This design comes from an exercise in tuning for small area on the open sky130 flow, not from production work.
The RTL was checked by simulation tests, not by an equivalence proof against the original design.
Some runs may be left out. An edit can pass the tests and still lose a function that they never use.
Power and IR drop assume default switching activity.

--- design.v ---
`timescale 1ns / 1ps
module clock_div(
    input clk, rst,
    input en,
    output tick
    );
    parameter period = 4;
    parameter width = 1;
    reg [width-1:0] cnt;
    reg clk_out;
    assign tick = en & (cnt == ((period >> 1) - 1)) & ~clk_out;
    always @(posedge clk or posedge rst)
    begin
        if (rst) begin
            cnt <= 0;
            clk_out <= 0;
            end
        else if (en)
            if (cnt == ((period >> 1) - 1)) begin
                clk_out <= ~clk_out;
                cnt <= 0;
            end
            else begin
                cnt <= cnt + 1;
            end
    end
endmodule
module clock_div_bps(input clk,
                     input rst,
                     output clk_bps,
                     output bps_tick);
    reg [13:0]cnt_first,cnt_second;
    always @(posedge clk or posedge rst)begin
        if (rst)
            cnt_first <= 14'd0;
        else if (cnt_first == 14'd100)
            cnt_first <= 14'd0;
        else
            cnt_first <= cnt_first + 1'b1;
    end
    always @(posedge clk or posedge rst)begin
        if (rst)
            cnt_second <= 14'd0;
        else if (cnt_second == 14'd25)
            cnt_second <= 14'd0;
        else if (cnt_first == 14'd100)
            cnt_second <= cnt_second + 1'b1;
        else
            cnt_second <= cnt_second;
    end
    assign clk_bps = cnt_second == 14'd25 ? 1'b1 : 1'b0;
    assign bps_tick = (cnt_first == 14'd100) && (cnt_second == 14'd24);
endmodule
module bottomFlag(
	input key,clk,clr,
	output key_changed2
    );
	wire key_changed1;
	reg [2:0] count;  
	reg sample1, sample_locked1, sample2, sample_locked2;
	always @(posedge clk or posedge clr)
		if(clr) sample1 <= 0;
		else sample1 <= key;
	always @(posedge clk or posedge clr)
		if(clr) sample_locked1 <= 0;
		else sample_locked1 <= sample1;	
	assign key_changed1 = ~sample_locked1 & sample1;
	always @(posedge clk or posedge clr)
		if(clr) count <= 0;
		else if(key_changed1) count <= 0;
		else count <= count + 1;
	always @(posedge clk or posedge clr)
		if(clr) sample2 <= 0;
		else if(count == 2)  
			sample2 <= key;	
	always @(posedge clk or posedge clr)
		if(clr) sample_locked2 <= 0;
		else sample_locked2 <= sample2;	
	assign key_changed2 = ~sample_locked2 & sample2;
endmodule
module flowLED (input clk,
                input rst,
                input en,
                output reg [5:0]led);
    wire clk_bps, bps_tick;
    clock_div_bps clkbps(clk,rst,clk_bps,bps_tick);
    reg[5:0]led_reg;
    always @(posedge clk or posedge rst)begin
        if (rst)
            led_reg <= 6'b100_000;
        else if (bps_tick) begin
            if (led_reg != 6'b000_001)
                led_reg <= led_reg >> 1'b1;
            else
                led_reg <= 6'b100_000;
        end
    end
      always @(posedge clk or posedge rst)begin
          if(rst)
          led<=6'b000_000;
          else if(en)
          led<=led_reg;
          else
          led<=6'b000_000;
      end
endmodule
`timescale 1ns / 1ps
module seg_tube(
    input [31:0] nums,
    input sys_clk, rst,
    output reg [7:0] seg_out,
    output reg [7:0] seg_en
);
    wire tick, tick_t;
    clock_div #(.period(4), .width(2)) cda(sys_clk, rst, 1'b1, tick_t);
    clock_div #(.period(4), .width(2)) cd(sys_clk, rst, tick_t, tick);
    reg [2:0] cnt;
    reg [3:0] data;
    always @(posedge sys_clk or posedge rst)
    begin
        if (rst) begin 
            cnt <= 0;
            data <= 0;
            seg_en <= 8'b1111_1111;
            seg_out <= 8'b1111_1111;
        end
        else if (tick) begin
            cnt <= cnt + 1;
            case(cnt)
                0: seg_en <= 8'b1111_1110;
                1: seg_en <= 8'b1111_1101;
                2: seg_en <= 8'b1111_1011;
                3: seg_en <= 8'b1111_0111;
                4: seg_en <= 8'b1110_1111;
                5: seg_en <= 8'b1101_1111;
                6: seg_en <= 8'b1011_1111;
                default: seg_en <= 8'b0111_1111;
            endcase
            case(cnt)
                6: data <= nums[31:28];
                5: data <= nums[27:24];
                4: data <= nums[23:20];
                3: data <= nums[19:16];
                2: data <= nums[15:12];
                1: data <= nums[11:8];
                0: data <= nums[7:4];
                default: data <= nums[3:0];
            endcase
            if (cnt == 2)
                case(data)
                    4'd0: seg_out<=8'b0100_0000;   
                    4'd1: seg_out<=8'b0111_1001;   
                    4'd2: seg_out<=8'b0010_0100;   
                    4'd3: seg_out<=8'b0011_0000;   
                    4'd4: seg_out<=8'b0001_1001;   
                    4'd5: seg_out<=8'b0001_0010;   
                    4'd6: seg_out<=8'b0000_0010;   
                    4'd7: seg_out<=8'b0111_1000;   
                    4'd8: seg_out<=8'b0000_0000;   
                    4'd9: seg_out<=8'b0001_0000;   
                    4'ha: seg_out=8'b0000_1000;   
                    4'hb: seg_out=8'b0000_0011;   
                    4'hc: seg_out=8'b0100_0110;   
                    4'hd: seg_out=8'b0010_0001;   
                    4'he: seg_out=8'b0000_0110;   
                    4'hf: seg_out=8'b0000_1110;   
                    default: seg_out <= 8'b1111_1111;
                endcase
            else
                case(data)
                    4'd0: seg_out<=8'b1100_0000;   
                    4'd1: seg_out<=8'b1111_1001;   
                    4'd2: seg_out<=8'b1010_0100;   
                    4'd3: seg_out<=8'b1011_0000;   
                    4'd4: seg_out<=8'b1001_1001;   
                    4'd5: seg_out<=8'b1001_0010;   
                    4'd6: seg_out<=8'b1000_0010;   
                    4'd7: seg_out<=8'b1111_1000;   
                    4'd8: seg_out<=8'b1000_0000;   
                    4'd9: seg_out<=8'b1001_0000;   
                    4'ha: seg_out=8'b0000_1000;   
                    4'hb: seg_out=8'b0000_0011;   
                    4'hc: seg_out=8'b0100_0110;   
                    4'hd: seg_out=8'b0010_0001;   
                    4'he: seg_out=8'b0000_0110;   
                    4'hf: seg_out=8'b0000_1110;   
                    default: seg_out <= 8'b1111_1111;
                endcase
        end
    end
endmodule
`timescale 1ns / 1ps
module seg_functions(
    input sys_clk, rst, timer_en,
    input [13:0] steps,
    input [1:0]  game_status,
    output [7:0] seg_out,
    output [7:0] seg_en
);
reg [5:0] min;
reg [5:0] sec;
reg [31:0] nums;
wire tick_a, tick_b, tick;
clock_div #(.period(10), .width(4)) cda(sys_clk, rst, 1'b1, tick_a);
clock_div #(.period(10), .width(4)) cdb(sys_clk, rst, tick_a, tick_b);
clock_div #(.period(10), .width(4)) cd(sys_clk, rst, tick_b, tick);
always @(posedge sys_clk or posedge rst)
begin
    if(rst)
    nums<=0;
    else begin
    nums[3:0] <= sec % 10;
    nums[7:4] <= sec / 10;
    nums[11:8] <= min % 10;
    nums[15:12] <= min / 10;
    nums[19:16] <= steps % 10;
    nums[23:20] <= (steps / 10) % 10;
    nums[27:24] <= (steps / 100) % 10;
    nums[31:28] <= steps / 1000;
    end
end
always @(posedge sys_clk or posedge rst)
begin
    if (rst) begin
        min <= 0;
        sec <= 0;
    end
    else if (!tick) begin
    end
    else if(game_status==2'b00)begin
         min <= 0;
         sec <= 0;
    end
    else begin
        if (timer_en) begin
           if (sec == 59) begin
                min <= min + 1;
                sec <= 0;
           end 
           else sec <= sec + 1;
       end
    end
end
seg_tube st(nums, sys_clk, rst, seg_out, seg_en);
endmodule
module fsm (input clk_d,
            input rst,
            input start_sw,
            input win_flag,
            input active,
            output reg [1:0]game_status,
            output reg[13:0]step_number,
            output reg timer_en);
    localparam CHOSE_BOARD  = 2'b00;
    localparam GAMING       = 2'b01;
    localparam GAME_INITIAL = 2'b10;
    localparam WINNED       = 2'b11;
    always @(posedge clk_d,posedge rst) begin
        if (rst)
            step_number <= 8'b0;
        else if (game_status == GAMING|game_status == GAME_INITIAL)begin
            if (active)begin
                if (step_number < 8'b1111_1111)
                    step_number <= step_number+1'b1;
                else
                    step_number <= 8'b0;
            end
            else
                step_number <= step_number;
        end
        else if(game_status==WINNED)
            step_number <= step_number;
        else
            step_number <= 8'b0;
    end
    always @(posedge clk_d,posedge rst) begin
        if (rst)
            game_status <= CHOSE_BOARD;
        else if (~start_sw)
            game_status <= CHOSE_BOARD;
        else if (start_sw&win_flag)
            game_status <= WINNED;
        else if (start_sw&step_number == 8'b0&!win_flag)
            game_status <= GAME_INITIAL;
        else
            game_status <= GAMING;
    end
    always @(posedge clk_d,posedge rst) begin
        if (rst)
            timer_en <= 0;
        else if (game_status == GAME_INITIAL|game_status == GAMING) begin
            timer_en <= 1;
        end
        else
            timer_en <= 0;
    end
endmodule
module play (input [1:0]game_status,
                       input clk_d,
                       rst,
                       input[3:0]act,
					   input random,
						input set,
						input[4:0] num,
						output reg possible_led,
                       output reg [11:0]out_game,
                       output reg win_flag);
localparam CHOSE_BOARD  = 2'b00;
localparam GAMING       = 2'b01;
localparam GAME_INITIAL = 2'b10;
localparam WINNED       = 2'b11;
localparam LEFT_UP    = 2'b00;
localparam LEFT_DOWN  = 2'b10;
localparam RIGHT_UP   = 2'b01;
localparam RIGHT_DOWN = 2'b11;
reg[11:0]out;        
reg [1:0]black_pos; 
wire[11:0]rand_gen; 
random rd(clk_d,rst,rand_gen); 
always @(posedge clk_d,posedge rst) begin
    if (rst)begin
        black_pos <= LEFT_DOWN;
        out       <= 12'b000_001_010_011;
    end
    else  begin
        case(game_status)
            CHOSE_BOARD:begin
			if (set&~random)begin
            case(num)
                5'b00000:out <= 12'b000_001_011_010;  
                5'b00001:out <= 12'b000_010_011_001;  
                5'b00010:out <= 12'b001_000_011_010;  
                5'b00011:out <= 12'b001_010_011_000;  
                5'b00100:out <= 12'b010_000_011_001;  
                5'b00101:out <= 12'b010_001_011_000;  
                5'b00110:out <= 12'b000_001_010_011;  
                5'b00111:out <= 12'b000_011_010_001;  
                5'b01000:out <= 12'b001_000_010_011;  
                5'b01001:out <= 12'b001_011_010_000;  
                5'b01010:out <= 12'b011_000_010_001;  
                5'b01011:out <= 12'b011_001_010_000;  
                5'b01100:out <= 12'b000_010_001_011;  
                5'b01101:out <= 12'b000_011_001_010;  
                5'b01110:out <= 12'b010_000_001_011;  
                5'b01111:out <= 12'b010_011_001_000;  
                5'b10000:out <= 12'b011_000_001_010;  
                5'b10001:out <= 12'b011_010_001_000;  
                5'b10010:out <= 12'b001_010_000_011;  
                5'b10011:out <= 12'b001_011_000_010;  
                5'b10100:out <= 12'b010_001_000_011;  
                5'b10101:out <= 12'b010_011_000_001;  
                5'b10110:out <= 12'b011_001_000_010;  
                5'b10111:out <= 12'b011_010_000_001;  
                default:out <= out;
                endcase
			end
			else if (set&random)  begin
				out <= rand_gen;
			end
			else begin
				out <= out;
				end
				end
            GAME_INITIAL:begin
                out <= out;
                casex(out)
                12'b011_xxx_xxx_xxx:black_pos<=LEFT_UP;
                12'bxxx_011_xxx_xxx:black_pos<=RIGHT_UP;
                12'bxxx_xxx_011_xxx:black_pos<=LEFT_DOWN;
                12'bxxx_xxx_xxx_011:black_pos<=RIGHT_DOWN;
                default: black_pos <= LEFT_DOWN;
                endcase
            end
            GAMING:begin
                case(black_pos)
                    LEFT_UP:begin
                        if (act[1])begin
                            out       <= {out[8:6],out[11:9],out[5:0]};
                            black_pos <= RIGHT_UP;
                        end
                        else if (act[2])begin
                            out       <= {out[5:3],out[8:6],out[11:9],out[2:0]};
                            black_pos <= LEFT_DOWN;
                        end
                        else begin
                            out       <= out;
                            black_pos <= black_pos;
                        end
                    end
                    RIGHT_UP:begin
                        if (act[3])begin
                            out       <= {out[8:6],out[11:9],out[5:0]};
                            black_pos <= LEFT_UP;
                        end
                        else if (act[2])begin
                            out       <= {out[11:9],out[2:0],out[5:3],out[8:6]};
                            black_pos <= RIGHT_DOWN;
                        end
                        else begin
                            out       <= out;
                            black_pos <= black_pos;
                        end
                    end
                    LEFT_DOWN:begin
                        if (act[0])begin
                            out       <= {out[5:3],out[8:6],out[11:9],out[2:0]};
                            black_pos <= LEFT_UP;
                        end
                        else if (act[1]) begin
                            out       <= {out[11:6],out[2:0],out[5:3]};
                            black_pos <= RIGHT_DOWN;
                        end
                        else begin
                            out       <= out;
                            black_pos <= black_pos;
                        end
                    end
                    RIGHT_DOWN:begin
                        if (act[0])begin
                            out       <= {out[11:9],out[2:0],out[5:3],out[8:6]};
                            black_pos <= RIGHT_UP;
                        end
                        else if (act[3])begin
                            out       <= {out[11:6],out[2:0],out[5:3]};
                            black_pos <= LEFT_DOWN;
                        end
                        else begin
                            out       <= out;
                            black_pos <= black_pos;
                        end
                    end
                    default:begin
                        out       <= out;
                        black_pos <= black_pos;
                    end
                endcase
            end
            WINNED:begin
                black_pos <= black_pos;
                out       <= out;
            end
            default:begin
                black_pos <= black_pos;
                out       <= out;
            end
        endcase
    end
end
always @(posedge clk_d,posedge rst) begin
    if (rst) possible_led <= 1'b1;
    else
    case(out)
        12'b000_001_010_011:possible_led <= 1'b1;
        12'b010_000_011_001:possible_led <= 1'b1;
        12'b011_010_001_000:possible_led <= 1'b1;
        12'b001_011_000_010:possible_led <= 1'b1;
        12'b010_000_001_011:possible_led <= 1'b1;
        12'b001_010_011_000:possible_led <= 1'b1;
        12'b011_001_000_010:possible_led <= 1'b1;
        12'b010_011_001_000:possible_led <= 1'b1;
        12'b001_010_000_011:possible_led <= 1'b1;
        12'b000_001_011_010:possible_led <= 1'b1;
        12'b011_000_010_001:possible_led <= 1'b1;
        12'b000_011_010_001:possible_led <= 1'b1;
        default:            possible_led <= 1'b0;
    endcase
end
always @(posedge clk_d,posedge rst) begin
    if (rst) win_flag <= 1'b0;
    else
    case(out_game)
        12'b000_001_010_100:win_flag <= 1'b1;
        default:            win_flag <= 1'b0;
    endcase
end
always @(posedge clk_d,posedge rst) begin
    if(rst)out_game<=12'b000_001_010_011;
    else begin
        if(game_status==GAME_INITIAL|game_status==GAMING)begin
            case(black_pos)
            LEFT_UP:out_game<={3'b100,(out[8:0])};
            LEFT_DOWN:out_game<={(out[11:6]),3'b100,(out[2:0])};
            RIGHT_DOWN:out_game<={(out[11:3]),3'b100};
            RIGHT_UP:out_game<={(out[11:9]),3'b100,(out[5:0])};
            default:out_game<=out_game;
            endcase
        end
        else if(game_status==WINNED)
        out_game<=out_game;
        else 
        out_game<=out;
    end
end
endmodule
module random (
    input clk_d,rst,
    output reg[11:0]rand_out
    );
    reg[4:0] regi;
    always @(posedge clk_d,posedge rst) begin
        if (rst)
            regi <= 0;
        else if (regi>=5'b11000)
            regi <= 0;
        else
            regi <= regi+1'b1;
    end
    always @(posedge clk_d,posedge rst) begin
        if (rst)
            rand_out <= 12'b000_001_010_011;
        else begin
            case(regi)
                5'b00000:rand_out <= 12'b000_001_011_010;  
                5'b00001:rand_out <= 12'b000_010_011_001;  
                5'b00010:rand_out <= 12'b001_000_011_010;  
                5'b00011:rand_out <= 12'b001_010_011_000;  
                5'b00100:rand_out <= 12'b010_000_011_001;  
                5'b00101:rand_out <= 12'b010_001_011_000;  
                5'b00110:rand_out <= 12'b000_001_010_011;  
                5'b00111:rand_out <= 12'b000_011_010_001;  
                5'b01000:rand_out <= 12'b001_000_010_011;  
                5'b01001:rand_out <= 12'b001_011_010_000;  
                5'b01010:rand_out <= 12'b011_000_010_001;  
                5'b01011:rand_out <= 12'b011_001_010_000;  
                5'b01100:rand_out <= 12'b000_010_001_011;  
                5'b01101:rand_out <= 12'b000_011_001_010;  
                5'b01110:rand_out <= 12'b010_000_001_011;  
                5'b01111:rand_out <= 12'b010_011_001_000;  
                5'b10000:rand_out <= 12'b011_000_001_010;  
                5'b10001:rand_out <= 12'b011_010_001_000;  
                5'b10010:rand_out <= 12'b001_010_000_011;  
                5'b10011:rand_out <= 12'b001_011_000_010;  
                5'b10100:rand_out <= 12'b010_001_000_011;  
                5'b10101:rand_out <= 12'b010_011_000_001;  
                5'b10110:rand_out <= 12'b011_001_000_010;  
                5'b10111:rand_out <= 12'b011_010_000_001;  
                default:rand_out <= rand_out;
            endcase
        end
    end
endmodule
module gameControl (input clk_d,
                    input rst,
                    input [4:0] board_num_sw,
                    input start_sw,
                    input set_bt,
                    input [3:0] act_bt,
                    input random_sw,
                    output possi_led,
                    output [7:0]DIG,
                    output [7:0]Y,
                    output [5:0]flow_led,
                    output [11:0]out);
    localparam CHOSE_BOARD  = 2'b00;
    localparam GAMING       = 2'b01;
    localparam GAME_INITIAL = 2'b10;
    localparam WINNED       = 2'b11;
    wire set_flag;
    wire[3:0] act_flag;
    bottomFlag stF(set_bt,clk_d,rst,set_flag);
    bottomFlag actF0(act_bt[0],clk_d,rst,act_flag[0]);
    bottomFlag actF1(act_bt[1],clk_d,rst,act_flag[1]);
    bottomFlag actF2(act_bt[2],clk_d,rst,act_flag[2]);
    bottomFlag actF3(act_bt[3],clk_d,rst,act_flag[3]);
    wire active;
    assign active = act_flag[0]|act_flag[1]|act_flag[2]|act_flag[3];
    wire [1:0] game_status;
    wire win_flag;
    wire [13:0]step_number;
    wire timer_en;
    fsm fsm(clk_d,rst,start_sw,win_flag,active,game_status,step_number,timer_en);
    play pC(game_status,clk_d,rst,act_flag,random_sw,set_flag,board_num_sw,possi_led,out,win_flag);
    flowLED fled(clk_d,rst,win_flag,flow_led);
    seg_functions sf(clk_d, rst,timer_en, step_number,game_status, Y, DIG);
endmodule
`timescale 1ns / 1ps
module vga_sync
(
    input clk, rst,
    output reg [11:0] h_cnt,
    output reg [11:0] v_cnt,
    output hsync, vsync, active_flag
);
always @(posedge clk or posedge rst)
begin
    if(rst)
        h_cnt <= 12'd0;
    else if(h_cnt == 799)
        h_cnt <= 12'd0;
    else
        h_cnt <= h_cnt + 1;
end
assign hsync = (h_cnt < 96) ? 0 : 1;
always @(posedge clk or posedge rst)
begin
    if(rst)
        v_cnt <= 12'd0;
    else if(v_cnt == 524)
        v_cnt <= 12'd0;
    else if(h_cnt == 799)
        v_cnt <= v_cnt + 1;
    else
        v_cnt <= v_cnt;
end
assign vsync = (v_cnt < 2) ? 1'b0 : 1'b1;
assign active_flag = (h_cnt >= 144) && (h_cnt <= 624) && (v_cnt >= 35) && (v_cnt <= 515);
endmodule
`timescale 1ns / 1ps
module vga (input clk,
            rst,
            input [11:0] img_nums,
            input [11:0] rom_data,
            output reg [3:0] red,
            output reg [3:0] green,
            output reg [3:0] blue,
            output hsync,
            vsync,
            output [17:0] rom_addr);
    wire [11:0] h_cnt;
    wire [11:0] v_cnt;
    wire active_flag;
    wire [11:0] data;
    reg [17:0] addr;
    vga_sync sync(clk, rst, h_cnt, v_cnt, hsync, vsync, active_flag);
    reg [17:0] rom_addr_q;
    reg [11:0] rom_q;
    always @(posedge clk or posedge rst)
    begin
        if (rst) begin
            rom_addr_q <= 18'd0;
            rom_q      <= 12'd0;
        end
        else begin
            rom_addr_q <= addr;
            rom_q      <= rom_data;
        end
    end
    assign rom_addr = rom_addr_q;
    assign data     = rom_q;
    always @(posedge clk or posedge rst)
    begin
        if (rst) begin
            addr  <= 18'd0;
            red   <= 4'b0000;
            green <= 4'b0000;
            blue  <= 4'b0000;
        end
        else if (active_flag && h_cnt - 144 <= 480) begin
            if (h_cnt - 144 <= 240) begin
                if (v_cnt - 35 <= 240) begin
                    case(img_nums[11:9])
                        3'b000: addr  <= (v_cnt - 35) * 480 + (h_cnt - 144);
                        3'b001: addr  <= (v_cnt - 35) * 480 + (h_cnt - 144) + 240;
                        3'b010: addr  <= (v_cnt - 35) * 480 + (h_cnt - 144) + 115200;
                        3'b011: addr  <= (v_cnt - 35) * 480 + (h_cnt - 144) + 115440;
                        default: addr <= 230400;
                    endcase
                end
                else begin
                    case(img_nums[5:3])
                        3'b000: addr  <= (v_cnt - 35) * 480 + (h_cnt - 144) - 115200;
                        3'b001: addr  <= (v_cnt - 35) * 480 + (h_cnt - 144) - 114960;
                        3'b010: addr  <= (v_cnt - 35) * 480 + (h_cnt - 144);
                        3'b011: addr  <= (v_cnt - 35) * 480 + (h_cnt - 144) + 240;
                        default: addr <= 230400;
                    endcase
                end
            end
            else begin
                if (v_cnt - 35 <= 240) begin
                    case(img_nums[8:6])
                    3'b000: addr  <= (v_cnt - 35) * 480 + (h_cnt - 144) - 240;
                    3'b001: addr  <= (v_cnt - 35) * 480 + (h_cnt - 144);
                    3'b010: addr  <= (v_cnt - 35) * 480 + (h_cnt - 144) + 114960;
                    3'b011: addr  <= (v_cnt - 35) * 480 + (h_cnt - 144) + 115200;
                    default: addr <= 230400;
                    endcase
                end
                else begin
                    case(img_nums[2:0])
                        3'b000: addr  <= (v_cnt - 35) * 480 + (h_cnt - 144) - 115440;
                        3'b001: addr  <= (v_cnt - 35) * 480 + (h_cnt - 144) - 115200;
                        3'b010: addr  <= (v_cnt - 35) * 480 + (h_cnt - 144) - 240;
                        3'b011: addr  <= (v_cnt - 35) * 480 + (h_cnt - 144);
                        default: addr <= 230400;
                    endcase
                end
            end
            if (data != 230400) begin
                red   <= data[11:8];
                green <= data[7:4];
                blue  <= data[3:0];
            end
            else begin
                red   <= 4'b0000;
                green <= 4'b0000;
                blue  <= 4'b0000;
            end
        end
        else begin
            red   <= 4'b0000;
            green <= 4'b0000;
            blue  <= 4'b0000;
        end
    end
endmodule
module top (input sys_clk,
            input rst,
            input [4:0]bottom,
            input [5:0]key,
            input random_key,
            input [11:0] rom_data,
            output possi_led,
            output [7:0]DIG,
            output [7:0]Y,
            output [5:0]flow_led,
            output [3:0] red,
            output [3:0] green,
            output [3:0] blue,
            output hsync,
            vsync,
            output [5:0]key_led,
            output rd_led,
            output [17:0] rom_addr
            );
    wire [11:0] img_nums;
    vga vga(sys_clk,rst,img_nums,rom_data,red,green,blue,hsync,vsync,rom_addr);
    gameControl gc(sys_clk,rst,key[4:0],key[5],bottom[0],bottom[4:1],random_key,possi_led,DIG,Y,flow_led,img_nums);
    assign key_led = key;
    assign rd_led  = random_key;
endmodule
--- run.sh ---
#!/bin/bash
# synth_recipe.tcl (not shown) runs the flow's synth.tcl, then flattens the netlist and writes it again
# the make line also repeats each setting of config.mk as NAME=value (left out here)
make -C /OpenROAD-flow-scripts/flow DESIGN_CONFIG=/design/flow/config.mk WORK_HOME=/design/flow/orfs CLKGATE_MAP_FILE= SYNTH_SCRIPT=/design/flow/synth_recipe.tcl finish
--- config.mk ---
export PLATFORM = sky130hd
export DESIGN_NAME = top
export DESIGN_NICKNAME = top
export VERILOG_FILES = /design/flow/design.v
export SDC_FILE = /design/flow/constraint.sdc
export NUM_CORES = 4
export LEC_CHECK = 0
export CAP_MARGIN = 20
export CORE_MARGIN = 2
export CORE_UTILIZATION = 40
export SLEW_MARGIN = 20
--- constraint.sdc ---
create_clock -name core_clock -period 12.0 [get_ports {sys_clk}]
set_input_delay 2.4000 -clock core_clock [delete_from_list [all_inputs] [get_ports {sys_clk}]]
set_output_delay 2.4000 -clock core_clock [all_outputs]
set_load 0.01 [all_outputs]
Run 1, where the registers sit:
The bar under the picture is 100 um long. Other sequential cells in the stronger gray, the rest of the logic in the fainter gray.
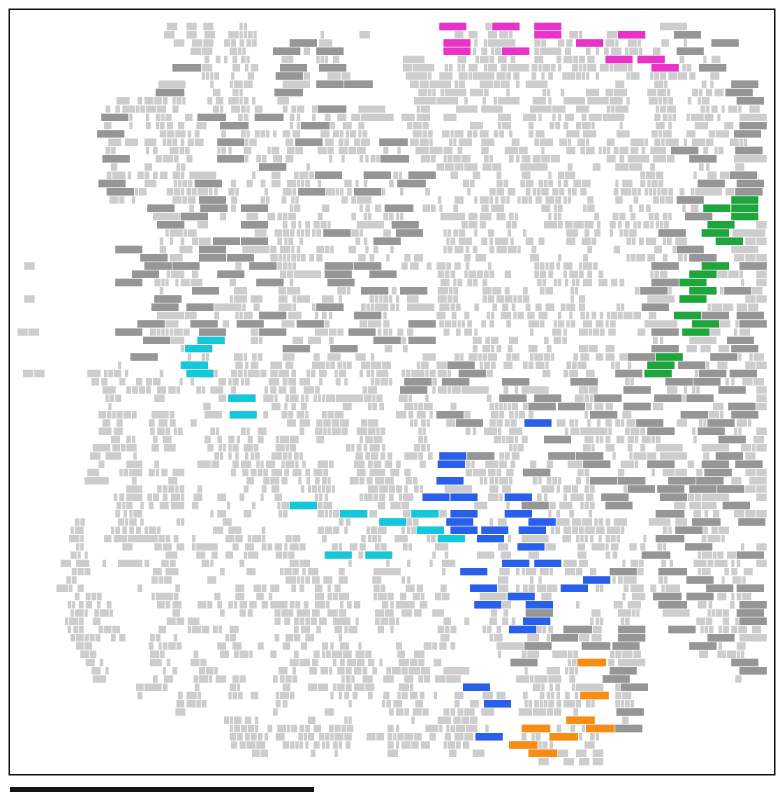
color	signal	sequential cells
cyan	`gc.fsm.step_number`	14
green	`vga.rom_addr_q`	18
orange	`gc.sf.st.seg_out`	8
magenta	`vga.sync.v_cnt`	12
blue	`gc.sf.nums`	30
register area: 7620 um^2
Flop+latch power: 1300 uW
fin util: 44.5%

Run 1, clock distribution:
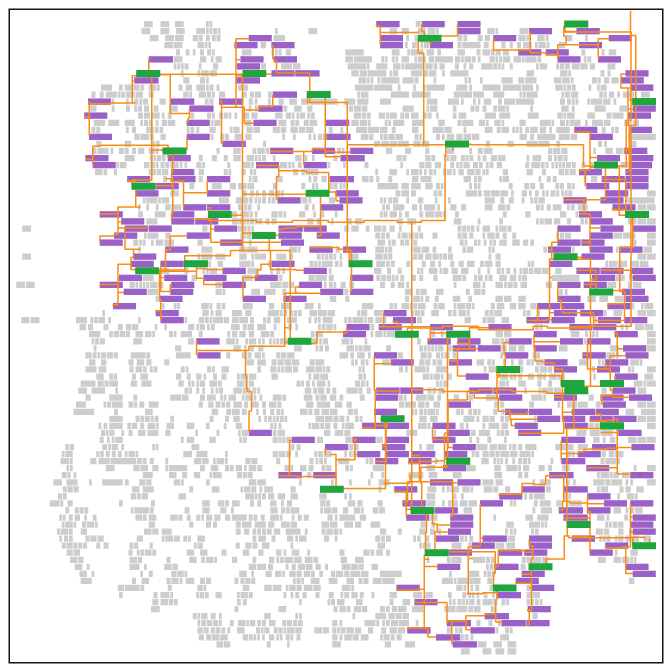
[orange] clock wires | length: 4460 um
[green] cells driving clock nets | count: 36
[purple] flip-flops | count: 303
routed clock nets	37
clock group share of total power: 36.0%
clock latency on the worst-skew pair: 0.56 ns
clock group power: 1120 uW

Run 1, pin placement:
Pins as bars across the die edge, other pins in gray.
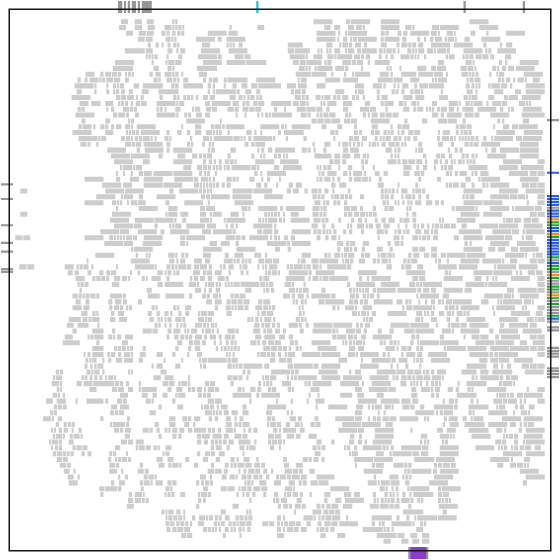
color	port	pins	direction	edge
blue	`rom_addr`	18	output	east
purple	`Y`	8	output	south
cyan	`possi_led`	1	output	north
green	`rom_data`	12	input	east
orange	`green`	4	output	east
all pins by edge	56 east, 15 north, 10 south, 7 west
Die Ht: 252 um
die width: 252 um
Port-buffer cells: 87

Run 1, signal routing as the flow saved it:
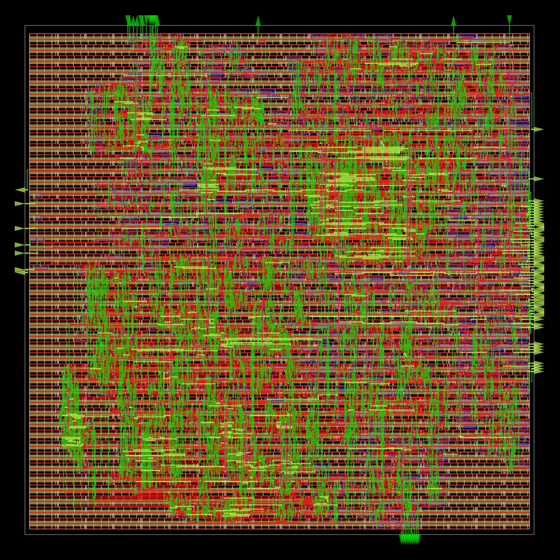
DR WL met2: 30.0 mm
Tot GR Track Use: 20.7%
met3 wire len: 3.67 mm
routed metal-1 wire length: 31.4 mm
DR vias: 22400

==> run notes, run 1 <==
Worst setup startpoint gc.fsm.step_number[12]$_DFFE_PP0P_; CTS clk-pin slew, worst paths 0.06 ns; fin. max-slew vios 0; vias in the first global route 20700; Synth Cell Area 24500 um^2; Final Critical Period 9.06 ns; nature of the critical path startpoint register; final hold vios 0; gp weighted congestion 0.928; max FFs per register 30; Synthesis Warnings 12; Layout Skew 0.0273 ns; cts bufs inserted 36; setup_tns 0 ns; First-pass DRT Iterations 9; CTS Hold Bufs 0; Vias per Instance 5.92; LEAKAGE 0.0113 uW; Post-Syn Instances 3032; commonest cells after routing, fill and taps aside nor2_1, nand2_1, dfrtp_1; H-tree levels 2; filler cell count 5961; die area 63300 um^2; Area Growth Syn to Fin 9.69%; largest net degree at the start of global routing 156; outcome timing/DRC/antenna clean; Biggest register gc.sf.nums; Hold Path Origin vga.addr[11]$_DFFE_PP0P_; reg2reg start gc.fsm.step_number[12]$_DFFE_PP0P_; CTS max path bufs 3; relative slew slack 27.0%; drt wl/cell 17.6 um; share of cells above drive strength 1 7.62%; worst endpoint required time 12.41 ns; post-DP HPWL 48.3 mm; Worst-Margin Slew 1.08 ns; Largest regs gc.sf.nums: 30 flops, vga.addr: 18 flops, vga.rom_addr_q: 18 flops; Nets 3131; clk root buf clkbuf_16; drt initial violations 2252; commonest non-fill, non-tap cell in the layout nor2_1; Synth Register Bits 303; asr flop ratio synth 100%; Initial Util 40.6%; peak supply drop 0.0000865 V
## run 1: power by group
part / leakage (uW) / switching (uW) / internal, uW
clock network: 0.000598 / 446 / 676
registers: 0.00392 / 181 / 1120
logic: 0.00680 / 408 / 289
## run 1: cell usage after synthesis (29+ instances only)
library cell	number	area, um^2
nor2_1	333	1250
nand2_1	279	1050
dfrtp_1	272	6810
o21ai_0	224	1120
a21oi_1	200	1000
clkbuf_1	145	544
inv_1	139	522
xnor2_1	124	1090
ha_1	109	1360
nand3_1	90	450
nor3_1	81	405
a31oi_1	48	300
xor2_1	47	412
nor2b_1	41	257
a211oi_1	40	300
nand2b_1	37	231
o211ai_1	32	240
dfstp_2	31	815
nand4_1	31	194
o22ai_1	30	188
and3_1	29	181
o31ai_1	29	218
## run 1: cell families (layout without fill, tap and decap cells)
family | after synthesis | after routing | synth area share, %
xor+xnor | 172 | 172 | 6.20
compound gates | 915 | 915 | 25.1
flops | 303 | 303 | 31.1
simple gates | 1099 | 1099 | 21.7
buf+inv | 349 | 321 | 5.87
mux | 52 | 52 | 2.36
fa+ha+maj | 142 | 142 | 7.69
## run 1: path summary, 6_finish.rpt
check                      cells after the start                      endpoint  slack (ns)
setup / recovery                              25      gc.sf.nums[21]$_DFF_PP0_        2.94
setup reg to reg                              25      gc.sf.nums[21]$_DFF_PP0_        2.94
min in group asynchronous                      2      gc.fled.led[0]$_DFF_PP0_        2.40
hold / removal                                 0  vga.rom_addr_q[11]$_DFF_PP0_        0.35
hold reg to reg                                0  vga.rom_addr_q[11]$_DFF_PP0_        0.35
max in group asynchronous                      3   gc.actF3.count[0]$_DFF_PP0_        8.24
## run 1: through the flow
stage / area (um^2) / power, uW / hold WS, ns / setup WS (ns) / std cells
2_1_floorplan: 24500 / 1790 / 0.347 / 1.28 / 3032
3_3_place_gp: 25700 / 1980 / 0.354 / 3.26 / 3721
3_5_place_dp: 25700 / 2000 / 0.355 / 3.10 / 3721
4_1_cts: 26900 / 3150 / 0.342 / 3.05 / 3786
5_1_grt: 26900 / 3290 / 0.363 / 2.17 / 3786
6_report: 26900 / 3120 / 0.353 / 2.94 / 3786
## run 1: cell type report
cell class,instances,area (um^2),area share [%]
clock buffers,48,996,3.70
repair buffers,106,1030,3.81
clock inverters,17,220,0.819
inverters,150,578,2.15
well taps,782,978,3.64
flip-flops and latches,303,7620,28.3
multi-input cells,2380,15500,57.5
## run 1: per-layer routing
layer / wire length (um) / track usage [%] / share of wire (%)
met5: 0 / 0 / 0
met4: 1520 / 5.85 / 2.3
met3: 3670 / 2.53 / 5.5
met2: 30000 / 32.4 / 45
met1: 31400 / 29.9 / 47
## run 1: critical path, stage by stage (launching register included)
cell	delay, ns
dfrtp_1	0.65
nor2_1	0.30
inv_1	0.07
ha_1	0.33
nand2b_1	0.22
o21a_1	0.25
a21oi_4	0.19
mux2i_4	0.38
nand4_1	0.25
a211oi_1	0.38
or2_1	0.67
a22oi_1	0.32
a21oi_2	0.55
o31a_1	0.29
nand2_2	0.21
a21oi_1	0.66
nand2_1	0.47
or3_1	0.43
a2111oi_1	0.50
a2111o_1	0.21
o211a_1	0.36
and2_0	0.17
o21ai_0	0.07
a22o_1	0.27
or4_4	0.54
xnor2_1	0.14
Run 1, logic cells by family:
The bar under the picture is 100 um long.
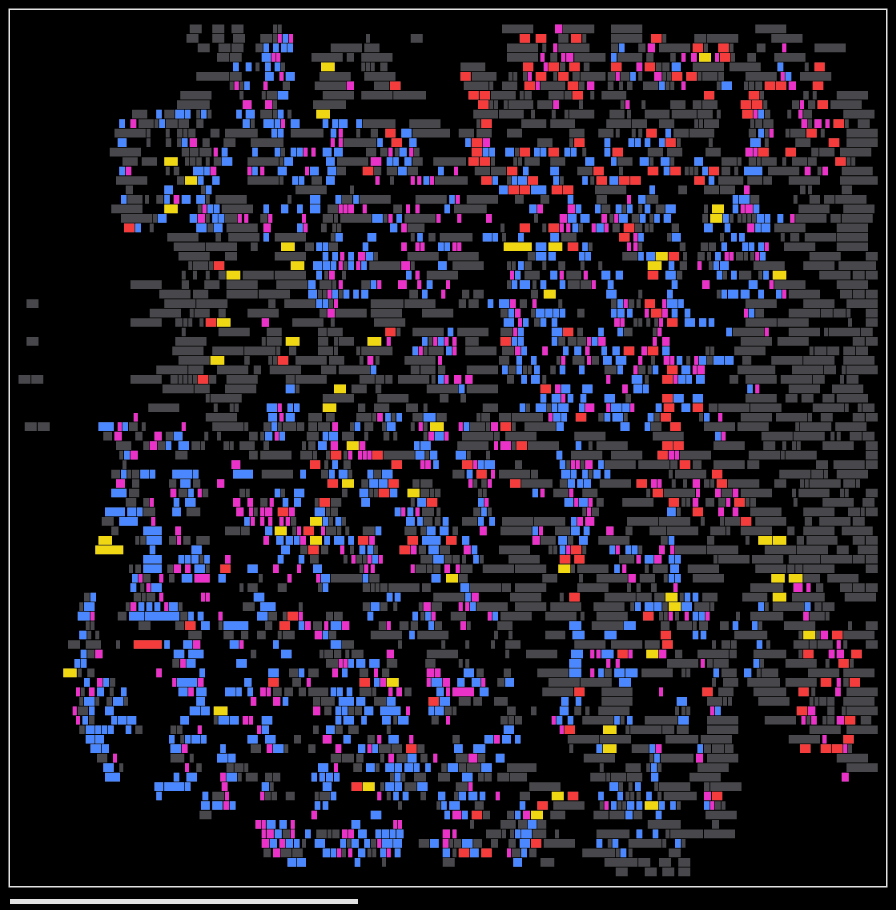

==> run 2: a larger rewrite; changed files in full <==
==> design.v <==
module bottomFlag(
    input  key, clk, clr,
    output reg flag
    );
    reg s1, kc, s2;
    reg [2:0] count;
    wire c2 = (count == 3'd2);
    always @(posedge clk or posedge clr)
        if (clr) begin
            s1 <= 1'b0; kc <= 1'b0; count <= 3'd0; s2 <= 1'b0; flag <= 1'b0;
        end else begin
            s1    <= key;
            kc    <= key & ~s1;
            count <= kc ? 3'd0 : count + 3'd1;
            if (c2) s2 <= key;
            flag  <= c2 & key & ~s2;
        end
endmodule
module top (input sys_clk,
            input rst,
            input [4:0] bottom,
            input [5:0] key,
            input random_key,
            input [11:0] rom_data,
            output possi_led,
            output [7:0] DIG,
            output [7:0] Y,
            output [5:0] flow_led,
            output [3:0] red,
            output [3:0] green,
            output [3:0] blue,
            output hsync,
            vsync,
            output [5:0] key_led,
            output rd_led,
            output [17:0] rom_addr);
    assign key_led = key;
    assign rd_led  = random_key;
    reg [6:0] ue;
    reg [4:0] w25;
    reg [2:0] w5;
    reg [6:0] z;
    wire w25_wrap = (w25 == 5'd24);
    always @(posedge sys_clk or posedge rst)
        if (rst) begin
            ue <= 7'd122; w25 <= 5'd0; w5 <= 3'd0; z <= 7'd0;
        end else begin
            ue  <= ue + 7'd1;
            w25 <= w25_wrap ? 5'd0 : w25 + 5'd1;
            if (w25_wrap) w5 <= (w5 == 3'd4) ? 3'd0 : w5 + 3'd1;
            z   <= (z == 7'd100) ? 7'd0 : z + 7'd1;
        end
    wire segtick = &ue[3:0];
    wire [2:0] e = ue[6:4];
    wire ttick = (ue[2:0] == 3'd6) & (w5 == 3'd2) & (w25 == 5'd19);    
    wire ftick = (w25 == 5'd0) & (z == 7'd0);                           
    wire set_flag;
    wire [3:0] act;
    bottomFlag stF (bottom[0], sys_clk, rst, set_flag);
    bottomFlag a0  (bottom[1], sys_clk, rst, act[0]);
    bottomFlag a1  (bottom[2], sys_clk, rst, act[1]);
    bottomFlag a2  (bottom[3], sys_clk, rst, act[2]);
    bottomFlag a3  (bottom[4], sys_clk, rst, act[3]);
    wire active = |act;
    wire start_sw = key[5];
    reg [1:0] gs;
    reg timer_en;
    reg [3:0] st1, st10;
    reg [1:0] st100;
    reg win_flag;
    wire playing = gs[0] ^ gs[1];
    wire st_zero = (st1 == 4'd0) & (st10 == 4'd0) & (st100 == 2'd0);
    wire st_max  = (st1 == 4'd5) & (st10 == 4'd5) & (st100 == 2'd2);
    always @(posedge sys_clk or posedge rst)
        if (rst) begin
            gs <= 2'b00; timer_en <= 1'b0;
            st1 <= 4'd0; st10 <= 4'd0; st100 <= 2'd0;
        end else begin
            if (~start_sw)     gs <= 2'b00;
            else if (win_flag) gs <= 2'b11;
            else if (st_zero)  gs <= 2'b10;
            else               gs <= 2'b01;
            timer_en <= playing;
            if (playing) begin
                if (active) begin
                    if (st_max) begin
                        st1 <= 4'd0; st10 <= 4'd0; st100 <= 2'd0;
                    end else if (st1 != 4'd9) st1 <= st1 + 4'd1;
                    else begin
                        st1 <= 4'd0;
                        if (st10 != 4'd9) st10 <= st10 + 4'd1;
                        else begin st10 <= 4'd0; st100 <= st100 + 2'd1; end
                    end
                end
            end else if (gs == 2'b00) begin
                st1 <= 4'd0; st10 <= 4'd0; st100 <= 2'd0;
            end
        end
    reg [1:0] o0, o1, o2, bp;
    wire [1:0] o3 = o0 ^ o1 ^ o2;
    reg [4:0] rc;       
    always @(posedge sys_clk or posedge rst)
        if (rst) rc <= 5'd31;
        else rc <= (rc[4] & rc[3]) ? 5'd0 : rc + 5'd1;
    wire [4:0] idx = random_key ? rc : key[4:0];
    reg [5:0] tb;
    always @* begin
        case (idx)
            5'd0:  tb = {2'd0, 2'd1, 2'd3};
            5'd1:  tb = {2'd0, 2'd2, 2'd3};
            5'd2:  tb = {2'd1, 2'd0, 2'd3};
            5'd3:  tb = {2'd1, 2'd2, 2'd3};
            5'd4:  tb = {2'd2, 2'd0, 2'd3};
            5'd5:  tb = {2'd2, 2'd1, 2'd3};
            5'd6:  tb = {2'd0, 2'd1, 2'd2};
            5'd7:  tb = {2'd0, 2'd3, 2'd2};
            5'd8:  tb = {2'd1, 2'd0, 2'd2};
            5'd9:  tb = {2'd1, 2'd3, 2'd2};
            5'd10: tb = {2'd3, 2'd0, 2'd2};
            5'd11: tb = {2'd3, 2'd1, 2'd2};
            5'd12: tb = {2'd0, 2'd2, 2'd1};
            5'd13: tb = {2'd0, 2'd3, 2'd1};
            5'd14: tb = {2'd2, 2'd0, 2'd1};
            5'd15: tb = {2'd2, 2'd3, 2'd1};
            5'd16: tb = {2'd3, 2'd0, 2'd1};
            5'd17: tb = {2'd3, 2'd2, 2'd1};
            5'd18: tb = {2'd1, 2'd2, 2'd0};
            5'd19: tb = {2'd1, 2'd3, 2'd0};
            5'd20: tb = {2'd2, 2'd1, 2'd0};
            5'd21: tb = {2'd2, 2'd3, 2'd0};
            5'd22: tb = {2'd3, 2'd1, 2'd0};
            5'd23: tb = {2'd3, 2'd2, 2'd0};
            5'd24: tb = {2'd3, 2'd2, 2'd0};
            default: tb = {2'd0, 2'd1, 2'd2};
        endcase
    end
    wire load = set_flag & (random_key | ~(key[4] & key[3]));
    always @(posedge sys_clk or posedge rst)
        if (rst) begin
            o0 <= 2'd0; o1 <= 2'd1; o2 <= 2'd2; bp <= 2'b10;
        end else begin
            case (gs)
                2'b00: if (load) {o0, o1, o2} <= tb;
                2'b10: begin
                    if (o0 == 2'd3)      bp <= 2'b00;
                    else if (o1 == 2'd3) bp <= 2'b01;
                    else if (o2 == 2'd3) bp <= 2'b10;
                    else                 bp <= 2'b11;
                end
                2'b01: case (bp)
                    2'b00: if (act[1]) begin o0 <= o1; o1 <= o0; bp <= 2'b01; end
                           else if (act[2]) begin o0 <= o2; o2 <= o0; bp <= 2'b10; end
                    2'b01: if (act[3]) begin o0 <= o1; o1 <= o0; bp <= 2'b00; end
                           else if (act[2]) begin o1 <= o3; bp <= 2'b11; end
                    2'b10: if (act[0]) begin o0 <= o2; o2 <= o0; bp <= 2'b00; end
                           else if (act[1]) begin o2 <= o3; bp <= 2'b11; end
                    2'b11: if (act[0]) begin o1 <= o3; bp <= 2'b01; end
                           else if (act[3]) begin o2 <= o3; bp <= 2'b10; end
                endcase
                default: ;
            endcase
        end
    reg poss;
    always @(posedge sys_clk or posedge rst)
        if (rst) poss <= 1'b1;
        else case ({o0, o1, o2})
            {2'd0, 2'd1, 2'd2}, {2'd2, 2'd0, 2'd3}, {2'd3, 2'd2, 2'd1}, {2'd1, 2'd3, 2'd0},
            {2'd2, 2'd0, 2'd1}, {2'd1, 2'd2, 2'd3}, {2'd3, 2'd1, 2'd0}, {2'd2, 2'd3, 2'd1},
            {2'd1, 2'd2, 2'd0}, {2'd0, 2'd1, 2'd3}, {2'd3, 2'd0, 2'd2}, {2'd0, 2'd3, 2'd2}:
                poss <= 1'b1;
            default: poss <= 1'b0;
        endcase
    assign possi_led = poss;
    reg [1:0] g0, g1, g2, gbp;
    reg gb;
    wire [1:0] g3 = g0 ^ g1 ^ g2;
    always @(posedge sys_clk or posedge rst)
        if (rst) begin
            g0 <= 2'd0; g1 <= 2'd1; g2 <= 2'd2; gbp <= 2'd0; gb <= 1'b0; win_flag <= 1'b0;
        end else begin
            if (gs != 2'b11) begin
                g0 <= o0; g1 <= o1; g2 <= o2; gbp <= bp; gb <= playing;
            end
            win_flag <= gb & (gbp == 2'b11) & (g0 == 2'd0) & (g1 == 2'd1) & (g2 == 2'd2);
        end
    reg [2:0] kk;
    reg winD;
    always @(posedge sys_clk or posedge rst)
        if (rst) begin kk <= 3'd5; winD <= 1'b0; end
        else begin
            winD <= win_flag;
            if (ftick) kk <= (kk == 3'd5) ? 3'd0 : kk + 3'd1;
        end
    assign flow_led = winD ? (6'b100000 >> kk) : 6'b0;
    reg [3:0] sec1, min1;
    reg [2:0] sec10, min10;
    always @(posedge sys_clk or posedge rst)
        if (rst) begin
            sec1 <= 4'd0; sec10 <= 3'd0; min1 <= 4'd0; min10 <= 3'd0;
        end else if (ttick) begin
            if (gs == 2'b00) begin
                sec1 <= 4'd0; sec10 <= 3'd0; min1 <= 4'd0; min10 <= 3'd0;
            end else if (timer_en) begin
                if (sec1 != 4'd9) sec1 <= sec1 + 4'd1;
                else begin
                    sec1 <= 4'd0;
                    if (sec10 != 3'd5) sec10 <= sec10 + 3'd1;
                    else begin
                        sec10 <= 3'd0;
                        if (min10 == 3'd6 && min1 == 4'd3) begin min10 <= 3'd0; min1 <= 4'd0; end
                        else if (min1 != 4'd9) min1 <= min1 + 4'd1;
                        else begin min1 <= 4'd0; min10 <= min10 + 3'd1; end
                    end
                end
            end
        end
    reg [3:0] dsel;
    always @* begin
        case (e)
            3'd7: dsel = {1'b0, sec10};
            3'd0: dsel = min1;
            3'd1: dsel = {1'b0, min10};
            3'd2: dsel = st1;
            3'd3: dsel = st10;
            3'd4: dsel = {2'b0, st100};
            3'd5: dsel = 4'd0;
            default: dsel = sec1;
        endcase
    end
    reg [3:0] pre;
    always @(posedge sys_clk) pre <= dsel;
    reg [3:0] data, shown;
    always @(posedge sys_clk or posedge rst)
        if (rst) begin data <= 4'd0; shown <= 4'hf; end
        else if (segtick) begin data <= pre; shown <= data; end
    wire blank = &shown;
    reg [6:0] seg7;
    always @* begin
        case (shown)
            4'd0: seg7 = 7'b100_0000;
            4'd1: seg7 = 7'b111_1001;
            4'd2: seg7 = 7'b010_0100;
            4'd3: seg7 = 7'b011_0000;
            4'd4: seg7 = 7'b001_1001;
            4'd5: seg7 = 7'b001_0010;
            4'd6: seg7 = 7'b000_0010;
            4'd7: seg7 = 7'b111_1000;
            4'd8: seg7 = 7'b000_0000;
            4'd9: seg7 = 7'b001_0000;
            default: seg7 = 7'b111_1111;
        endcase
    end
    assign Y = {~(e == 3'd2), seg7};
    assign DIG = {~((e == 3'd7) & ~blank), ~(7'b1 << e)};
    reg [9:0] hc, vc;
    wire h_end = (hc == 10'd655);
    always @(posedge sys_clk or posedge rst)
        if (rst) begin hc <= 10'd878; vc <= 10'd989; end
        else begin
            hc <= h_end ? 10'd880 : hc + 10'd1;
            if (vc == 10'd489) vc <= 10'd989;
            else if (h_end) vc <= vc + 10'd1;
        end
    wire h_wrap = (hc == 10'd654) | h_end;
    assign hsync = ~(((hc >= 10'd878) & (hc <= 10'd973)) | h_wrap);
    assign vsync = ~((vc == 10'd489) | ((vc == 10'd488) & h_end) | (vc == 10'd989) |
                     ((vc == 10'd990) & ~h_wrap));
    wire v_in  = ~vc[9] & (vc[8:0] <= 9'd480);
    wire A     = (~hc[9] & (hc[8:0] <= 9'd478) | (hc >= 10'd1022)) & v_in;
    wire qx_t  = ~hc[9] & (hc[8:0] >= 9'd239);
    wire qy_t  = vc[8:0] > 9'd240;
    wire [1:0] q_t = {qy_t, qx_t};
    reg  [1:0] fld;
    always @* case (q_t)
        2'd0: fld = g0; 2'd1: fld = g1; 2'd2: fld = g2; default: fld = g3;
    endcase
    wire blk = gb & (gbp == q_t);
    reg [2:0] sa, sb;
    always @(posedge sys_clk or posedge rst)
        if (rst) begin sa <= 3'b100; sb <= 3'b100; end
        else begin
            if (A) sa <= blk ? 3'b101 : {1'b0, fld};
            sb <= sa;
        end
    wire hneg     = hc[9] & hc[8];
    wire actC     = ~hc[9] & (hc[8:0] <= 9'd480) & v_in;
    wire sameline = ~hneg & ~actC & v_in;
    wire prevline = hneg & ~vc[9] & (vc[8:0] >= 9'd1) & (vc[8:0] <= 9'd481);
    wire [8:0] xs = actC ? hc[8:0] : 9'd480;
    wire [8:0] ys = (actC | sameline) ? vc[8:0] : prevline ? vc[8:0] - 9'd1 : 9'd480;
    wire qx = xs > 9'd240;
    wire qy = ys > 9'd240;
    wire [8:0] X2 = xs + (sb[0] ? 9'd240 : 9'd0) - (qx ? 9'd240 : 9'd0);
    wire [8:0] Y2 = ys + (sb[1] ? 9'd240 : 9'd0) - (qy ? 9'd240 : 9'd0);
    wire [8:0] X3 = sb[2] ? 9'd0 : X2;
    wire [8:0] Y3 = sb[2] ? (sb[0] ? 9'd480 : 9'd0) : Y2;
    assign rom_addr = {Y3, X3} - {4'd0, Y3, 5'd0};
    reg [11:0] rom_q;
    always @(posedge sys_clk) rom_q <= rom_data;
    reg [11:0] rgb;
    always @(posedge sys_clk or posedge rst)
        if (rst) rgb <= 12'd0;
        else rgb <= A ? rom_q : 12'd0;
    assign red   = rgb[11:8];
    assign green = rgb[7:4];
    assign blue  = rgb[3:0];
endmodule
==> config.mk <==
export PLATFORM = sky130hd
export DESIGN_NAME = top
export DESIGN_NICKNAME = top
export VERILOG_FILES = /design/flow/design.v
export SDC_FILE = /design/flow/constraint.sdc
export NUM_CORES = 4
export LEC_CHECK = 0
export ABC_AREA = 1
export CAP_MARGIN = 20
export CORE_MARGIN = 2
export CORE_UTILIZATION = 40
export SLEW_MARGIN = 20
Run 2, logic cells by family:
The bar under the picture is 50 um long.
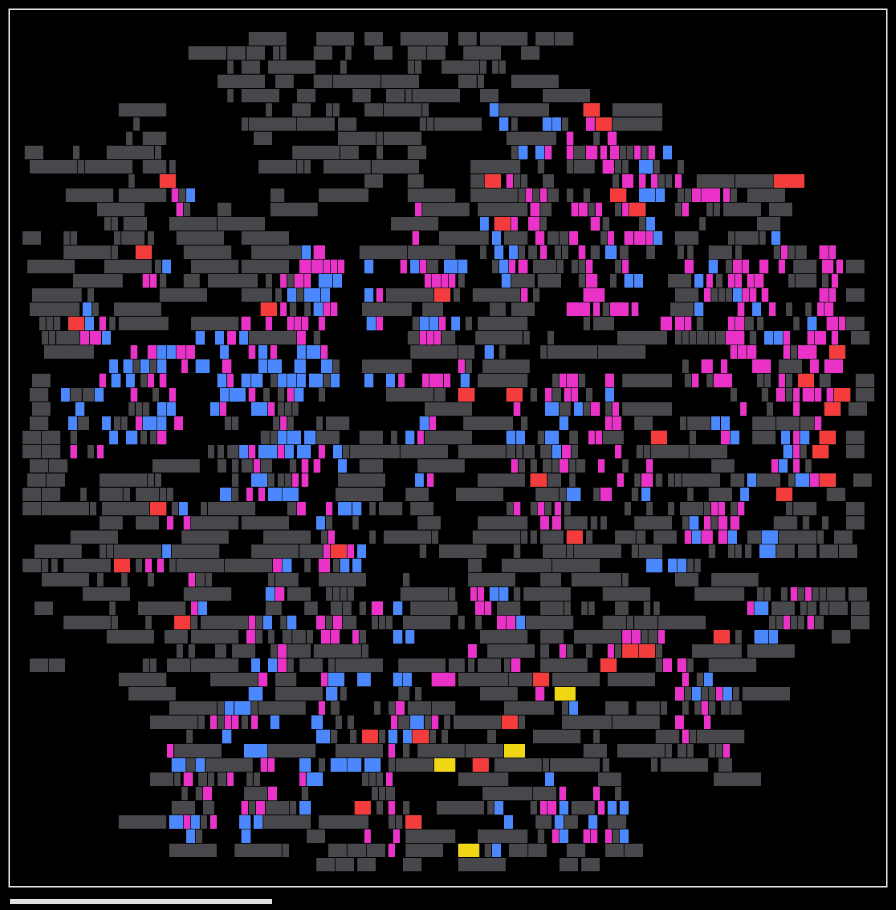
color	family	cells
red	XOR/XNOR gates	40
blue	inverting AOI/OAI gates	212
magenta	NAND gates	325
yellow	multiplexers	4
Layout Cells excl Fill: 1778
fraction of area in multi-input gates: 42.7%

Run 2, pin placement:
Pins as bars across the die edge, other pins in gray.
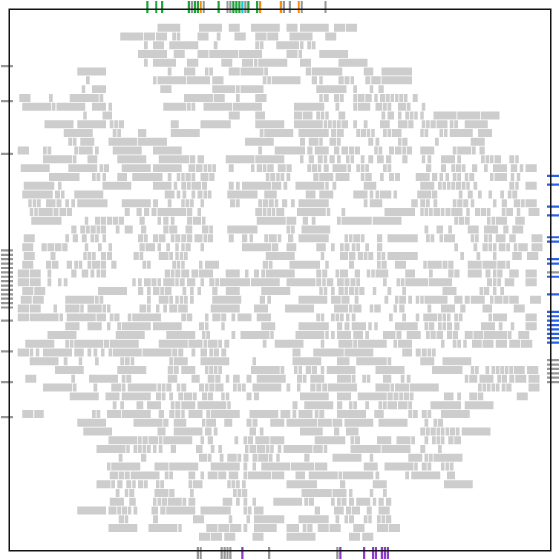
color	port	pins	direction	edge
blue	`rom_addr`	18	output	east
green	`rom_data`	12	input	north
cyan	`possi_led`	1	output	north
purple	`Y`	8	output	south
orange	`green`	4	output	north
all pins by edge	26 north, 25 east, 21 west, 16 south
die width: 167 um
Die Ht: 167 um

==> run 2 against run 1 <==
Against the previous run:
- still clean
- non-clock buffer count shrank 17
- area after synthesis down 56%
- cell count decreased by 53%
- design area down 54%
- critical path depth rose by 14
- synthesized cell count decreased by 56%
- clock skew down 0.018 ns
- wire length fell by 68%
- fmax grew 6.4%
- critical path type is now register to output port
==> run notes, run 2 <==
slowest CP cell dfstp_2; clk root buf clkbuf_16; setup_tns 0 ns; final hold vios 0; outcome timing/DRC/antenna clean; Area Growth Syn to Fin 16.1%; LEAKAGE 0.00593 uW; met3 wire len 726 um; Largest regs rgb: 12 flops, rom_q: 12 flops; worst path bufs/invs 6; Power, Total 2460 uW; Hold Path Origin sa[2]$_DFFE_PP1P_; reg2reg start gs[1]$_DFF_PP0_; commonest non-fill, non-tap cell in the layout inv_1; peak per-stage delay on the critical path 0.57 ns; fin util 47.4%; asr flop ratio synth 90.8%; worst reg2reg path depth 12; drt wl/cell 12.1 um; CTS clk-pin slew, worst paths 0.06 ns; Worst-Margin Slew 0.908 ns; DR WL met2 9.87 mm; most numerous cell in the Yosys netlist inv_1; die area 28000 um^2; H-tree levels 4; top post-synthesis cells by area dfrtp_1, dfstp_2, ha_1, inv_1, nand2_1; fin. max-slew vios 0; Tot GR Track Use 15.9%; cts bufs inserted 17; DR vias 8695; Final Critical Period 8.52 ns; drt initial violations 555; CTS max path bufs 2; number of cells on the critical path 39; Layout Skew 0.00976 ns; dpl cells 1746; nature of the critical path startpoint register; filler cell count 2563; Initial Util 40.8%; most frequent cells after synthesis inv_1, nand2_1, nor2_1
run 2: changes by cell type after synthesis, sizes merged, moves of 38 or more:
cell and change:
nor2 -156, a211oi -38, nor2b -41, a31oi -47, o21ai -136, dfrtp -153, inv +95, clkbuf -134
buf -38, xnor2 -111, nand2 -58, a21oi -144, nor3 -56
run 2: how the worst min path moves through the flow:
stage	to	cells past startpoint
2_1_floorplan	sb[1]$_DFF_PP0_	0
3_3_place_gp	sb[2]$_DFF_PP1_	0
3_5_place_dp	sb[1]$_DFF_PP0_	0
4_1_cts	sb[2]$_DFF_PP1_	0
5_1_grt	sb[2]$_DFF_PP1_	0
6_report	sb[2]$_DFF_PP1_	0
run 2: cells by family after synthesis:
family,after synthesis,synth area share [%]
fa+ha+maj,87,10.8
flops,174,40.5
simple gates,558,23.2
buf+inv,267,9.89
xor+xnor,40,3.35
compound gates,219,11.8
mux,4,0.422
run 2: cell type report:
class                           count  area, um^2  share of cell area, %
Sequential cell                   174        4320                   34.9
Clock inverter                     15         131                   1.06
Multi-Input combinational cell    908        5290                   42.7
Tap cell                          335         419                   3.38
Clock buffer                       17         425                   3.44
Timing Repair Buffer               89         886                   7.15
Inverter                          240         907                   7.32
run 2: report_power, final:
group | switching, uW | internal, uW | total, uW
Sequential | 82.7 | 691 | 774
Combinational | 657 | 517 | 1170
Clock | 243 | 272 | 515
run 2: per-layer routing:
layer | up-vias | global-route usage (%)
li1 | 4510 | -
met1 | 3992 | 21.8
met2 | 169 | 26.2
met3 | 24 | 2.48
met4 | 0 | 4.27
met5 | - | 0
run 2: per-stage QoR:
stage,setup slack (ns),hold slack [ns],area (um^2)
floorplan,4.80,0.354,10700
global placement,4.04,0.358,11800
detailed placement,3.91,0.362,11800
CTS,3.44,0.372,12400
global route,2.88,0.382,12400
finish,3.48,0.368,12400
Run 2, routed metal, one color a layer:
Only two layers are drawn.
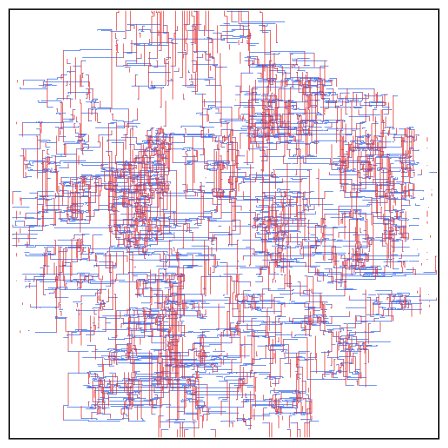

--- run 3 (changed files replaced; the others as in run 2) ---
==> design.v <==
module clock_div(
    input clk, rst,
    output segtick,
    output [2:0] e,
    output ttick,       
    output ftick        
    );
    reg [6:0] ue;
    reg [4:0] w25;
    reg [2:0] w5;
    reg [6:0] z;
    reg [6:0] ue_n;
    integer i;
    reg c;
    always @* begin
        c = 1'b1;
        for (i = 0; i < 7; i = i + 1) begin ue_n[i] = ue[i] ^ c; c = c & ue[i]; end
    end
    wire w25_last = (w25 == 5'b10000);
    always @(posedge clk or posedge rst)
        if (rst) begin
            ue <= 7'd122; w25 <= 5'd0; w5 <= 3'd0; z <= 7'd0;
        end else begin
            ue  <= ue_n;
            w25 <= {w25[3:0], w25[4] ^ w25[2] ^ ~(w25[0] | w25[1])};
            if (w25_last) w5 <= {w5[1:0], ~(w5[1] | w5[2])};
            z   <= {z[5:0], z[6] ^ z[5] ^ ~(z[0] | z[1])};
        end
    assign segtick = &ue[3:0];
    assign e = ue[6:4];
    assign ttick = (ue[2:0] == 3'd6) & w5[1] & w5[0] & (w25 == 5'b00101);
    assign ftick = (w25 == 5'd0) & (z == 7'd0);
endmodule
module bottomFlag(
    input  key, clk, clr,
    output reg flag
    );
    reg s1, kc, s2;
    reg [2:0] count;
    wire c2 = ~count[2] & count[1] & ~count[0];
    always @(posedge clk or posedge clr)
        if (clr) begin
            s1 <= 1'b0; kc <= 1'b0; count <= 3'd0; s2 <= 1'b0; flag <= 1'b0;
        end else begin
            s1    <= key;
            kc    <= key & ~s1;
            count <= kc ? 3'd0 : {count[2] ^ (count[1] & count[0]), count[1] ^ count[0], ~count[0]};
            if (c2) s2 <= key;
            flag  <= c2 & key & ~s2;
        end
endmodule
module flowLED (input clk, rst,
                input en,
                input ftick,
                output [5:0] led);
    reg [2:0] kk;
    reg winD;
    always @(posedge clk or posedge rst)
        if (rst) begin kk <= 3'b100; winD <= 1'b0; end
        else begin
            winD <= en;
            if (ftick) kk <= {kk[1:0], ~kk[2]};
        end
    assign led[5] = winD & ~kk[2] & ~kk[0];
    assign led[4] = winD &  kk[0] & ~kk[1];
    assign led[3] = winD &  kk[1] & ~kk[2];
    assign led[2] = winD &  kk[2] &  kk[0];
    assign led[1] = winD &  kk[1] & ~kk[0];
    assign led[0] = winD &  kk[2] & ~kk[1];
endmodule
module seg_tube(
    input clk, rst, segtick,
    input [2:0] e,
    input [3:0] pre,
    output [7:0] seg_out,
    output [7:0] seg_en
);
    reg [3:0] data, shown;
    always @(posedge clk or posedge rst)
        if (rst) begin data <= 4'd0; shown <= 4'hf; end
        else if (segtick) begin data <= pre; shown <= data; end
    wire blank = &shown;
    reg [6:0] seg7;
    always @* begin
        case (shown)
            4'd0: seg7 = 7'b100_0000;
            4'd1: seg7 = 7'b111_1001;
            4'd2: seg7 = 7'b010_0100;
            4'd3: seg7 = 7'b011_0000;
            4'd4: seg7 = 7'b001_1001;
            4'd5: seg7 = 7'b001_0010;
            4'd6: seg7 = 7'b000_0010;
            4'd7: seg7 = 7'b111_1000;
            4'd8: seg7 = 7'b000_0000;
            4'd9: seg7 = 7'b001_0000;
            default: seg7 = 7'b111_1111;
        endcase
    end
    assign seg_out = {~(e == 3'd2), seg7};
    assign seg_en = {~((e == 3'd7) & ~blank), ~(7'b1 << e)};
endmodule
module seg_functions(
    input clk, rst, timer_en, ttick,
    input [1:0] gs,
    input [2:0] e,
    input [3:0] st1, st10,
    input [1:0] st100,
    output reg [3:0] pre
);
    reg [3:0] sec1, min1;
    reg [2:0] sec10, min10;
    always @(posedge clk or posedge rst)
        if (rst) begin
            sec1 <= 4'd0; sec10 <= 3'd0; min1 <= 4'd0; min10 <= 3'd0;
        end else if (ttick) begin
            if (gs == 2'b00) begin
                sec1 <= 4'd0; sec10 <= 3'd0; min1 <= 4'd0; min10 <= 3'd0;
            end else if (timer_en) begin
                if (~(sec1[3] & sec1[0]))
                    sec1 <= {sec1[3] ^ (sec1[2] & sec1[1] & sec1[0]), sec1[2] ^ (sec1[1] & sec1[0]), sec1[1] ^ sec1[0], ~sec1[0]};
                else begin
                    sec1 <= 4'd0;
                    if (~(sec10[2] & sec10[0]))
                        sec10 <= {sec10[2] ^ (sec10[1] & sec10[0]), sec10[1] ^ sec10[0], ~sec10[0]};
                    else begin
                        sec10 <= 3'd0;
                        if (min10[2] & min10[1] & min1[1] & min1[0]) begin min10 <= 3'd0; min1 <= 4'd0; end
                        else if (~(min1[3] & min1[0]))
                            min1 <= {min1[3] ^ (min1[2] & min1[1] & min1[0]), min1[2] ^ (min1[1] & min1[0]), min1[1] ^ min1[0], ~min1[0]};
                        else begin
                            min1 <= 4'd0;
                            min10 <= {min10[2] ^ (min10[1] & min10[0]), min10[1] ^ min10[0], ~min10[0]};
                        end
                    end
                end
            end
        end
    reg [3:0] dsel;
    always @* begin
        case (e)
            3'd7: dsel = {1'b0, sec10};
            3'd0: dsel = min1;
            3'd1: dsel = {1'b0, min10};
            3'd2: dsel = st1;
            3'd3: dsel = st10;
            3'd4: dsel = {2'b0, st100};
            3'd5: dsel = 4'd0;
            default: dsel = sec1;
        endcase
    end
    always @(posedge clk) pre <= dsel;
endmodule
module fsm (input clk, rst,
            input start_sw,
            input win_flag,
            input active,
            output reg [1:0] gs,
            output reg timer_en,
            output reg [3:0] st1,
            output reg [3:0] st10,
            output reg [1:0] st100);
    wire playing = gs[0] ^ gs[1];
    wire st_zero = (st1 == 4'd0) & (st10 == 4'd0) & (st100 == 2'd0);
    wire st_max  = (st1 == 4'd5) & (st10 == 4'd5) & st100[1];
    wire st1_9   = st1[3] & st1[0];
    wire st10_9  = st10[3] & st10[0];
    always @(posedge clk or posedge rst)
        if (rst) begin
            gs <= 2'b00; timer_en <= 1'b0;
            st1 <= 4'd0; st10 <= 4'd0; st100 <= 2'd0;
        end else begin
            if (~start_sw)     gs <= 2'b00;
            else if (win_flag) gs <= 2'b11;
            else if (st_zero)  gs <= 2'b10;
            else               gs <= 2'b01;
            timer_en <= playing;
            if (playing) begin
                if (active) begin
                    if (st_max) begin
                        st1 <= 4'd0; st10 <= 4'd0; st100 <= 2'd0;
                    end else if (~st1_9)
                        st1 <= {st1[3] ^ (st1[2] & st1[1] & st1[0]), st1[2] ^ (st1[1] & st1[0]), st1[1] ^ st1[0], ~st1[0]};
                    else begin
                        st1 <= 4'd0;
                        if (~st10_9)
                            st10 <= {st10[3] ^ (st10[2] & st10[1] & st10[0]), st10[2] ^ (st10[1] & st10[0]), st10[1] ^ st10[0], ~st10[0]};
                        else begin
                            st10 <= 4'd0;
                            st100 <= {st100[1] ^ st100[0], ~st100[0]};
                        end
                    end
                end
            end else if (~gs[1]) begin
                st1 <= 4'd0; st10 <= 4'd0; st100 <= 2'd0;
            end
        end
endmodule
module play (input clk, rst,
             input [1:0] gs,
             input [3:0] act,
             input random,
             input set,
             input [4:0] num,
             output reg possible_led,
             output reg [1:0] g0, g1, g2, gbp,
             output reg gb,
             output reg win_flag);
    reg [1:0] o0, o1, o2, bp;
    wire [1:0] o3 = o0 ^ o1 ^ o2;
    wire [4:0] rc;
    random rd (clk, rst, rc);
    wire [4:0] idx = random ? rc : num;
    reg [5:0] tb;
    always @* begin
        case (idx)
            5'd0:  tb = {2'd0, 2'd1, 2'd3};
            5'd1:  tb = {2'd0, 2'd2, 2'd3};
            5'd2:  tb = {2'd1, 2'd0, 2'd3};
            5'd3:  tb = {2'd1, 2'd2, 2'd3};
            5'd4:  tb = {2'd2, 2'd0, 2'd3};
            5'd5:  tb = {2'd2, 2'd1, 2'd3};
            5'd6:  tb = {2'd0, 2'd1, 2'd2};
            5'd7:  tb = {2'd0, 2'd3, 2'd2};
            5'd8:  tb = {2'd1, 2'd0, 2'd2};
            5'd9:  tb = {2'd1, 2'd3, 2'd2};
            5'd10: tb = {2'd3, 2'd0, 2'd2};
            5'd11: tb = {2'd3, 2'd1, 2'd2};
            5'd12: tb = {2'd0, 2'd2, 2'd1};
            5'd13: tb = {2'd0, 2'd3, 2'd1};
            5'd14: tb = {2'd2, 2'd0, 2'd1};
            5'd15: tb = {2'd2, 2'd3, 2'd1};
            5'd16: tb = {2'd3, 2'd0, 2'd1};
            5'd17: tb = {2'd3, 2'd2, 2'd1};
            5'd18: tb = {2'd1, 2'd2, 2'd0};
            5'd19: tb = {2'd1, 2'd3, 2'd0};
            5'd20: tb = {2'd2, 2'd1, 2'd0};
            5'd21: tb = {2'd2, 2'd3, 2'd0};
            5'd22: tb = {2'd3, 2'd1, 2'd0};
            5'd23: tb = {2'd3, 2'd2, 2'd0};
            5'd24: tb = {2'd3, 2'd2, 2'd0};
            default: tb = {2'd0, 2'd1, 2'd2};
        endcase
    end
    wire load = set & (random | ~(num[4] & num[3]));
    always @(posedge clk or posedge rst)
        if (rst) begin
            o0 <= 2'd0; o1 <= 2'd1; o2 <= 2'd2; bp <= 2'b10;
        end else begin
            case (gs)
                2'b00: if (load) {o0, o1, o2} <= tb;
                2'b10: begin
                    if (o0 == 2'd3)      bp <= 2'b00;
                    else if (o1 == 2'd3) bp <= 2'b01;
                    else if (o2 == 2'd3) bp <= 2'b10;
                    else                 bp <= 2'b11;
                end
                2'b01: case (bp)
                    2'b00: if (act[1]) begin o0 <= o1; o1 <= o0; bp <= 2'b01; end
                           else if (act[2]) begin o0 <= o2; o2 <= o0; bp <= 2'b10; end
                    2'b01: if (act[3]) begin o0 <= o1; o1 <= o0; bp <= 2'b00; end
                           else if (act[2]) begin o1 <= o3; bp <= 2'b11; end
                    2'b10: if (act[0]) begin o0 <= o2; o2 <= o0; bp <= 2'b00; end
                           else if (act[1]) begin o2 <= o3; bp <= 2'b11; end
                    2'b11: if (act[0]) begin o1 <= o3; bp <= 2'b01; end
                           else if (act[3]) begin o2 <= o3; bp <= 2'b10; end
                endcase
                default: ;
            endcase
        end
    always @(posedge clk or posedge rst)
        if (rst) possible_led <= 1'b1;
        else case ({o0, o1, o2})
            {2'd0, 2'd1, 2'd2}, {2'd2, 2'd0, 2'd3}, {2'd3, 2'd2, 2'd1}, {2'd1, 2'd3, 2'd0},
            {2'd2, 2'd0, 2'd1}, {2'd1, 2'd2, 2'd3}, {2'd3, 2'd1, 2'd0}, {2'd2, 2'd3, 2'd1},
            {2'd1, 2'd2, 2'd0}, {2'd0, 2'd1, 2'd3}, {2'd3, 2'd0, 2'd2}, {2'd0, 2'd3, 2'd2}:
                possible_led <= 1'b1;
            default: possible_led <= 1'b0;
        endcase
    always @(posedge clk or posedge rst)
        if (rst) begin
            g0 <= 2'd0; g1 <= 2'd1; g2 <= 2'd2; gbp <= 2'd0; gb <= 1'b0; win_flag <= 1'b0;
        end else begin
            if (gs != 2'b11) begin
                g0 <= o0; g1 <= o1; g2 <= o2; gbp <= bp; gb <= gs[0] ^ gs[1];
            end
            win_flag <= gb & (gbp == 2'b11) & (g0 == 2'd0) & (g1 == 2'd1) & (g2 == 2'd2);
        end
endmodule
module random (input clk, rst, output reg [4:0] rc);
    always @(posedge clk or posedge rst)
        if (rst) rc <= 5'd31;
        else if (rc[4] & rc[3]) rc <= 5'd0;
        else rc <= {rc[4] ^ (rc[3] & rc[2] & rc[1] & rc[0]), rc[3] ^ (rc[2] & rc[1] & rc[0]),
                    rc[2] ^ (rc[1] & rc[0]), rc[1] ^ rc[0], ~rc[0]};
endmodule
module vga_sync (
    input clk, rst,
    output reg [9:0] hc,
    output reg [9:0] vc,
    output hsync, vsync,
    output A,             
    output [1:0] q_t,     
    output actC,          
    output sameline,      
    output prevline,      
    output blank          
);
    reg [9:0] hc_n, vc_n;
    integer i;
    reg c, d;
    always @* begin
        c = 1'b1; d = 1'b1;
        for (i = 0; i < 10; i = i + 1) begin
            hc_n[i] = hc[i] ^ c; c = c & hc[i];
            vc_n[i] = vc[i] ^ d; d = d & vc[i];
        end
    end
    wire h_end = (hc == 10'd655);
    always @(posedge clk or posedge rst)
        if (rst) begin hc <= 10'd878; vc <= 10'd989; end
        else begin
            hc <= h_end ? 10'd880 : hc_n;
            if (vc == 10'd489) vc <= 10'd989;
            else if (h_end) vc <= vc_n;
        end
    wire h_wrap = (hc == 10'd654) | h_end;
    assign hsync = ~(((hc >= 10'd878) & (hc <= 10'd973)) | h_wrap);
    assign vsync = ~((vc == 10'd489) | ((vc == 10'd488) & h_end) | (vc == 10'd989) |
                     ((vc == 10'd990) & ~h_wrap));
    wire v_in  = ~vc[9] & (vc[8:0] <= 9'd480);
    assign A   = (~hc[9] & (hc[8:0] <= 9'd478) | (hc >= 10'd1022)) & v_in;
    assign q_t = {vc[8:0] > 9'd240, ~hc[9] & (hc[8:0] >= 9'd239)};
    wire hneg  = hc[9] & hc[8];
    assign actC     = ~hc[9] & (hc[8:0] <= 9'd480) & v_in;
    assign sameline = ~hneg & ~actC & v_in;
    assign prevline = hneg & ~vc[9] & (vc[8:0] >= 9'd1) & (vc[8:0] <= 9'd481);
    assign blank    = ~actC & ~sameline & ~prevline;
endmodule
module vga (input clk, rst,
            input [9:0] hc, vc,
            input A, actC, sameline, prevline, blank,
            input [1:0] q_t,
            input [1:0] g0, g1, g2, gbp,
            input gb,
            input [11:0] rom_data,
            output [3:0] red, green, blue,
            output [17:0] rom_addr);
    reg [1:0] fld;
    always @* case (q_t)
        2'd0: fld = g0; 2'd1: fld = g1; 2'd2: fld = g2; default: fld = g0 ^ g1 ^ g2;
    endcase
    wire blk = gb & (gbp == q_t);
    reg [2:0] sa, sb;
    always @(posedge clk or posedge rst)
        if (rst) begin sa <= 3'b100; sb <= 3'b100; end
        else begin
            if (A) sa <= blk ? 3'b101 : {1'b0, fld};
            sb <= sa;
        end
    function [17:0] add18(input [17:0] a, input [17:0] b, input cin);
        integer i; reg c;
        begin
            c = cin;
            for (i = 0; i < 18; i = i + 1) begin
                add18[i] = a[i] ^ b[i] ^ c;
                c = (a[i] & b[i]) | (c & (a[i] ^ b[i]));
            end
        end
    endfunction
    wire sx = sb[0], sy = sb[1];
    wire qxc = hc[8:0] > 9'd240;
    wire [4:0] kx = (sx & ~qxc) ? 5'd15 : (~sx & qxc) ? 5'd17 : 5'd0;
    wire [4:0] xh = add18({13'd0, hc[8:4]}, {13'd0, kx}, 1'b0);
    wire [8:0] X2 = actC ? {xh, hc[3:0]} : (sx ? 9'd480 : 9'd240);
    wire qy = prevline ? (vc[8:0] > 9'd241) : (vc[8:0] > 9'd240);
    wire [8:0] ky = ((sy & ~qy) ? 9'd240 : (~sy & qy) ? 9'd272 : 9'd0) + {9{prevline}};
    wire [8:0] ya = add18({9'd0, vc[8:0]}, {9'd0, ky}, 1'b0);
    wire [8:0] Y2 = blank ? (sy ? 9'd480 : 9'd240) : ya;
    wire [8:0] X3 = sb[2] ? 9'd0 : X2;
    wire [8:0] Y3 = sb[2] ? (sb[0] ? 9'd480 : 9'd0) : Y2;
    assign rom_addr = add18({Y3, X3}, ~{4'd0, Y3, 5'd0}, 1'b1);
    reg [11:0] rom_q;
    always @(posedge clk) rom_q <= rom_data;
    reg [11:0] rgb;
    always @(posedge clk or posedge rst)
        if (rst) rgb <= 12'd0;
        else rgb <= A ? rom_q : 12'd0;
    assign red   = rgb[11:8];
    assign green = rgb[7:4];
    assign blue  = rgb[3:0];
endmodule
module top (input sys_clk,
            input rst,
            input [4:0] bottom,
            input [5:0] key,
            input random_key,
            input [11:0] rom_data,
            output possi_led,
            output [7:0] DIG,
            output [7:0] Y,
            output [5:0] flow_led,
            output [3:0] red,
            output [3:0] green,
            output [3:0] blue,
            output hsync,
            vsync,
            output [5:0] key_led,
            output rd_led,
            output [17:0] rom_addr);
    assign key_led = key;
    assign rd_led  = random_key;
    wire segtick, ttick, ftick;
    wire [2:0] e;
    clock_div tbase (sys_clk, rst, segtick, e, ttick, ftick);
    wire set_flag;
    wire [3:0] act;
    bottomFlag stF (bottom[0], sys_clk, rst, set_flag);
    bottomFlag a0  (bottom[1], sys_clk, rst, act[0]);
    bottomFlag a1  (bottom[2], sys_clk, rst, act[1]);
    bottomFlag a2  (bottom[3], sys_clk, rst, act[2]);
    bottomFlag a3  (bottom[4], sys_clk, rst, act[3]);
    wire [1:0] gs;
    wire timer_en, win_flag;
    wire [3:0] st1, st10;
    wire [1:0] st100;
    fsm fsm (sys_clk, rst, key[5], win_flag, |act, gs, timer_en, st1, st10, st100);
    wire [1:0] g0, g1, g2, gbp;
    wire gb;
    play pC (sys_clk, rst, gs, act, random_key, set_flag, key[4:0], possi_led,
             g0, g1, g2, gbp, gb, win_flag);
    flowLED fled (sys_clk, rst, win_flag, ftick, flow_led);
    wire [3:0] pre;
    seg_functions sf (sys_clk, rst, timer_en, ttick, gs, e, st1, st10, st100, pre);
    seg_tube st (sys_clk, rst, segtick, e, pre, Y, DIG);
    wire [9:0] hc, vc;
    wire A, actC, sameline, prevline, blank;
    wire [1:0] q_t;
    vga_sync sync (sys_clk, rst, hc, vc, hsync, vsync, A, q_t, actC, sameline, prevline, blank);
    vga vga (sys_clk, rst, hc, vc, A, actC, sameline, prevline, blank, q_t,
             g0, g1, g2, gbp, gb, rom_data, red, green, blue, rom_addr);
endmodule
Run 3, routed metal, one color a layer:
Only two layers are drawn.
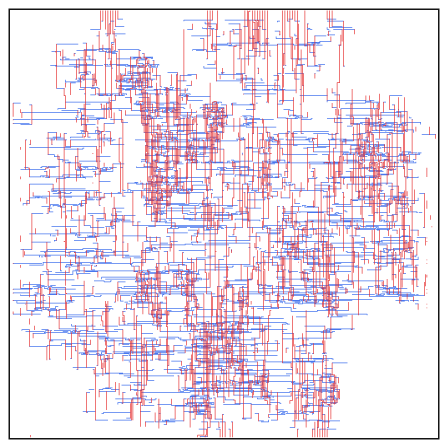
color	layer	wire length
red	met2	8780 um
blue	met1	9120 um
drt wl/cell: 12.4 um
DRT Wirelength: 18.8 mm
DR vias: 7334
Tot GR Track Use: 16.2%

==> run 3 against run 2 <==
Against the previous run:
- still clean on timing, DRC and antenna
- register-to-register slack improved by 0.12 ns
- area after synthesis decreased by 11%
- via count decreased by 16%
- synthesized cell count decreased by 19%
- cell count decreased by 15%
- combinational power decreased by 37%
- die area decreased by 11%
- design area decreased by 8.9%
- clock power increased by 9.9%
- sequential power about the same
- utilization increased by 0.82 points
- sequential share of layout area increased by 3.4 points
- critical path type unchanged
- critical endpoint is now rom_addr[17]
==> run notes, run 3 <==
outcome timing/DRC/antenna clean; FF-to-FF End sync.vc[8]$_DFFE_PP1P_; reg2reg start sync.vc[1]$_DFFE_PP0P_; final hold vios 0; critical path's top delay family adder cells; Worst Hold Slack 0.367 ns; CTS Hold Bufs 0; nature of the critical path startpoint register; CTS max path bufs 2; number of cells on the critical path 28; logic gate share of total power 35.6%; Hold Crit Endpoint vga.sb[2]$_DFF_PP1_; Layout Skew 0.00892 ns; Post-Syn Instances 1094; clk root buf clkbuf_16; Int Pwr 1340 uW; Sw Share 35.4%; gp weighted congestion 0.904; LEAKAGE 0.00550 uW; Placed Area 10700 um^2; share of the synthesized area in the top cell type 31.7%; Worst setup startpoint sync.hc[5]$_DFF_PP1_; setup_tns 0 ns; most frequent cells after synthesis nand2_1, inv_1, dfrtp_1; Final Critical Period 9.53 ns; Initial Util 40.5%; First-pass DRT Iterations 5; worst endpoint required time 9.60 ns; slowest CP cell dfstp_2; Vias per Instance 4.83; clock group share of total power 27.2%; Synth Cell Area 9480 um^2; most used cell, CP fa_1; filler cell count 2285; Die Ht 158 um; fin. max-slew vios 0; Synthesis Warnings 10; worst reg2reg path depth 10; die width 158 um; Area Growth Syn to Fin 19.0%
Run 3, signal routing as the flow saved it:
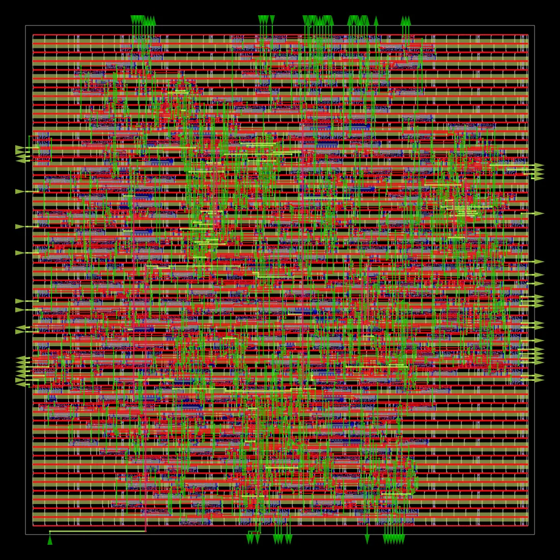
met3 wire len: 557 um
highest metal used: met4

[run 3: cell count changes after synthesis, sizes merged, moves of 12 or more]
cell and change:
nand3 -25, ha -12, xor2 -17, a21oi -19, o21ai -21, nor2 -63
inv -61, nand2 -28
[run 3: stage by stage]
| stage | util (%) | instances | total power (uW) | setup WS [ns] |
|---|---|---|---|---|
| floorplan | - | 1094 | 1270 | 3.67 |
| global placement | 45.6 | 1487 | 1520 | 3.00 |
| detailed placement | 45.6 | 1487 | 1530 | 2.90 |
| CTS | 48.2 | 1519 | 2110 | 2.46 |
| global route | 48.2 | 1519 | 2250 | 2.10 |
| finish | 48.2 | 1519 | 2080 | 2.47 |
[run 3: power by group through the flow]
stage	logic [uW]	clock network, uW	registers, uW
after global routing	856	609	789
final	741	566	775
after CTS	750	584	775
after floorplan	511	0	760
after detailed placement	746	0	786
after global placement	741	0	784
[run 3: final cells by class]
cell class | instances | area (um^2) | share of cell area (%)
Sequential cell | 174 | 4320 | 38.3
Timing Repair Buffer | 90 | 893 | 7.92
Clock buffer | 18 | 439 | 3.89
Tap cell | 319 | 399 | 3.54
Clock inverter | 14 | 168 | 1.49
Inverter | 181 | 686 | 6.08
Multi-Input combinational cell | 723 | 4380 | 38.8
[run 3: kinds of logic (layout without fill, tap and decap cells)]
kind of cell | Yosys count | in the layout | share of synthesized area (%)
and+or+nand+nor | 449 | 449 | 21.0
buffers and inverters | 197 | 303 | 8.24
DFF | 174 | 174 | 45.6
AOI/OAI and AO/OA | 160 | 160 | 9.50
adders and majority gates | 86 | 86 | 12.9
xor gates and xnor gates | 24 | 24 | 2.22
muxes | 4 | 4 | 0.475
[run 3: how the worst max path moves through the flow]
stage	slack [ns]	endpoint
CTS	2.46	rom_addr[17]
finish	2.47	rom_addr[17]
detailed placement	2.90	rom_addr[17]
global route	2.10	rom_addr[17]
global placement	3.00	rom_addr[17]
floorplan	3.67	rom_addr[17]
[run 3: routing by layer]
metal	track usage [%]	up-vias	share of wire [%]
met5	0	-	0
met4	5.83	0	1.9
met3	2.46	26	3.0
met2	26.1	135	47
met1	22.2	3435	48
li1	-	3738	-
Run 3, logic cells by family:
The bar under the picture is 50 um long.
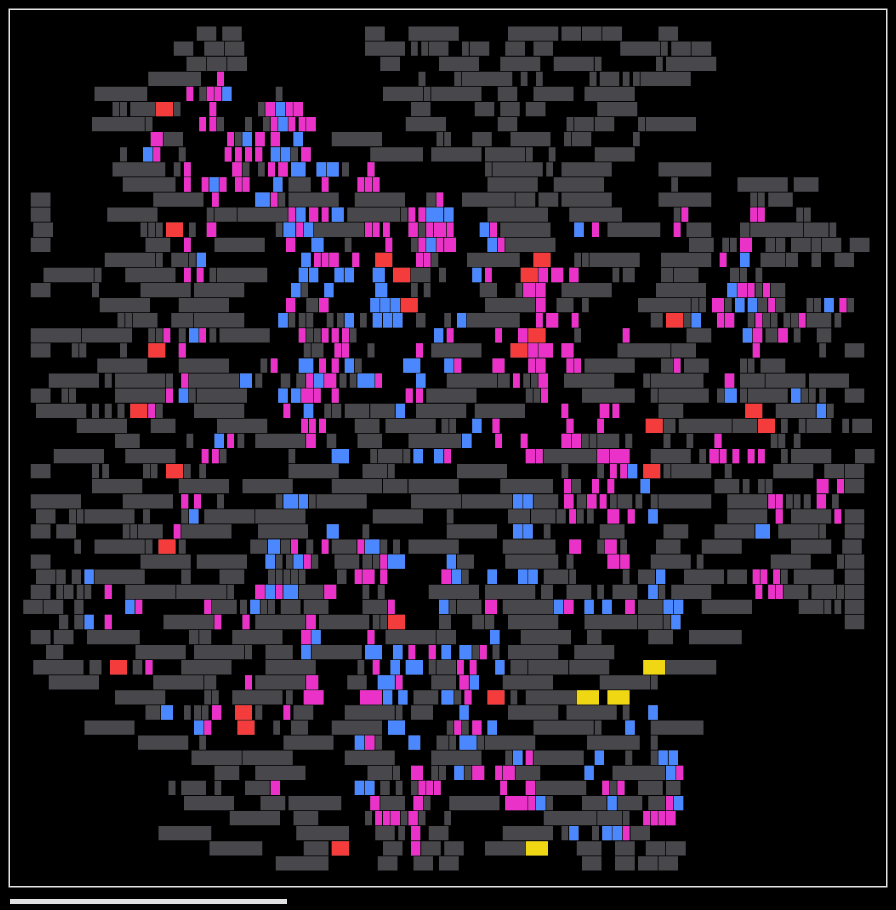

==> run 4, diff against run 3 <==
==> flow/run.sh (new file) <==
#!/bin/bash
# Standard ORFS layout, with two changes to how it is built:
#  - port buffers use the smallest buffer cell (buf_1) instead of the default
#  - clock tree built from small clock buffers, without dummy balancing loads
set -euo pipefail
export BUFFER_PORTS_ARGS="-buffer_cell sky130_fd_sc_hd__buf_1"
export CTS_ARGS="-sink_clustering_enable -repair_clock_nets -dont_use_dummy_load -buf_list sky130_fd_sc_hd__clkbuf_8 -root_buf sky130_fd_sc_hd__clkbuf_8 -sink_clustering_size 20"
bash standard.sh finish > standard_flow.log 2>&1
==> standard.sh (new file) <==
#!/bin/bash
# synth_recipe.tcl (not shown) runs the flow's synth.tcl, then flattens the netlist and writes it again
# the make line also repeats each setting of config.mk as NAME=value (left out here)
make -C /OpenROAD-flow-scripts/flow DESIGN_CONFIG=/design/flow/config.mk WORK_HOME=/design/flow/orfs CLKGATE_MAP_FILE= SYNTH_SCRIPT=/design/flow/synth_recipe.tcl "${@:-finish}"
removed: run.sh
Run 4, logic cells by family:
The bar under the picture is 50 um long.
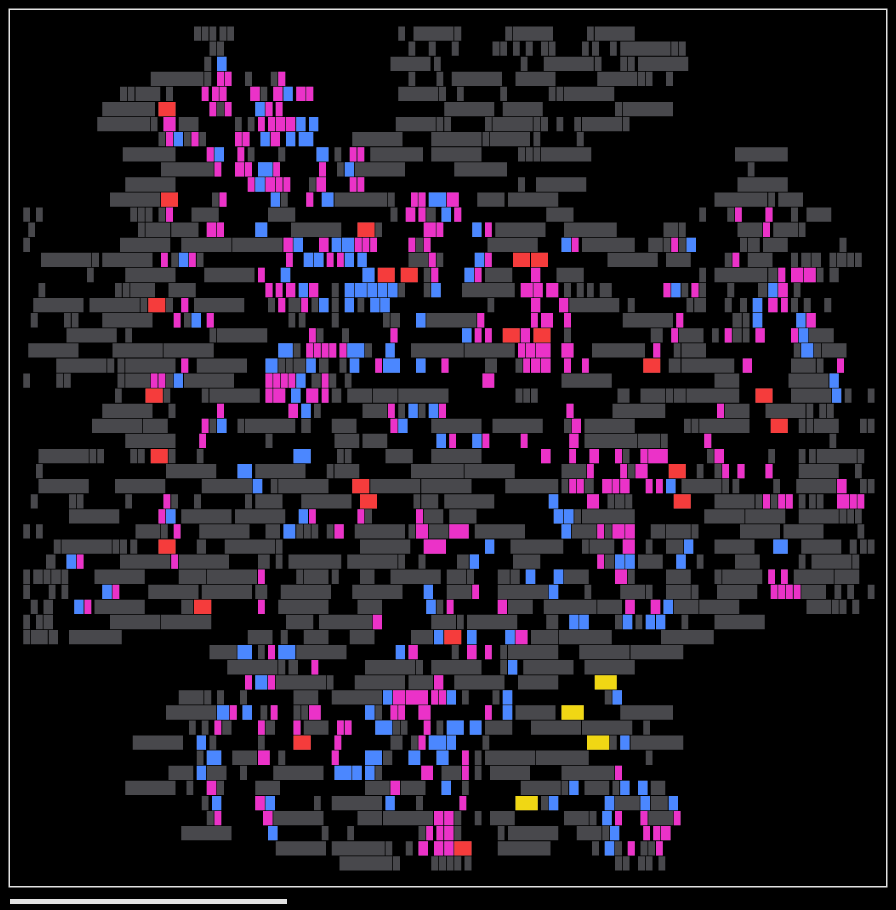
color	family	cells
red	XOR/XNOR gates	24
blue	inverting AOI/OAI gates	153
magenta	NAND gates	280
yellow	multiplexers	4
Layout Cells excl Fill: 1504
commonest non-fill, non-tap cell in the layout: nand2_1

==> run 4 against run 3 <==
Against the previous run:
- still clean
- synthesized cell count stayed put
- flip-flop and latch count stayed put
- clock power is 47% lower
- power is 17% lower
- via count is 1.7% lower
- die area stayed put
- highest routed layer unchanged
==> run notes, run 4 <==
peak supply drop 0.0000990 V; slowest CP cell dfstp_2; clock sink total 174; First-pass DRT Iterations 5; flop-to-flop setup slack 9.47 ns; first-pass GRT wire length 31.5 mm; core area 23400 um^2; post-DP HPWL 14.0 mm; HP Class register to register; top post-synthesis cells by area dfrtp_1, dfstp_2, ha_1, nand2_1, inv_1; Worst setup startpoint sync.hc[5]$_DFF_PP1_; RSZ-0062 raised after global routing false; H-tree levels 4; Critical Path AT 6.78 ns; clock latency on the worst-skew pair 0.45 ns; number of flops mapped to enable cells by yosys 0; total gr overflow 0; gp weighted congestion 0.922; most used flip-flop cell after synthesis dfrtp_1; syn_nets 1206; synthesized area per cell 8.66 um^2; asr flop ratio synth 90.8%; Peak Freq 0.109 GHz; DRT Wirelength 18.5 mm; # DRC 0; post-synth top area cell dfrtp_1; Tot GR Track Use 15.5%; reg2reg start sync.vc[1]$_DFFE_PP0P_; fin. max-slew vios 0; drt initial violations 525; commonest cells after routing, fill and taps aside nand2_1, inv_1, dfrtp_1; Setup Fix Bufs, Post-CTS 0; filler cell count 2347; CP endpoint rom_addr[17]; Final Critical Period 9.18 ns; most used cell, CP fa_1; relative slew slack 42.5%; Synth Register Bits 174; setup_tns 0 ns; Initial Util 40.5%; CTS max path bufs 2; share of the synthesized area in the top cell type 31.7%; post-synthesis cell type count 55; nature of the critical path startpoint register; worst endpoint required time 9.60 ns; most numerous cell in the Yosys netlist nand2_1; most frequent cells after synthesis nand2_1, inv_1, dfrtp_1; Inserted Diodes 0; post_cts resized 0; Layout Skew 0.0309 ns; critical path peak fanout 6; largest net degree at the start of global routing 89; Rows 56; Nets 1299; CTS clk-pin slew, worst paths 0.09 ns; initial antenna violation count 0; die area 24900 um^2; Area Growth Syn to Fin 9.36%; share of cells above drive strength 1 7.76%; Vias per Instance 4.79; Port-buffer cells 87; # IOs 88; CTS tree built; crit share post-route 76.5%; Crit Path Class register to output port; Crit. End Element output port; Finish-stage setup viols 0; final hold vios 0; Post-Syn Instances 1094; DR vias 7209; vias in the first global route 6629; FF-to-FF End sync.vc[8]$_DFFE_PP1P_; cts bufs inserted 17; Seq/Total Area, Yosys 45.6%; Synthesis Warnings 10; CTS Hold Bufs 0; pwr dens 167 nW/um^2; Post-DRT Antenna Nets 0; outcome timing/DRC/antenna clean; clk root buf clkbuf_8; Synth Cell Area 9480 um^2; Worst-Margin Slew 0.862 ns; MaxCap Viol Count 0; drt wl/cell 12.3 um; fin util 44.3%; LEAKAGE 0.00508 uW; worst reg2reg path depth 10; peak per-stage delay on the critical path 0.61 ns; Largest regs vga.rgb: 12 flops, vga.rom_q: 12 flops
Run 4, pin placement:
Pins as bars across the die edge, other pins in gray.
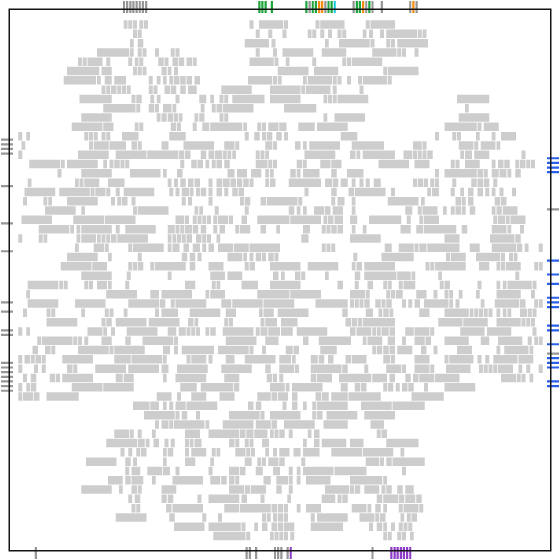
color	port	pins	direction	edge
green	`rom_data`	12	input	north
blue	`rom_addr`	18	output	east
orange	`green`	4	output	north
cyan	`possi_led`	1	output	north
purple	`Y`	8	output	south
all pins by edge	33 north, 20 east, 18 west, 17 south
die width: 158 um
Die Ht: 158 um

[run 4: worst min-delay path by stage]
stage / endpoint / depth (start not counted) / start
6_report: tbase.z[2]$_DFF_PP0_ / 0 / tbase.z[1]$_DFF_PP0_
5_1_grt: tbase.z[2]$_DFF_PP0_ / 0 / tbase.z[1]$_DFF_PP0_
4_1_cts: tbase.z[2]$_DFF_PP0_ / 0 / tbase.z[1]$_DFF_PP0_
3_5_place_dp: vga.sb[2]$_DFF_PP1_ / 0 / vga.sa[2]$_DFFE_PP1P_
3_3_place_gp: tbase.z[1]$_DFF_PP0_ / 0 / tbase.z[0]$_DFF_PP0_
2_1_floorplan: tbase.z[1]$_DFF_PP0_ / 0 / tbase.z[0]$_DFF_PP0_
[run 4: critical path, delay by kind of cell (launching register included)]
kind / cells / cell delay, ns
fa+ha+maj: 15 / 4.64
buf+inv: 5 / 0.36
simple gates: 7 / 0.60
flops: 1 / 0.61
compound gates: 1 / 0.12
[run 4: cell type report]
| cell class | instances | area [um^2] | share of cell area (%) |
|---|---|---|---|
| sequential | 174 | 4320 | 41.7 |
| tap | 319 | 399 | 3.85 |
| clock buffer | 17 | 234 | 2.26 |
| inverter | 181 | 686 | 6.61 |
| multi-input combinational | 723 | 4380 | 42.2 |
| timing repair buffer | 90 | 349 | 3.37 |
[run 4: stage by stage]
stage / std cells / cell area (um^2) / power (uW) / hold WS [ns] / setup slack (ns)
after CTS: 1504 / 10400 / 1750 / 0.360 / 2.76
after detailed placement: 1487 / 10100 / 1440 / 0.358 / 3.26
after global placement: 1487 / 10100 / 1430 / 0.350 / 3.33
final: 1504 / 10400 / 1730 / 0.352 / 2.82
after global routing: 1504 / 10400 / 1900 / 0.367 / 2.35
after floorplan: 1094 / 9480 / 1270 / 0.346 / 3.67
[run 4: kinds of logic (layout without fill, tap and decap cells)]
logic type	count (synthesis)	after routing	share of synthesized area, %
AO/OA/AOI/OAI	160	160	9.50
AND/OR/NAND/NOR	449	449	21.0
adder cells (fa/ha/maj)	86	86	12.9
flip-flops	174	174	45.6
buffers and inverters	197	288	8.24
multiplexers	4	4	0.475
XOR/XNOR	24	24	2.22
[run 4: where the power goes]
part / total (uW) / switching, uW / internal (uW)
Clock: 302 / 177 / 125
Sequential: 777 / 83.7 / 693
Combinational: 652 / 411 / 240
[run 4: per-layer routing]
layer  global-route usage, %  vias to the layer above  wire length (um)
met3                    2.82                       14               605
met5                       0                        -                 0
met1                    21.9                     3359              9040
met2                    24.8                      127              8640
met4                    4.12                        0               215
li1                        -                     3709                 -
Run 4, routed metal, one color a layer:
Only two layers are drawn.
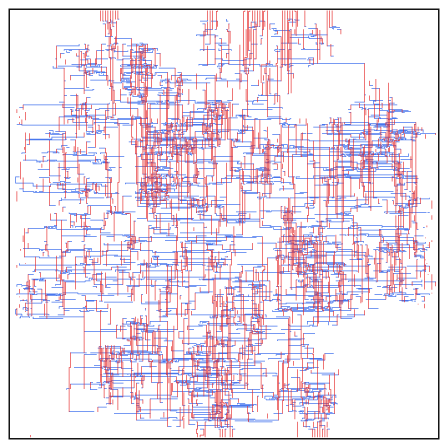

==> run 5, diff against run 4 <==
--- a/design.v
+++ b/design.v
@@ -99,3 +99,4 @@
     assign seg_out = {~(e == 3'd2), seg7};
-    assign seg_en = {~((e == 3'd7) & ~blank), ~(7'b1 << e)};
+    assign seg_en = {~((e == 3'd7) & ~blank), e != 3'd6, e != 3'd5, e != 3'd4,
+                     e != 3'd3, e != 3'd2, e != 3'd1, e != 3'd0};
 endmodule
@@ -157,3 +158,3 @@
             output reg [1:0] gs,
-            output reg timer_en,
+            output reg timer_en,    
             output reg [3:0] st1,
@@ -166,5 +167,6 @@
     wire st10_9  = st10[3] & st10[0];
+    always @(posedge clk) timer_en <= playing;
     always @(posedge clk or posedge rst)
         if (rst) begin
-            gs <= 2'b00; timer_en <= 1'b0;
+            gs <= 2'b00;
             st1 <= 4'd0; st10 <= 4'd0; st100 <= 2'd0;
@@ -175,3 +177,2 @@
             else               gs <= 2'b01;
-            timer_en <= playing;
             if (playing) begin
@@ -240,3 +241,9 @@
             5'd24: tb = {2'd3, 2'd2, 2'd0};
-            default: tb = {2'd0, 2'd1, 2'd2};
+            5'd30: tb = {2'd0, 2'd1, 2'd2};    
+            5'd25: tb = {2'd3, 2'd3, 2'd0};
+            5'd26: tb = {2'd1, 2'd2, 2'd2};
+            5'd27: tb = {2'd1, 2'd3, 2'd2};
+            5'd28: tb = {2'd2, 2'd3, 2'd0};
+            5'd29: tb = {2'd2, 2'd3, 2'd0};
+            default: tb = {2'd0, 2'd3, 2'd2};
         endcase
@@ -244,2 +251,9 @@
     wire load = set & (random | ~(num[4] & num[3]));
+    wire gaming = ~gs[1] & gs[0];
+    wire b00 = bp == 2'b00, b01 = bp == 2'b01, b10 = bp == 2'b10, b11 = bp == 2'b11;
+    wire m01 = gaming & (b00 & act[1] | b01 & act[3]);
+    wire m02 = gaming & (b00 & ~act[1] & act[2] | b10 & act[0]);
+    wire m13 = gaming & (b01 & ~act[3] & act[2] | b11 & act[0]);
+    wire m23 = gaming & (b10 & ~act[0] & act[1] | b11 & ~act[0] & act[3]);
+    wire ld  = (gs == 2'b00) & load;
     always @(posedge clk or posedge rst)
@@ -248,22 +262,9 @@
         end else begin
-            case (gs)
-                2'b00: if (load) {o0, o1, o2} <= tb;
-                2'b10: begin
-                    if (o0 == 2'd3)      bp <= 2'b00;
-                    else if (o1 == 2'd3) bp <= 2'b01;
-                    else if (o2 == 2'd3) bp <= 2'b10;
-                    else                 bp <= 2'b11;
-                end
-                2'b01: case (bp)
-                    2'b00: if (act[1]) begin o0 <= o1; o1 <= o0; bp <= 2'b01; end
-                           else if (act[2]) begin o0 <= o2; o2 <= o0; bp <= 2'b10; end
-                    2'b01: if (act[3]) begin o0 <= o1; o1 <= o0; bp <= 2'b00; end
-                           else if (act[2]) begin o1 <= o3; bp <= 2'b11; end
-                    2'b10: if (act[0]) begin o0 <= o2; o2 <= o0; bp <= 2'b00; end
-                           else if (act[1]) begin o2 <= o3; bp <= 2'b11; end
-                    2'b11: if (act[0]) begin o1 <= o3; bp <= 2'b01; end
-                           else if (act[3]) begin o2 <= o3; bp <= 2'b10; end
-                endcase
-                default: ;
-            endcase
+            o0 <= ld ? tb[5:4] : m01 ? o1 : m02 ? o2 : o0;
+            o1 <= ld ? tb[3:2] : m01 ? o0 : m13 ? o3 : o1;
+            o2 <= ld ? tb[1:0] : m02 ? o0 : m23 ? o3 : o2;
+            if (gs == 2'b10)
+                bp <= (o0 == 2'd3) ? 2'b00 : (o1 == 2'd3) ? 2'b01 : (o2 == 2'd3) ? 2'b10 : 2'b11;
+            else
+                bp <= bp ^ {m02 | m13, m01 | m23};
         end
@@ -278,9 +279,11 @@
         endcase
+    always @(posedge clk)
+        if (gs != 2'b11) begin
+            g0 <= o0; g1 <= o1; g2 <= o2; gbp <= bp;
+        end
     always @(posedge clk or posedge rst)
         if (rst) begin
-            g0 <= 2'd0; g1 <= 2'd1; g2 <= 2'd2; gbp <= 2'd0; gb <= 1'b0; win_flag <= 1'b0;
+            gb <= 1'b0; win_flag <= 1'b0;
         end else begin
-            if (gs != 2'b11) begin
-                g0 <= o0; g1 <= o1; g2 <= o2; gbp <= bp; gb <= gs[0] ^ gs[1];
-            end
+            if (gs != 2'b11) gb <= gs[0] ^ gs[1];
             win_flag <= gb & (gbp == 2'b11) & (g0 == 2'd0) & (g1 == 2'd1) & (g2 == 2'd2);
@@ -290,3 +293,3 @@
     always @(posedge clk or posedge rst)
-        if (rst) rc <= 5'd31;
+        if (rst) rc <= 5'd30;
         else if (rc[4] & rc[3]) rc <= 5'd0;
@@ -323,8 +326,7 @@
             if (vc == 10'd489) vc <= 10'd989;
-            else if (h_end) vc <= vc_n;
+            else if (hc == 10'd653) vc <= vc_n;
         end
-    wire h_wrap = (hc == 10'd654) | h_end;
+    wire h_wrap = (hc == 10'd654) | h_end;    
     assign hsync = ~(((hc >= 10'd878) & (hc <= 10'd973)) | h_wrap);
-    assign vsync = ~((vc == 10'd489) | ((vc == 10'd488) & h_end) | (vc == 10'd989) |
-                     ((vc == 10'd990) & ~h_wrap));
+    assign vsync = ~((vc == 10'd989) | (vc == 10'd990));
     wire v_in  = ~vc[9] & (vc[8:0] <= 9'd480);
@@ -334,4 +336,4 @@
     assign actC     = ~hc[9] & (hc[8:0] <= 9'd480) & v_in;
-    assign sameline = ~hneg & ~actC & v_in;
-    assign prevline = hneg & ~vc[9] & (vc[8:0] >= 9'd1) & (vc[8:0] <= 9'd481);
+    assign sameline = ~hneg & ~h_wrap & ~actC & v_in;
+    assign prevline = (hneg | h_wrap) & ~vc[9] & (vc[8:0] >= 9'd1) & (vc[8:0] <= 9'd481);
     assign blank    = ~actC & ~sameline & ~prevline;
Run 5, routed metal, one color a layer:
Only two layers are drawn.
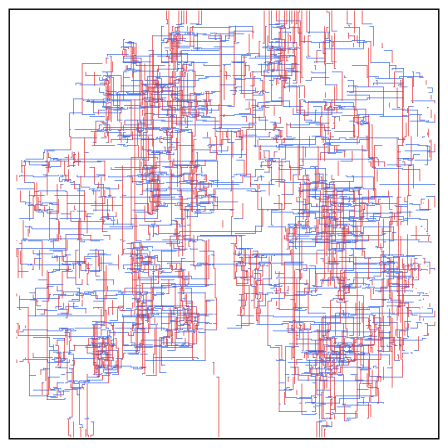
color	layer	wire length
blue	met1	8730 um
red	met2	8500 um
DRT Wirelength: 18.0 mm
DR vias: 6937
Tot GR Track Use: 15.5%

Run 5, signal routing as the flow saved it:
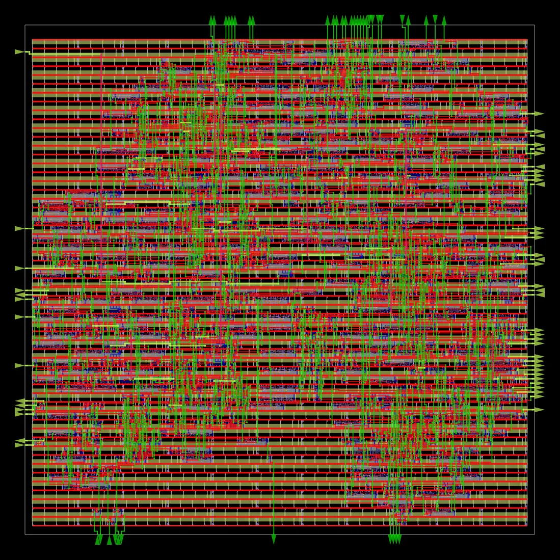
DR WL met2: 8.50 mm
routed metal-1 wire length: 8.73 mm
drt wl/cell: 12.4 um
met3 wire len: 490 um

==> run 5 against run 4 <==
Against the previous run:
- still clean
- cell count down 3.2%
- first-iteration DRC count down 30%
- clock skew up 0.0022 ns
- register-to-register slack better by 0.09 ns
- non-clock buffer count down 2
- hold slack better by 0.0015 ns
- critical path type unchanged
- largest power group unchanged
==> run notes, run 5 <==
slowest CP cell dfstp_2; largest net degree at the start of global routing 91; core area 22800 um^2; First-pass DRT Iterations 4; Finish-stage setup viols 0; asr flop ratio synth 85.6%; Setup Fix Bufs, Post-CTS 0; clock latency on the worst-skew pair 0.47 ns; Inserted Diodes 0; most frequent cells after synthesis inv_1, nand2_1, nor2_1; share of the synthesized area in the top cell type 30.5%; logic gate share of total power 34.4%; filler cell count 2267; Largest regs vga.rgb: 12 flops, vga.rom_q: 12 flops; total gr overflow 0; # DRC 0; Peak Freq 0.106 GHz; Synth Register Bits 174; Final Critical Period 9.48 ns; flop-to-flop setup slack 9.56 ns; most used cell, CP fa_1; die area 24600 um^2; Post-Syn Instances 1054; outcome timing/DRC/antenna clean; register area 4350 um^2; MaxCap Viol Count 0; LEAKAGE 0.00491 uW; sw power 618 uW; commonest cells after routing, fill and taps aside inv_1, nand2_1, nor2_1; peak supply drop 0.0000969 V; CTS clk-pin slew, worst paths 0.11 ns; Port-buffer cells 87; Die Ht 157 um; first-pass GRT wire length 31.0 mm; fin. max-slew vios 0; vias in the first global route 6725; initial antenna violation count 0; Seq/Total Area, Yosys 46.6%; drt initial violations 365; worst endpoint required time 9.60 ns; relative slew slack 45.8%; post-DP HPWL 13.7 mm; # IOs 88; final hold vios 0; Int Pwr 1030 uW; most numerous cell in the Yosys netlist inv_1; post-synth top area cell dfrtp_1; peak per-stage delay on the critical path 0.59 ns; Sw Share 37.6%; Vias per Instance 4.76; Crit Path Class register to output port; post-synthesis cell type count 53; pwr dens 161 nW/um^2; clk root buf clkbuf_8; Synthesis Warnings 10; CTS Hold Bufs 0; Layout Cells excl Fill 1456; die width 157 um; syn_nets 1162; share of cells above drive strength 1 9.45%; commonest non-fill, non-tap cell in the layout inv_1; Flop pwr share 47.0%; H-tree levels 4; dpl cells 1439; Layout Skew 0.0330 ns; Nets 1253; post_cts resized 0
[run 5: cell types whose count changed in the layout (fill, tap and decap cells not counted), moves of 8 or more]
cell	change
edfxtp_1	+8
nand4_1	-8
nand3_1	+9
o211ai_1	+8
a21oi_1	-12
o21ai_0	-14
inv_2	+11
nand2_1	-30
[run 5: through the flow]
| stage | cell area (um^2) | setup slack, ns | util, % | total power (uW) | hold WS (ns) |
|---|---|---|---|---|---|
| finish | 10200 | 2.52 | 44.8 | 1650 | 0.354 |
| global route | 10200 | 2.03 | 44.8 | 1800 | 0.367 |
| CTS | 10200 | 2.50 | 44.8 | 1670 | 0.356 |
| detailed placement | 9970 | 3.01 | 43.8 | 1360 | 0.356 |
| global placement | 9970 | 3.17 | 43.8 | 1350 | 0.351 |
| floorplan | 9350 | 3.48 | - | 1210 | 0.346 |
[run 5: worst register-to-register path: stages (launching register included)]
cell,delay (ns)
dfrtp_1,0.44
ha_1,0.26
ha_1,0.19
ha_1,0.18
ha_1,0.18
ha_1,0.18
ha_1,0.18
ha_1,0.22
ha_1,0.27
or2_2,0.29
[run 5: final timing paths]
path	from	cells past startpoint	endpoint
setup / recovery	sync.hc[6]$_DFF_PP1_	28	rom_addr[17]
max in group asynchronous	rst	3	fsm.st10[2]$_DFFE_PP0P_
setup reg to reg	sync.hc[0]$_DFF_PP0_	9	sync.hc[8]$_DFF_PP1_
hold / removal	tbase.z[0]$_DFF_PP0_	0	tbase.z[1]$_DFF_PP0_
hold reg to reg	tbase.z[0]$_DFF_PP0_	0	tbase.z[1]$_DFF_PP0_
min in group asynchronous	rst	2	vga.rgb[7]$_DFF_PP0_
[run 5: power by group through the flow]
stage               sequential (uW)  clock, uW  combinational [uW]
floorplan                       757          0                 450
global placement                783          0                 563
detailed placement              785          0                 571
CTS                             774        325                 574
global route                    788        347                 665
finish                          774        306                 566
[run 5: final cells by class]
type	instances	area share (%)
repair buffers	88	3.28
clock buffers	17	2.29
well taps	313	3.84
multi-input cells	678	41.0
inverters	186	6.89
flip-flops and latches	174	42.7
[run 5: cell families after synthesis]
| group | Yosys count | share of synthesized area, % |
|---|---|---|
| multiplexers | 4 | 0.482 |
| AO/OA/AOI/OAI | 145 | 9.25 |
| flip-flops | 174 | 46.6 |
| buffers and inverters | 202 | 8.65 |
| adder cells (fa/ha/maj) | 82 | 12.6 |
| XOR/XNOR | 22 | 2.06 |
| AND/OR/NAND/NOR | 425 | 20.4 |
[run 5: routing by layer]
metal	GRT usage (%)	vias up	wire length, um
met1	20.4	3239	8730
met5	0	-	0
li1	-	3577	-
met2	25.9	99	8500
met3	2.58	22	490
met4	5.50	0	286

==> layout pictures side by side <==
Clock distribution.
shot_01.png
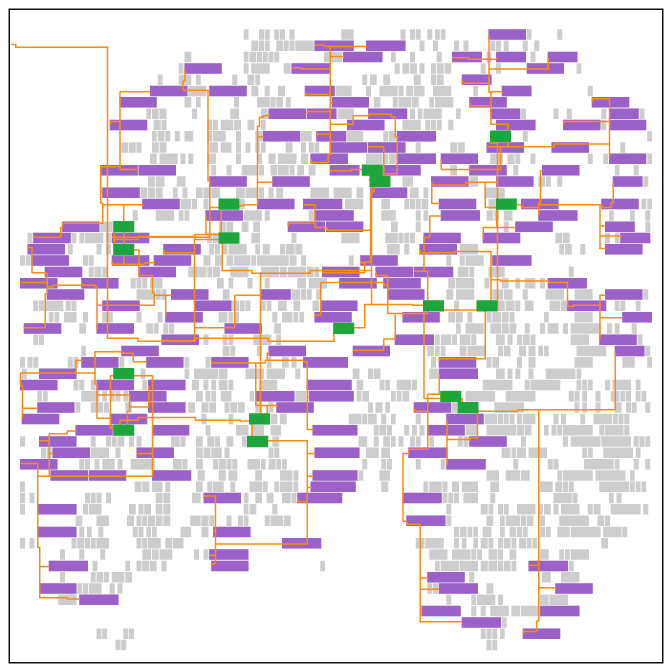
shot_02.png
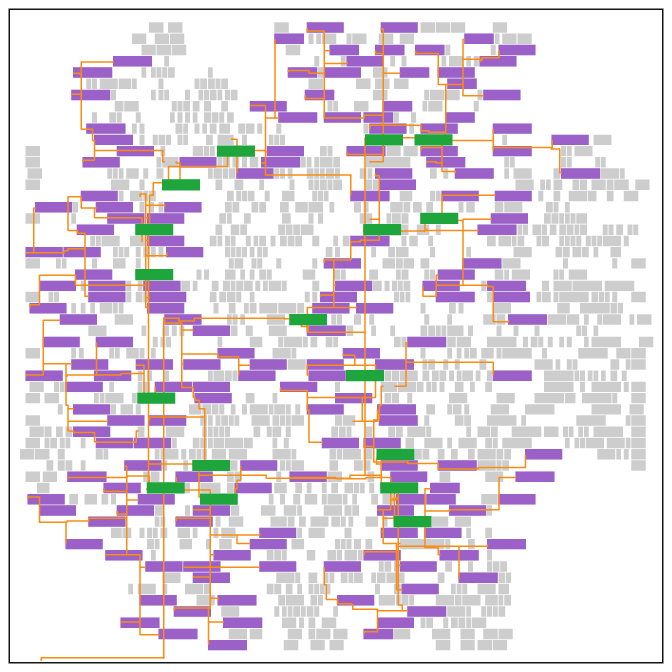
shot_03.png
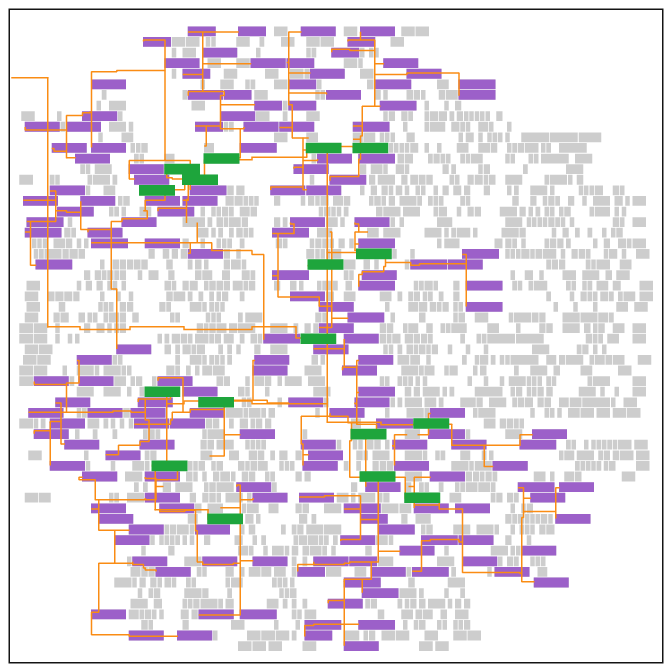
shot_04.png
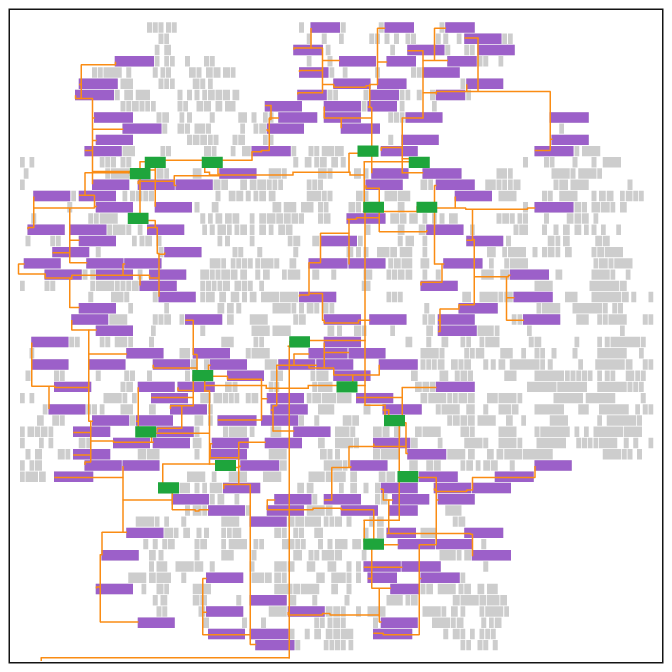
- shot_03.png = run 2
- shot_04.png = run 4
- shot_01.png = run 5
- shot_02.png = run 3

[what the ideal ports hide]
Ports are ideal in the flow. The routed layouts listed here were re-timed in OpenROAD.
Step 1: set_driving_cell puts a clkbuf_16 on sys_clk and a buf_2 on each other input, an assumption about the parent block.
Step 2, shift: input delay + t, output delay - t, t = (earliest + latest rising clock arrival at the registers) / 2. This alone moves slack from input paths to output paths.
a / b / c = ideal / step 1 / step 2; a / b = the first two.
| run | t, ns | setup WS [ns] | hold slack, ns |
|---|---|---|---|
| run 1 | 0.601 | 2.936 / 2.936 / 2.936 | 0.353 / 0.353 / 0.353 |
| run 2 | 0.460 | 3.484 / 3.438 / 3.897 | 0.368 / 0.368 / 0.368 |
| run 3 | 0.466 | 2.469 / 2.425 / 2.891 | 0.367 / 0.367 / 0.367 |
| run 4 | 0.473 | 2.823 / 2.787 / 3.260 | 0.352 / 0.352 / 0.352 |
| run 5 | 0.485 | 2.523 / 2.481 / 2.966 | 0.354 / 0.354 / 0.354 |
After both steps setup and hold are still met in every run listed.
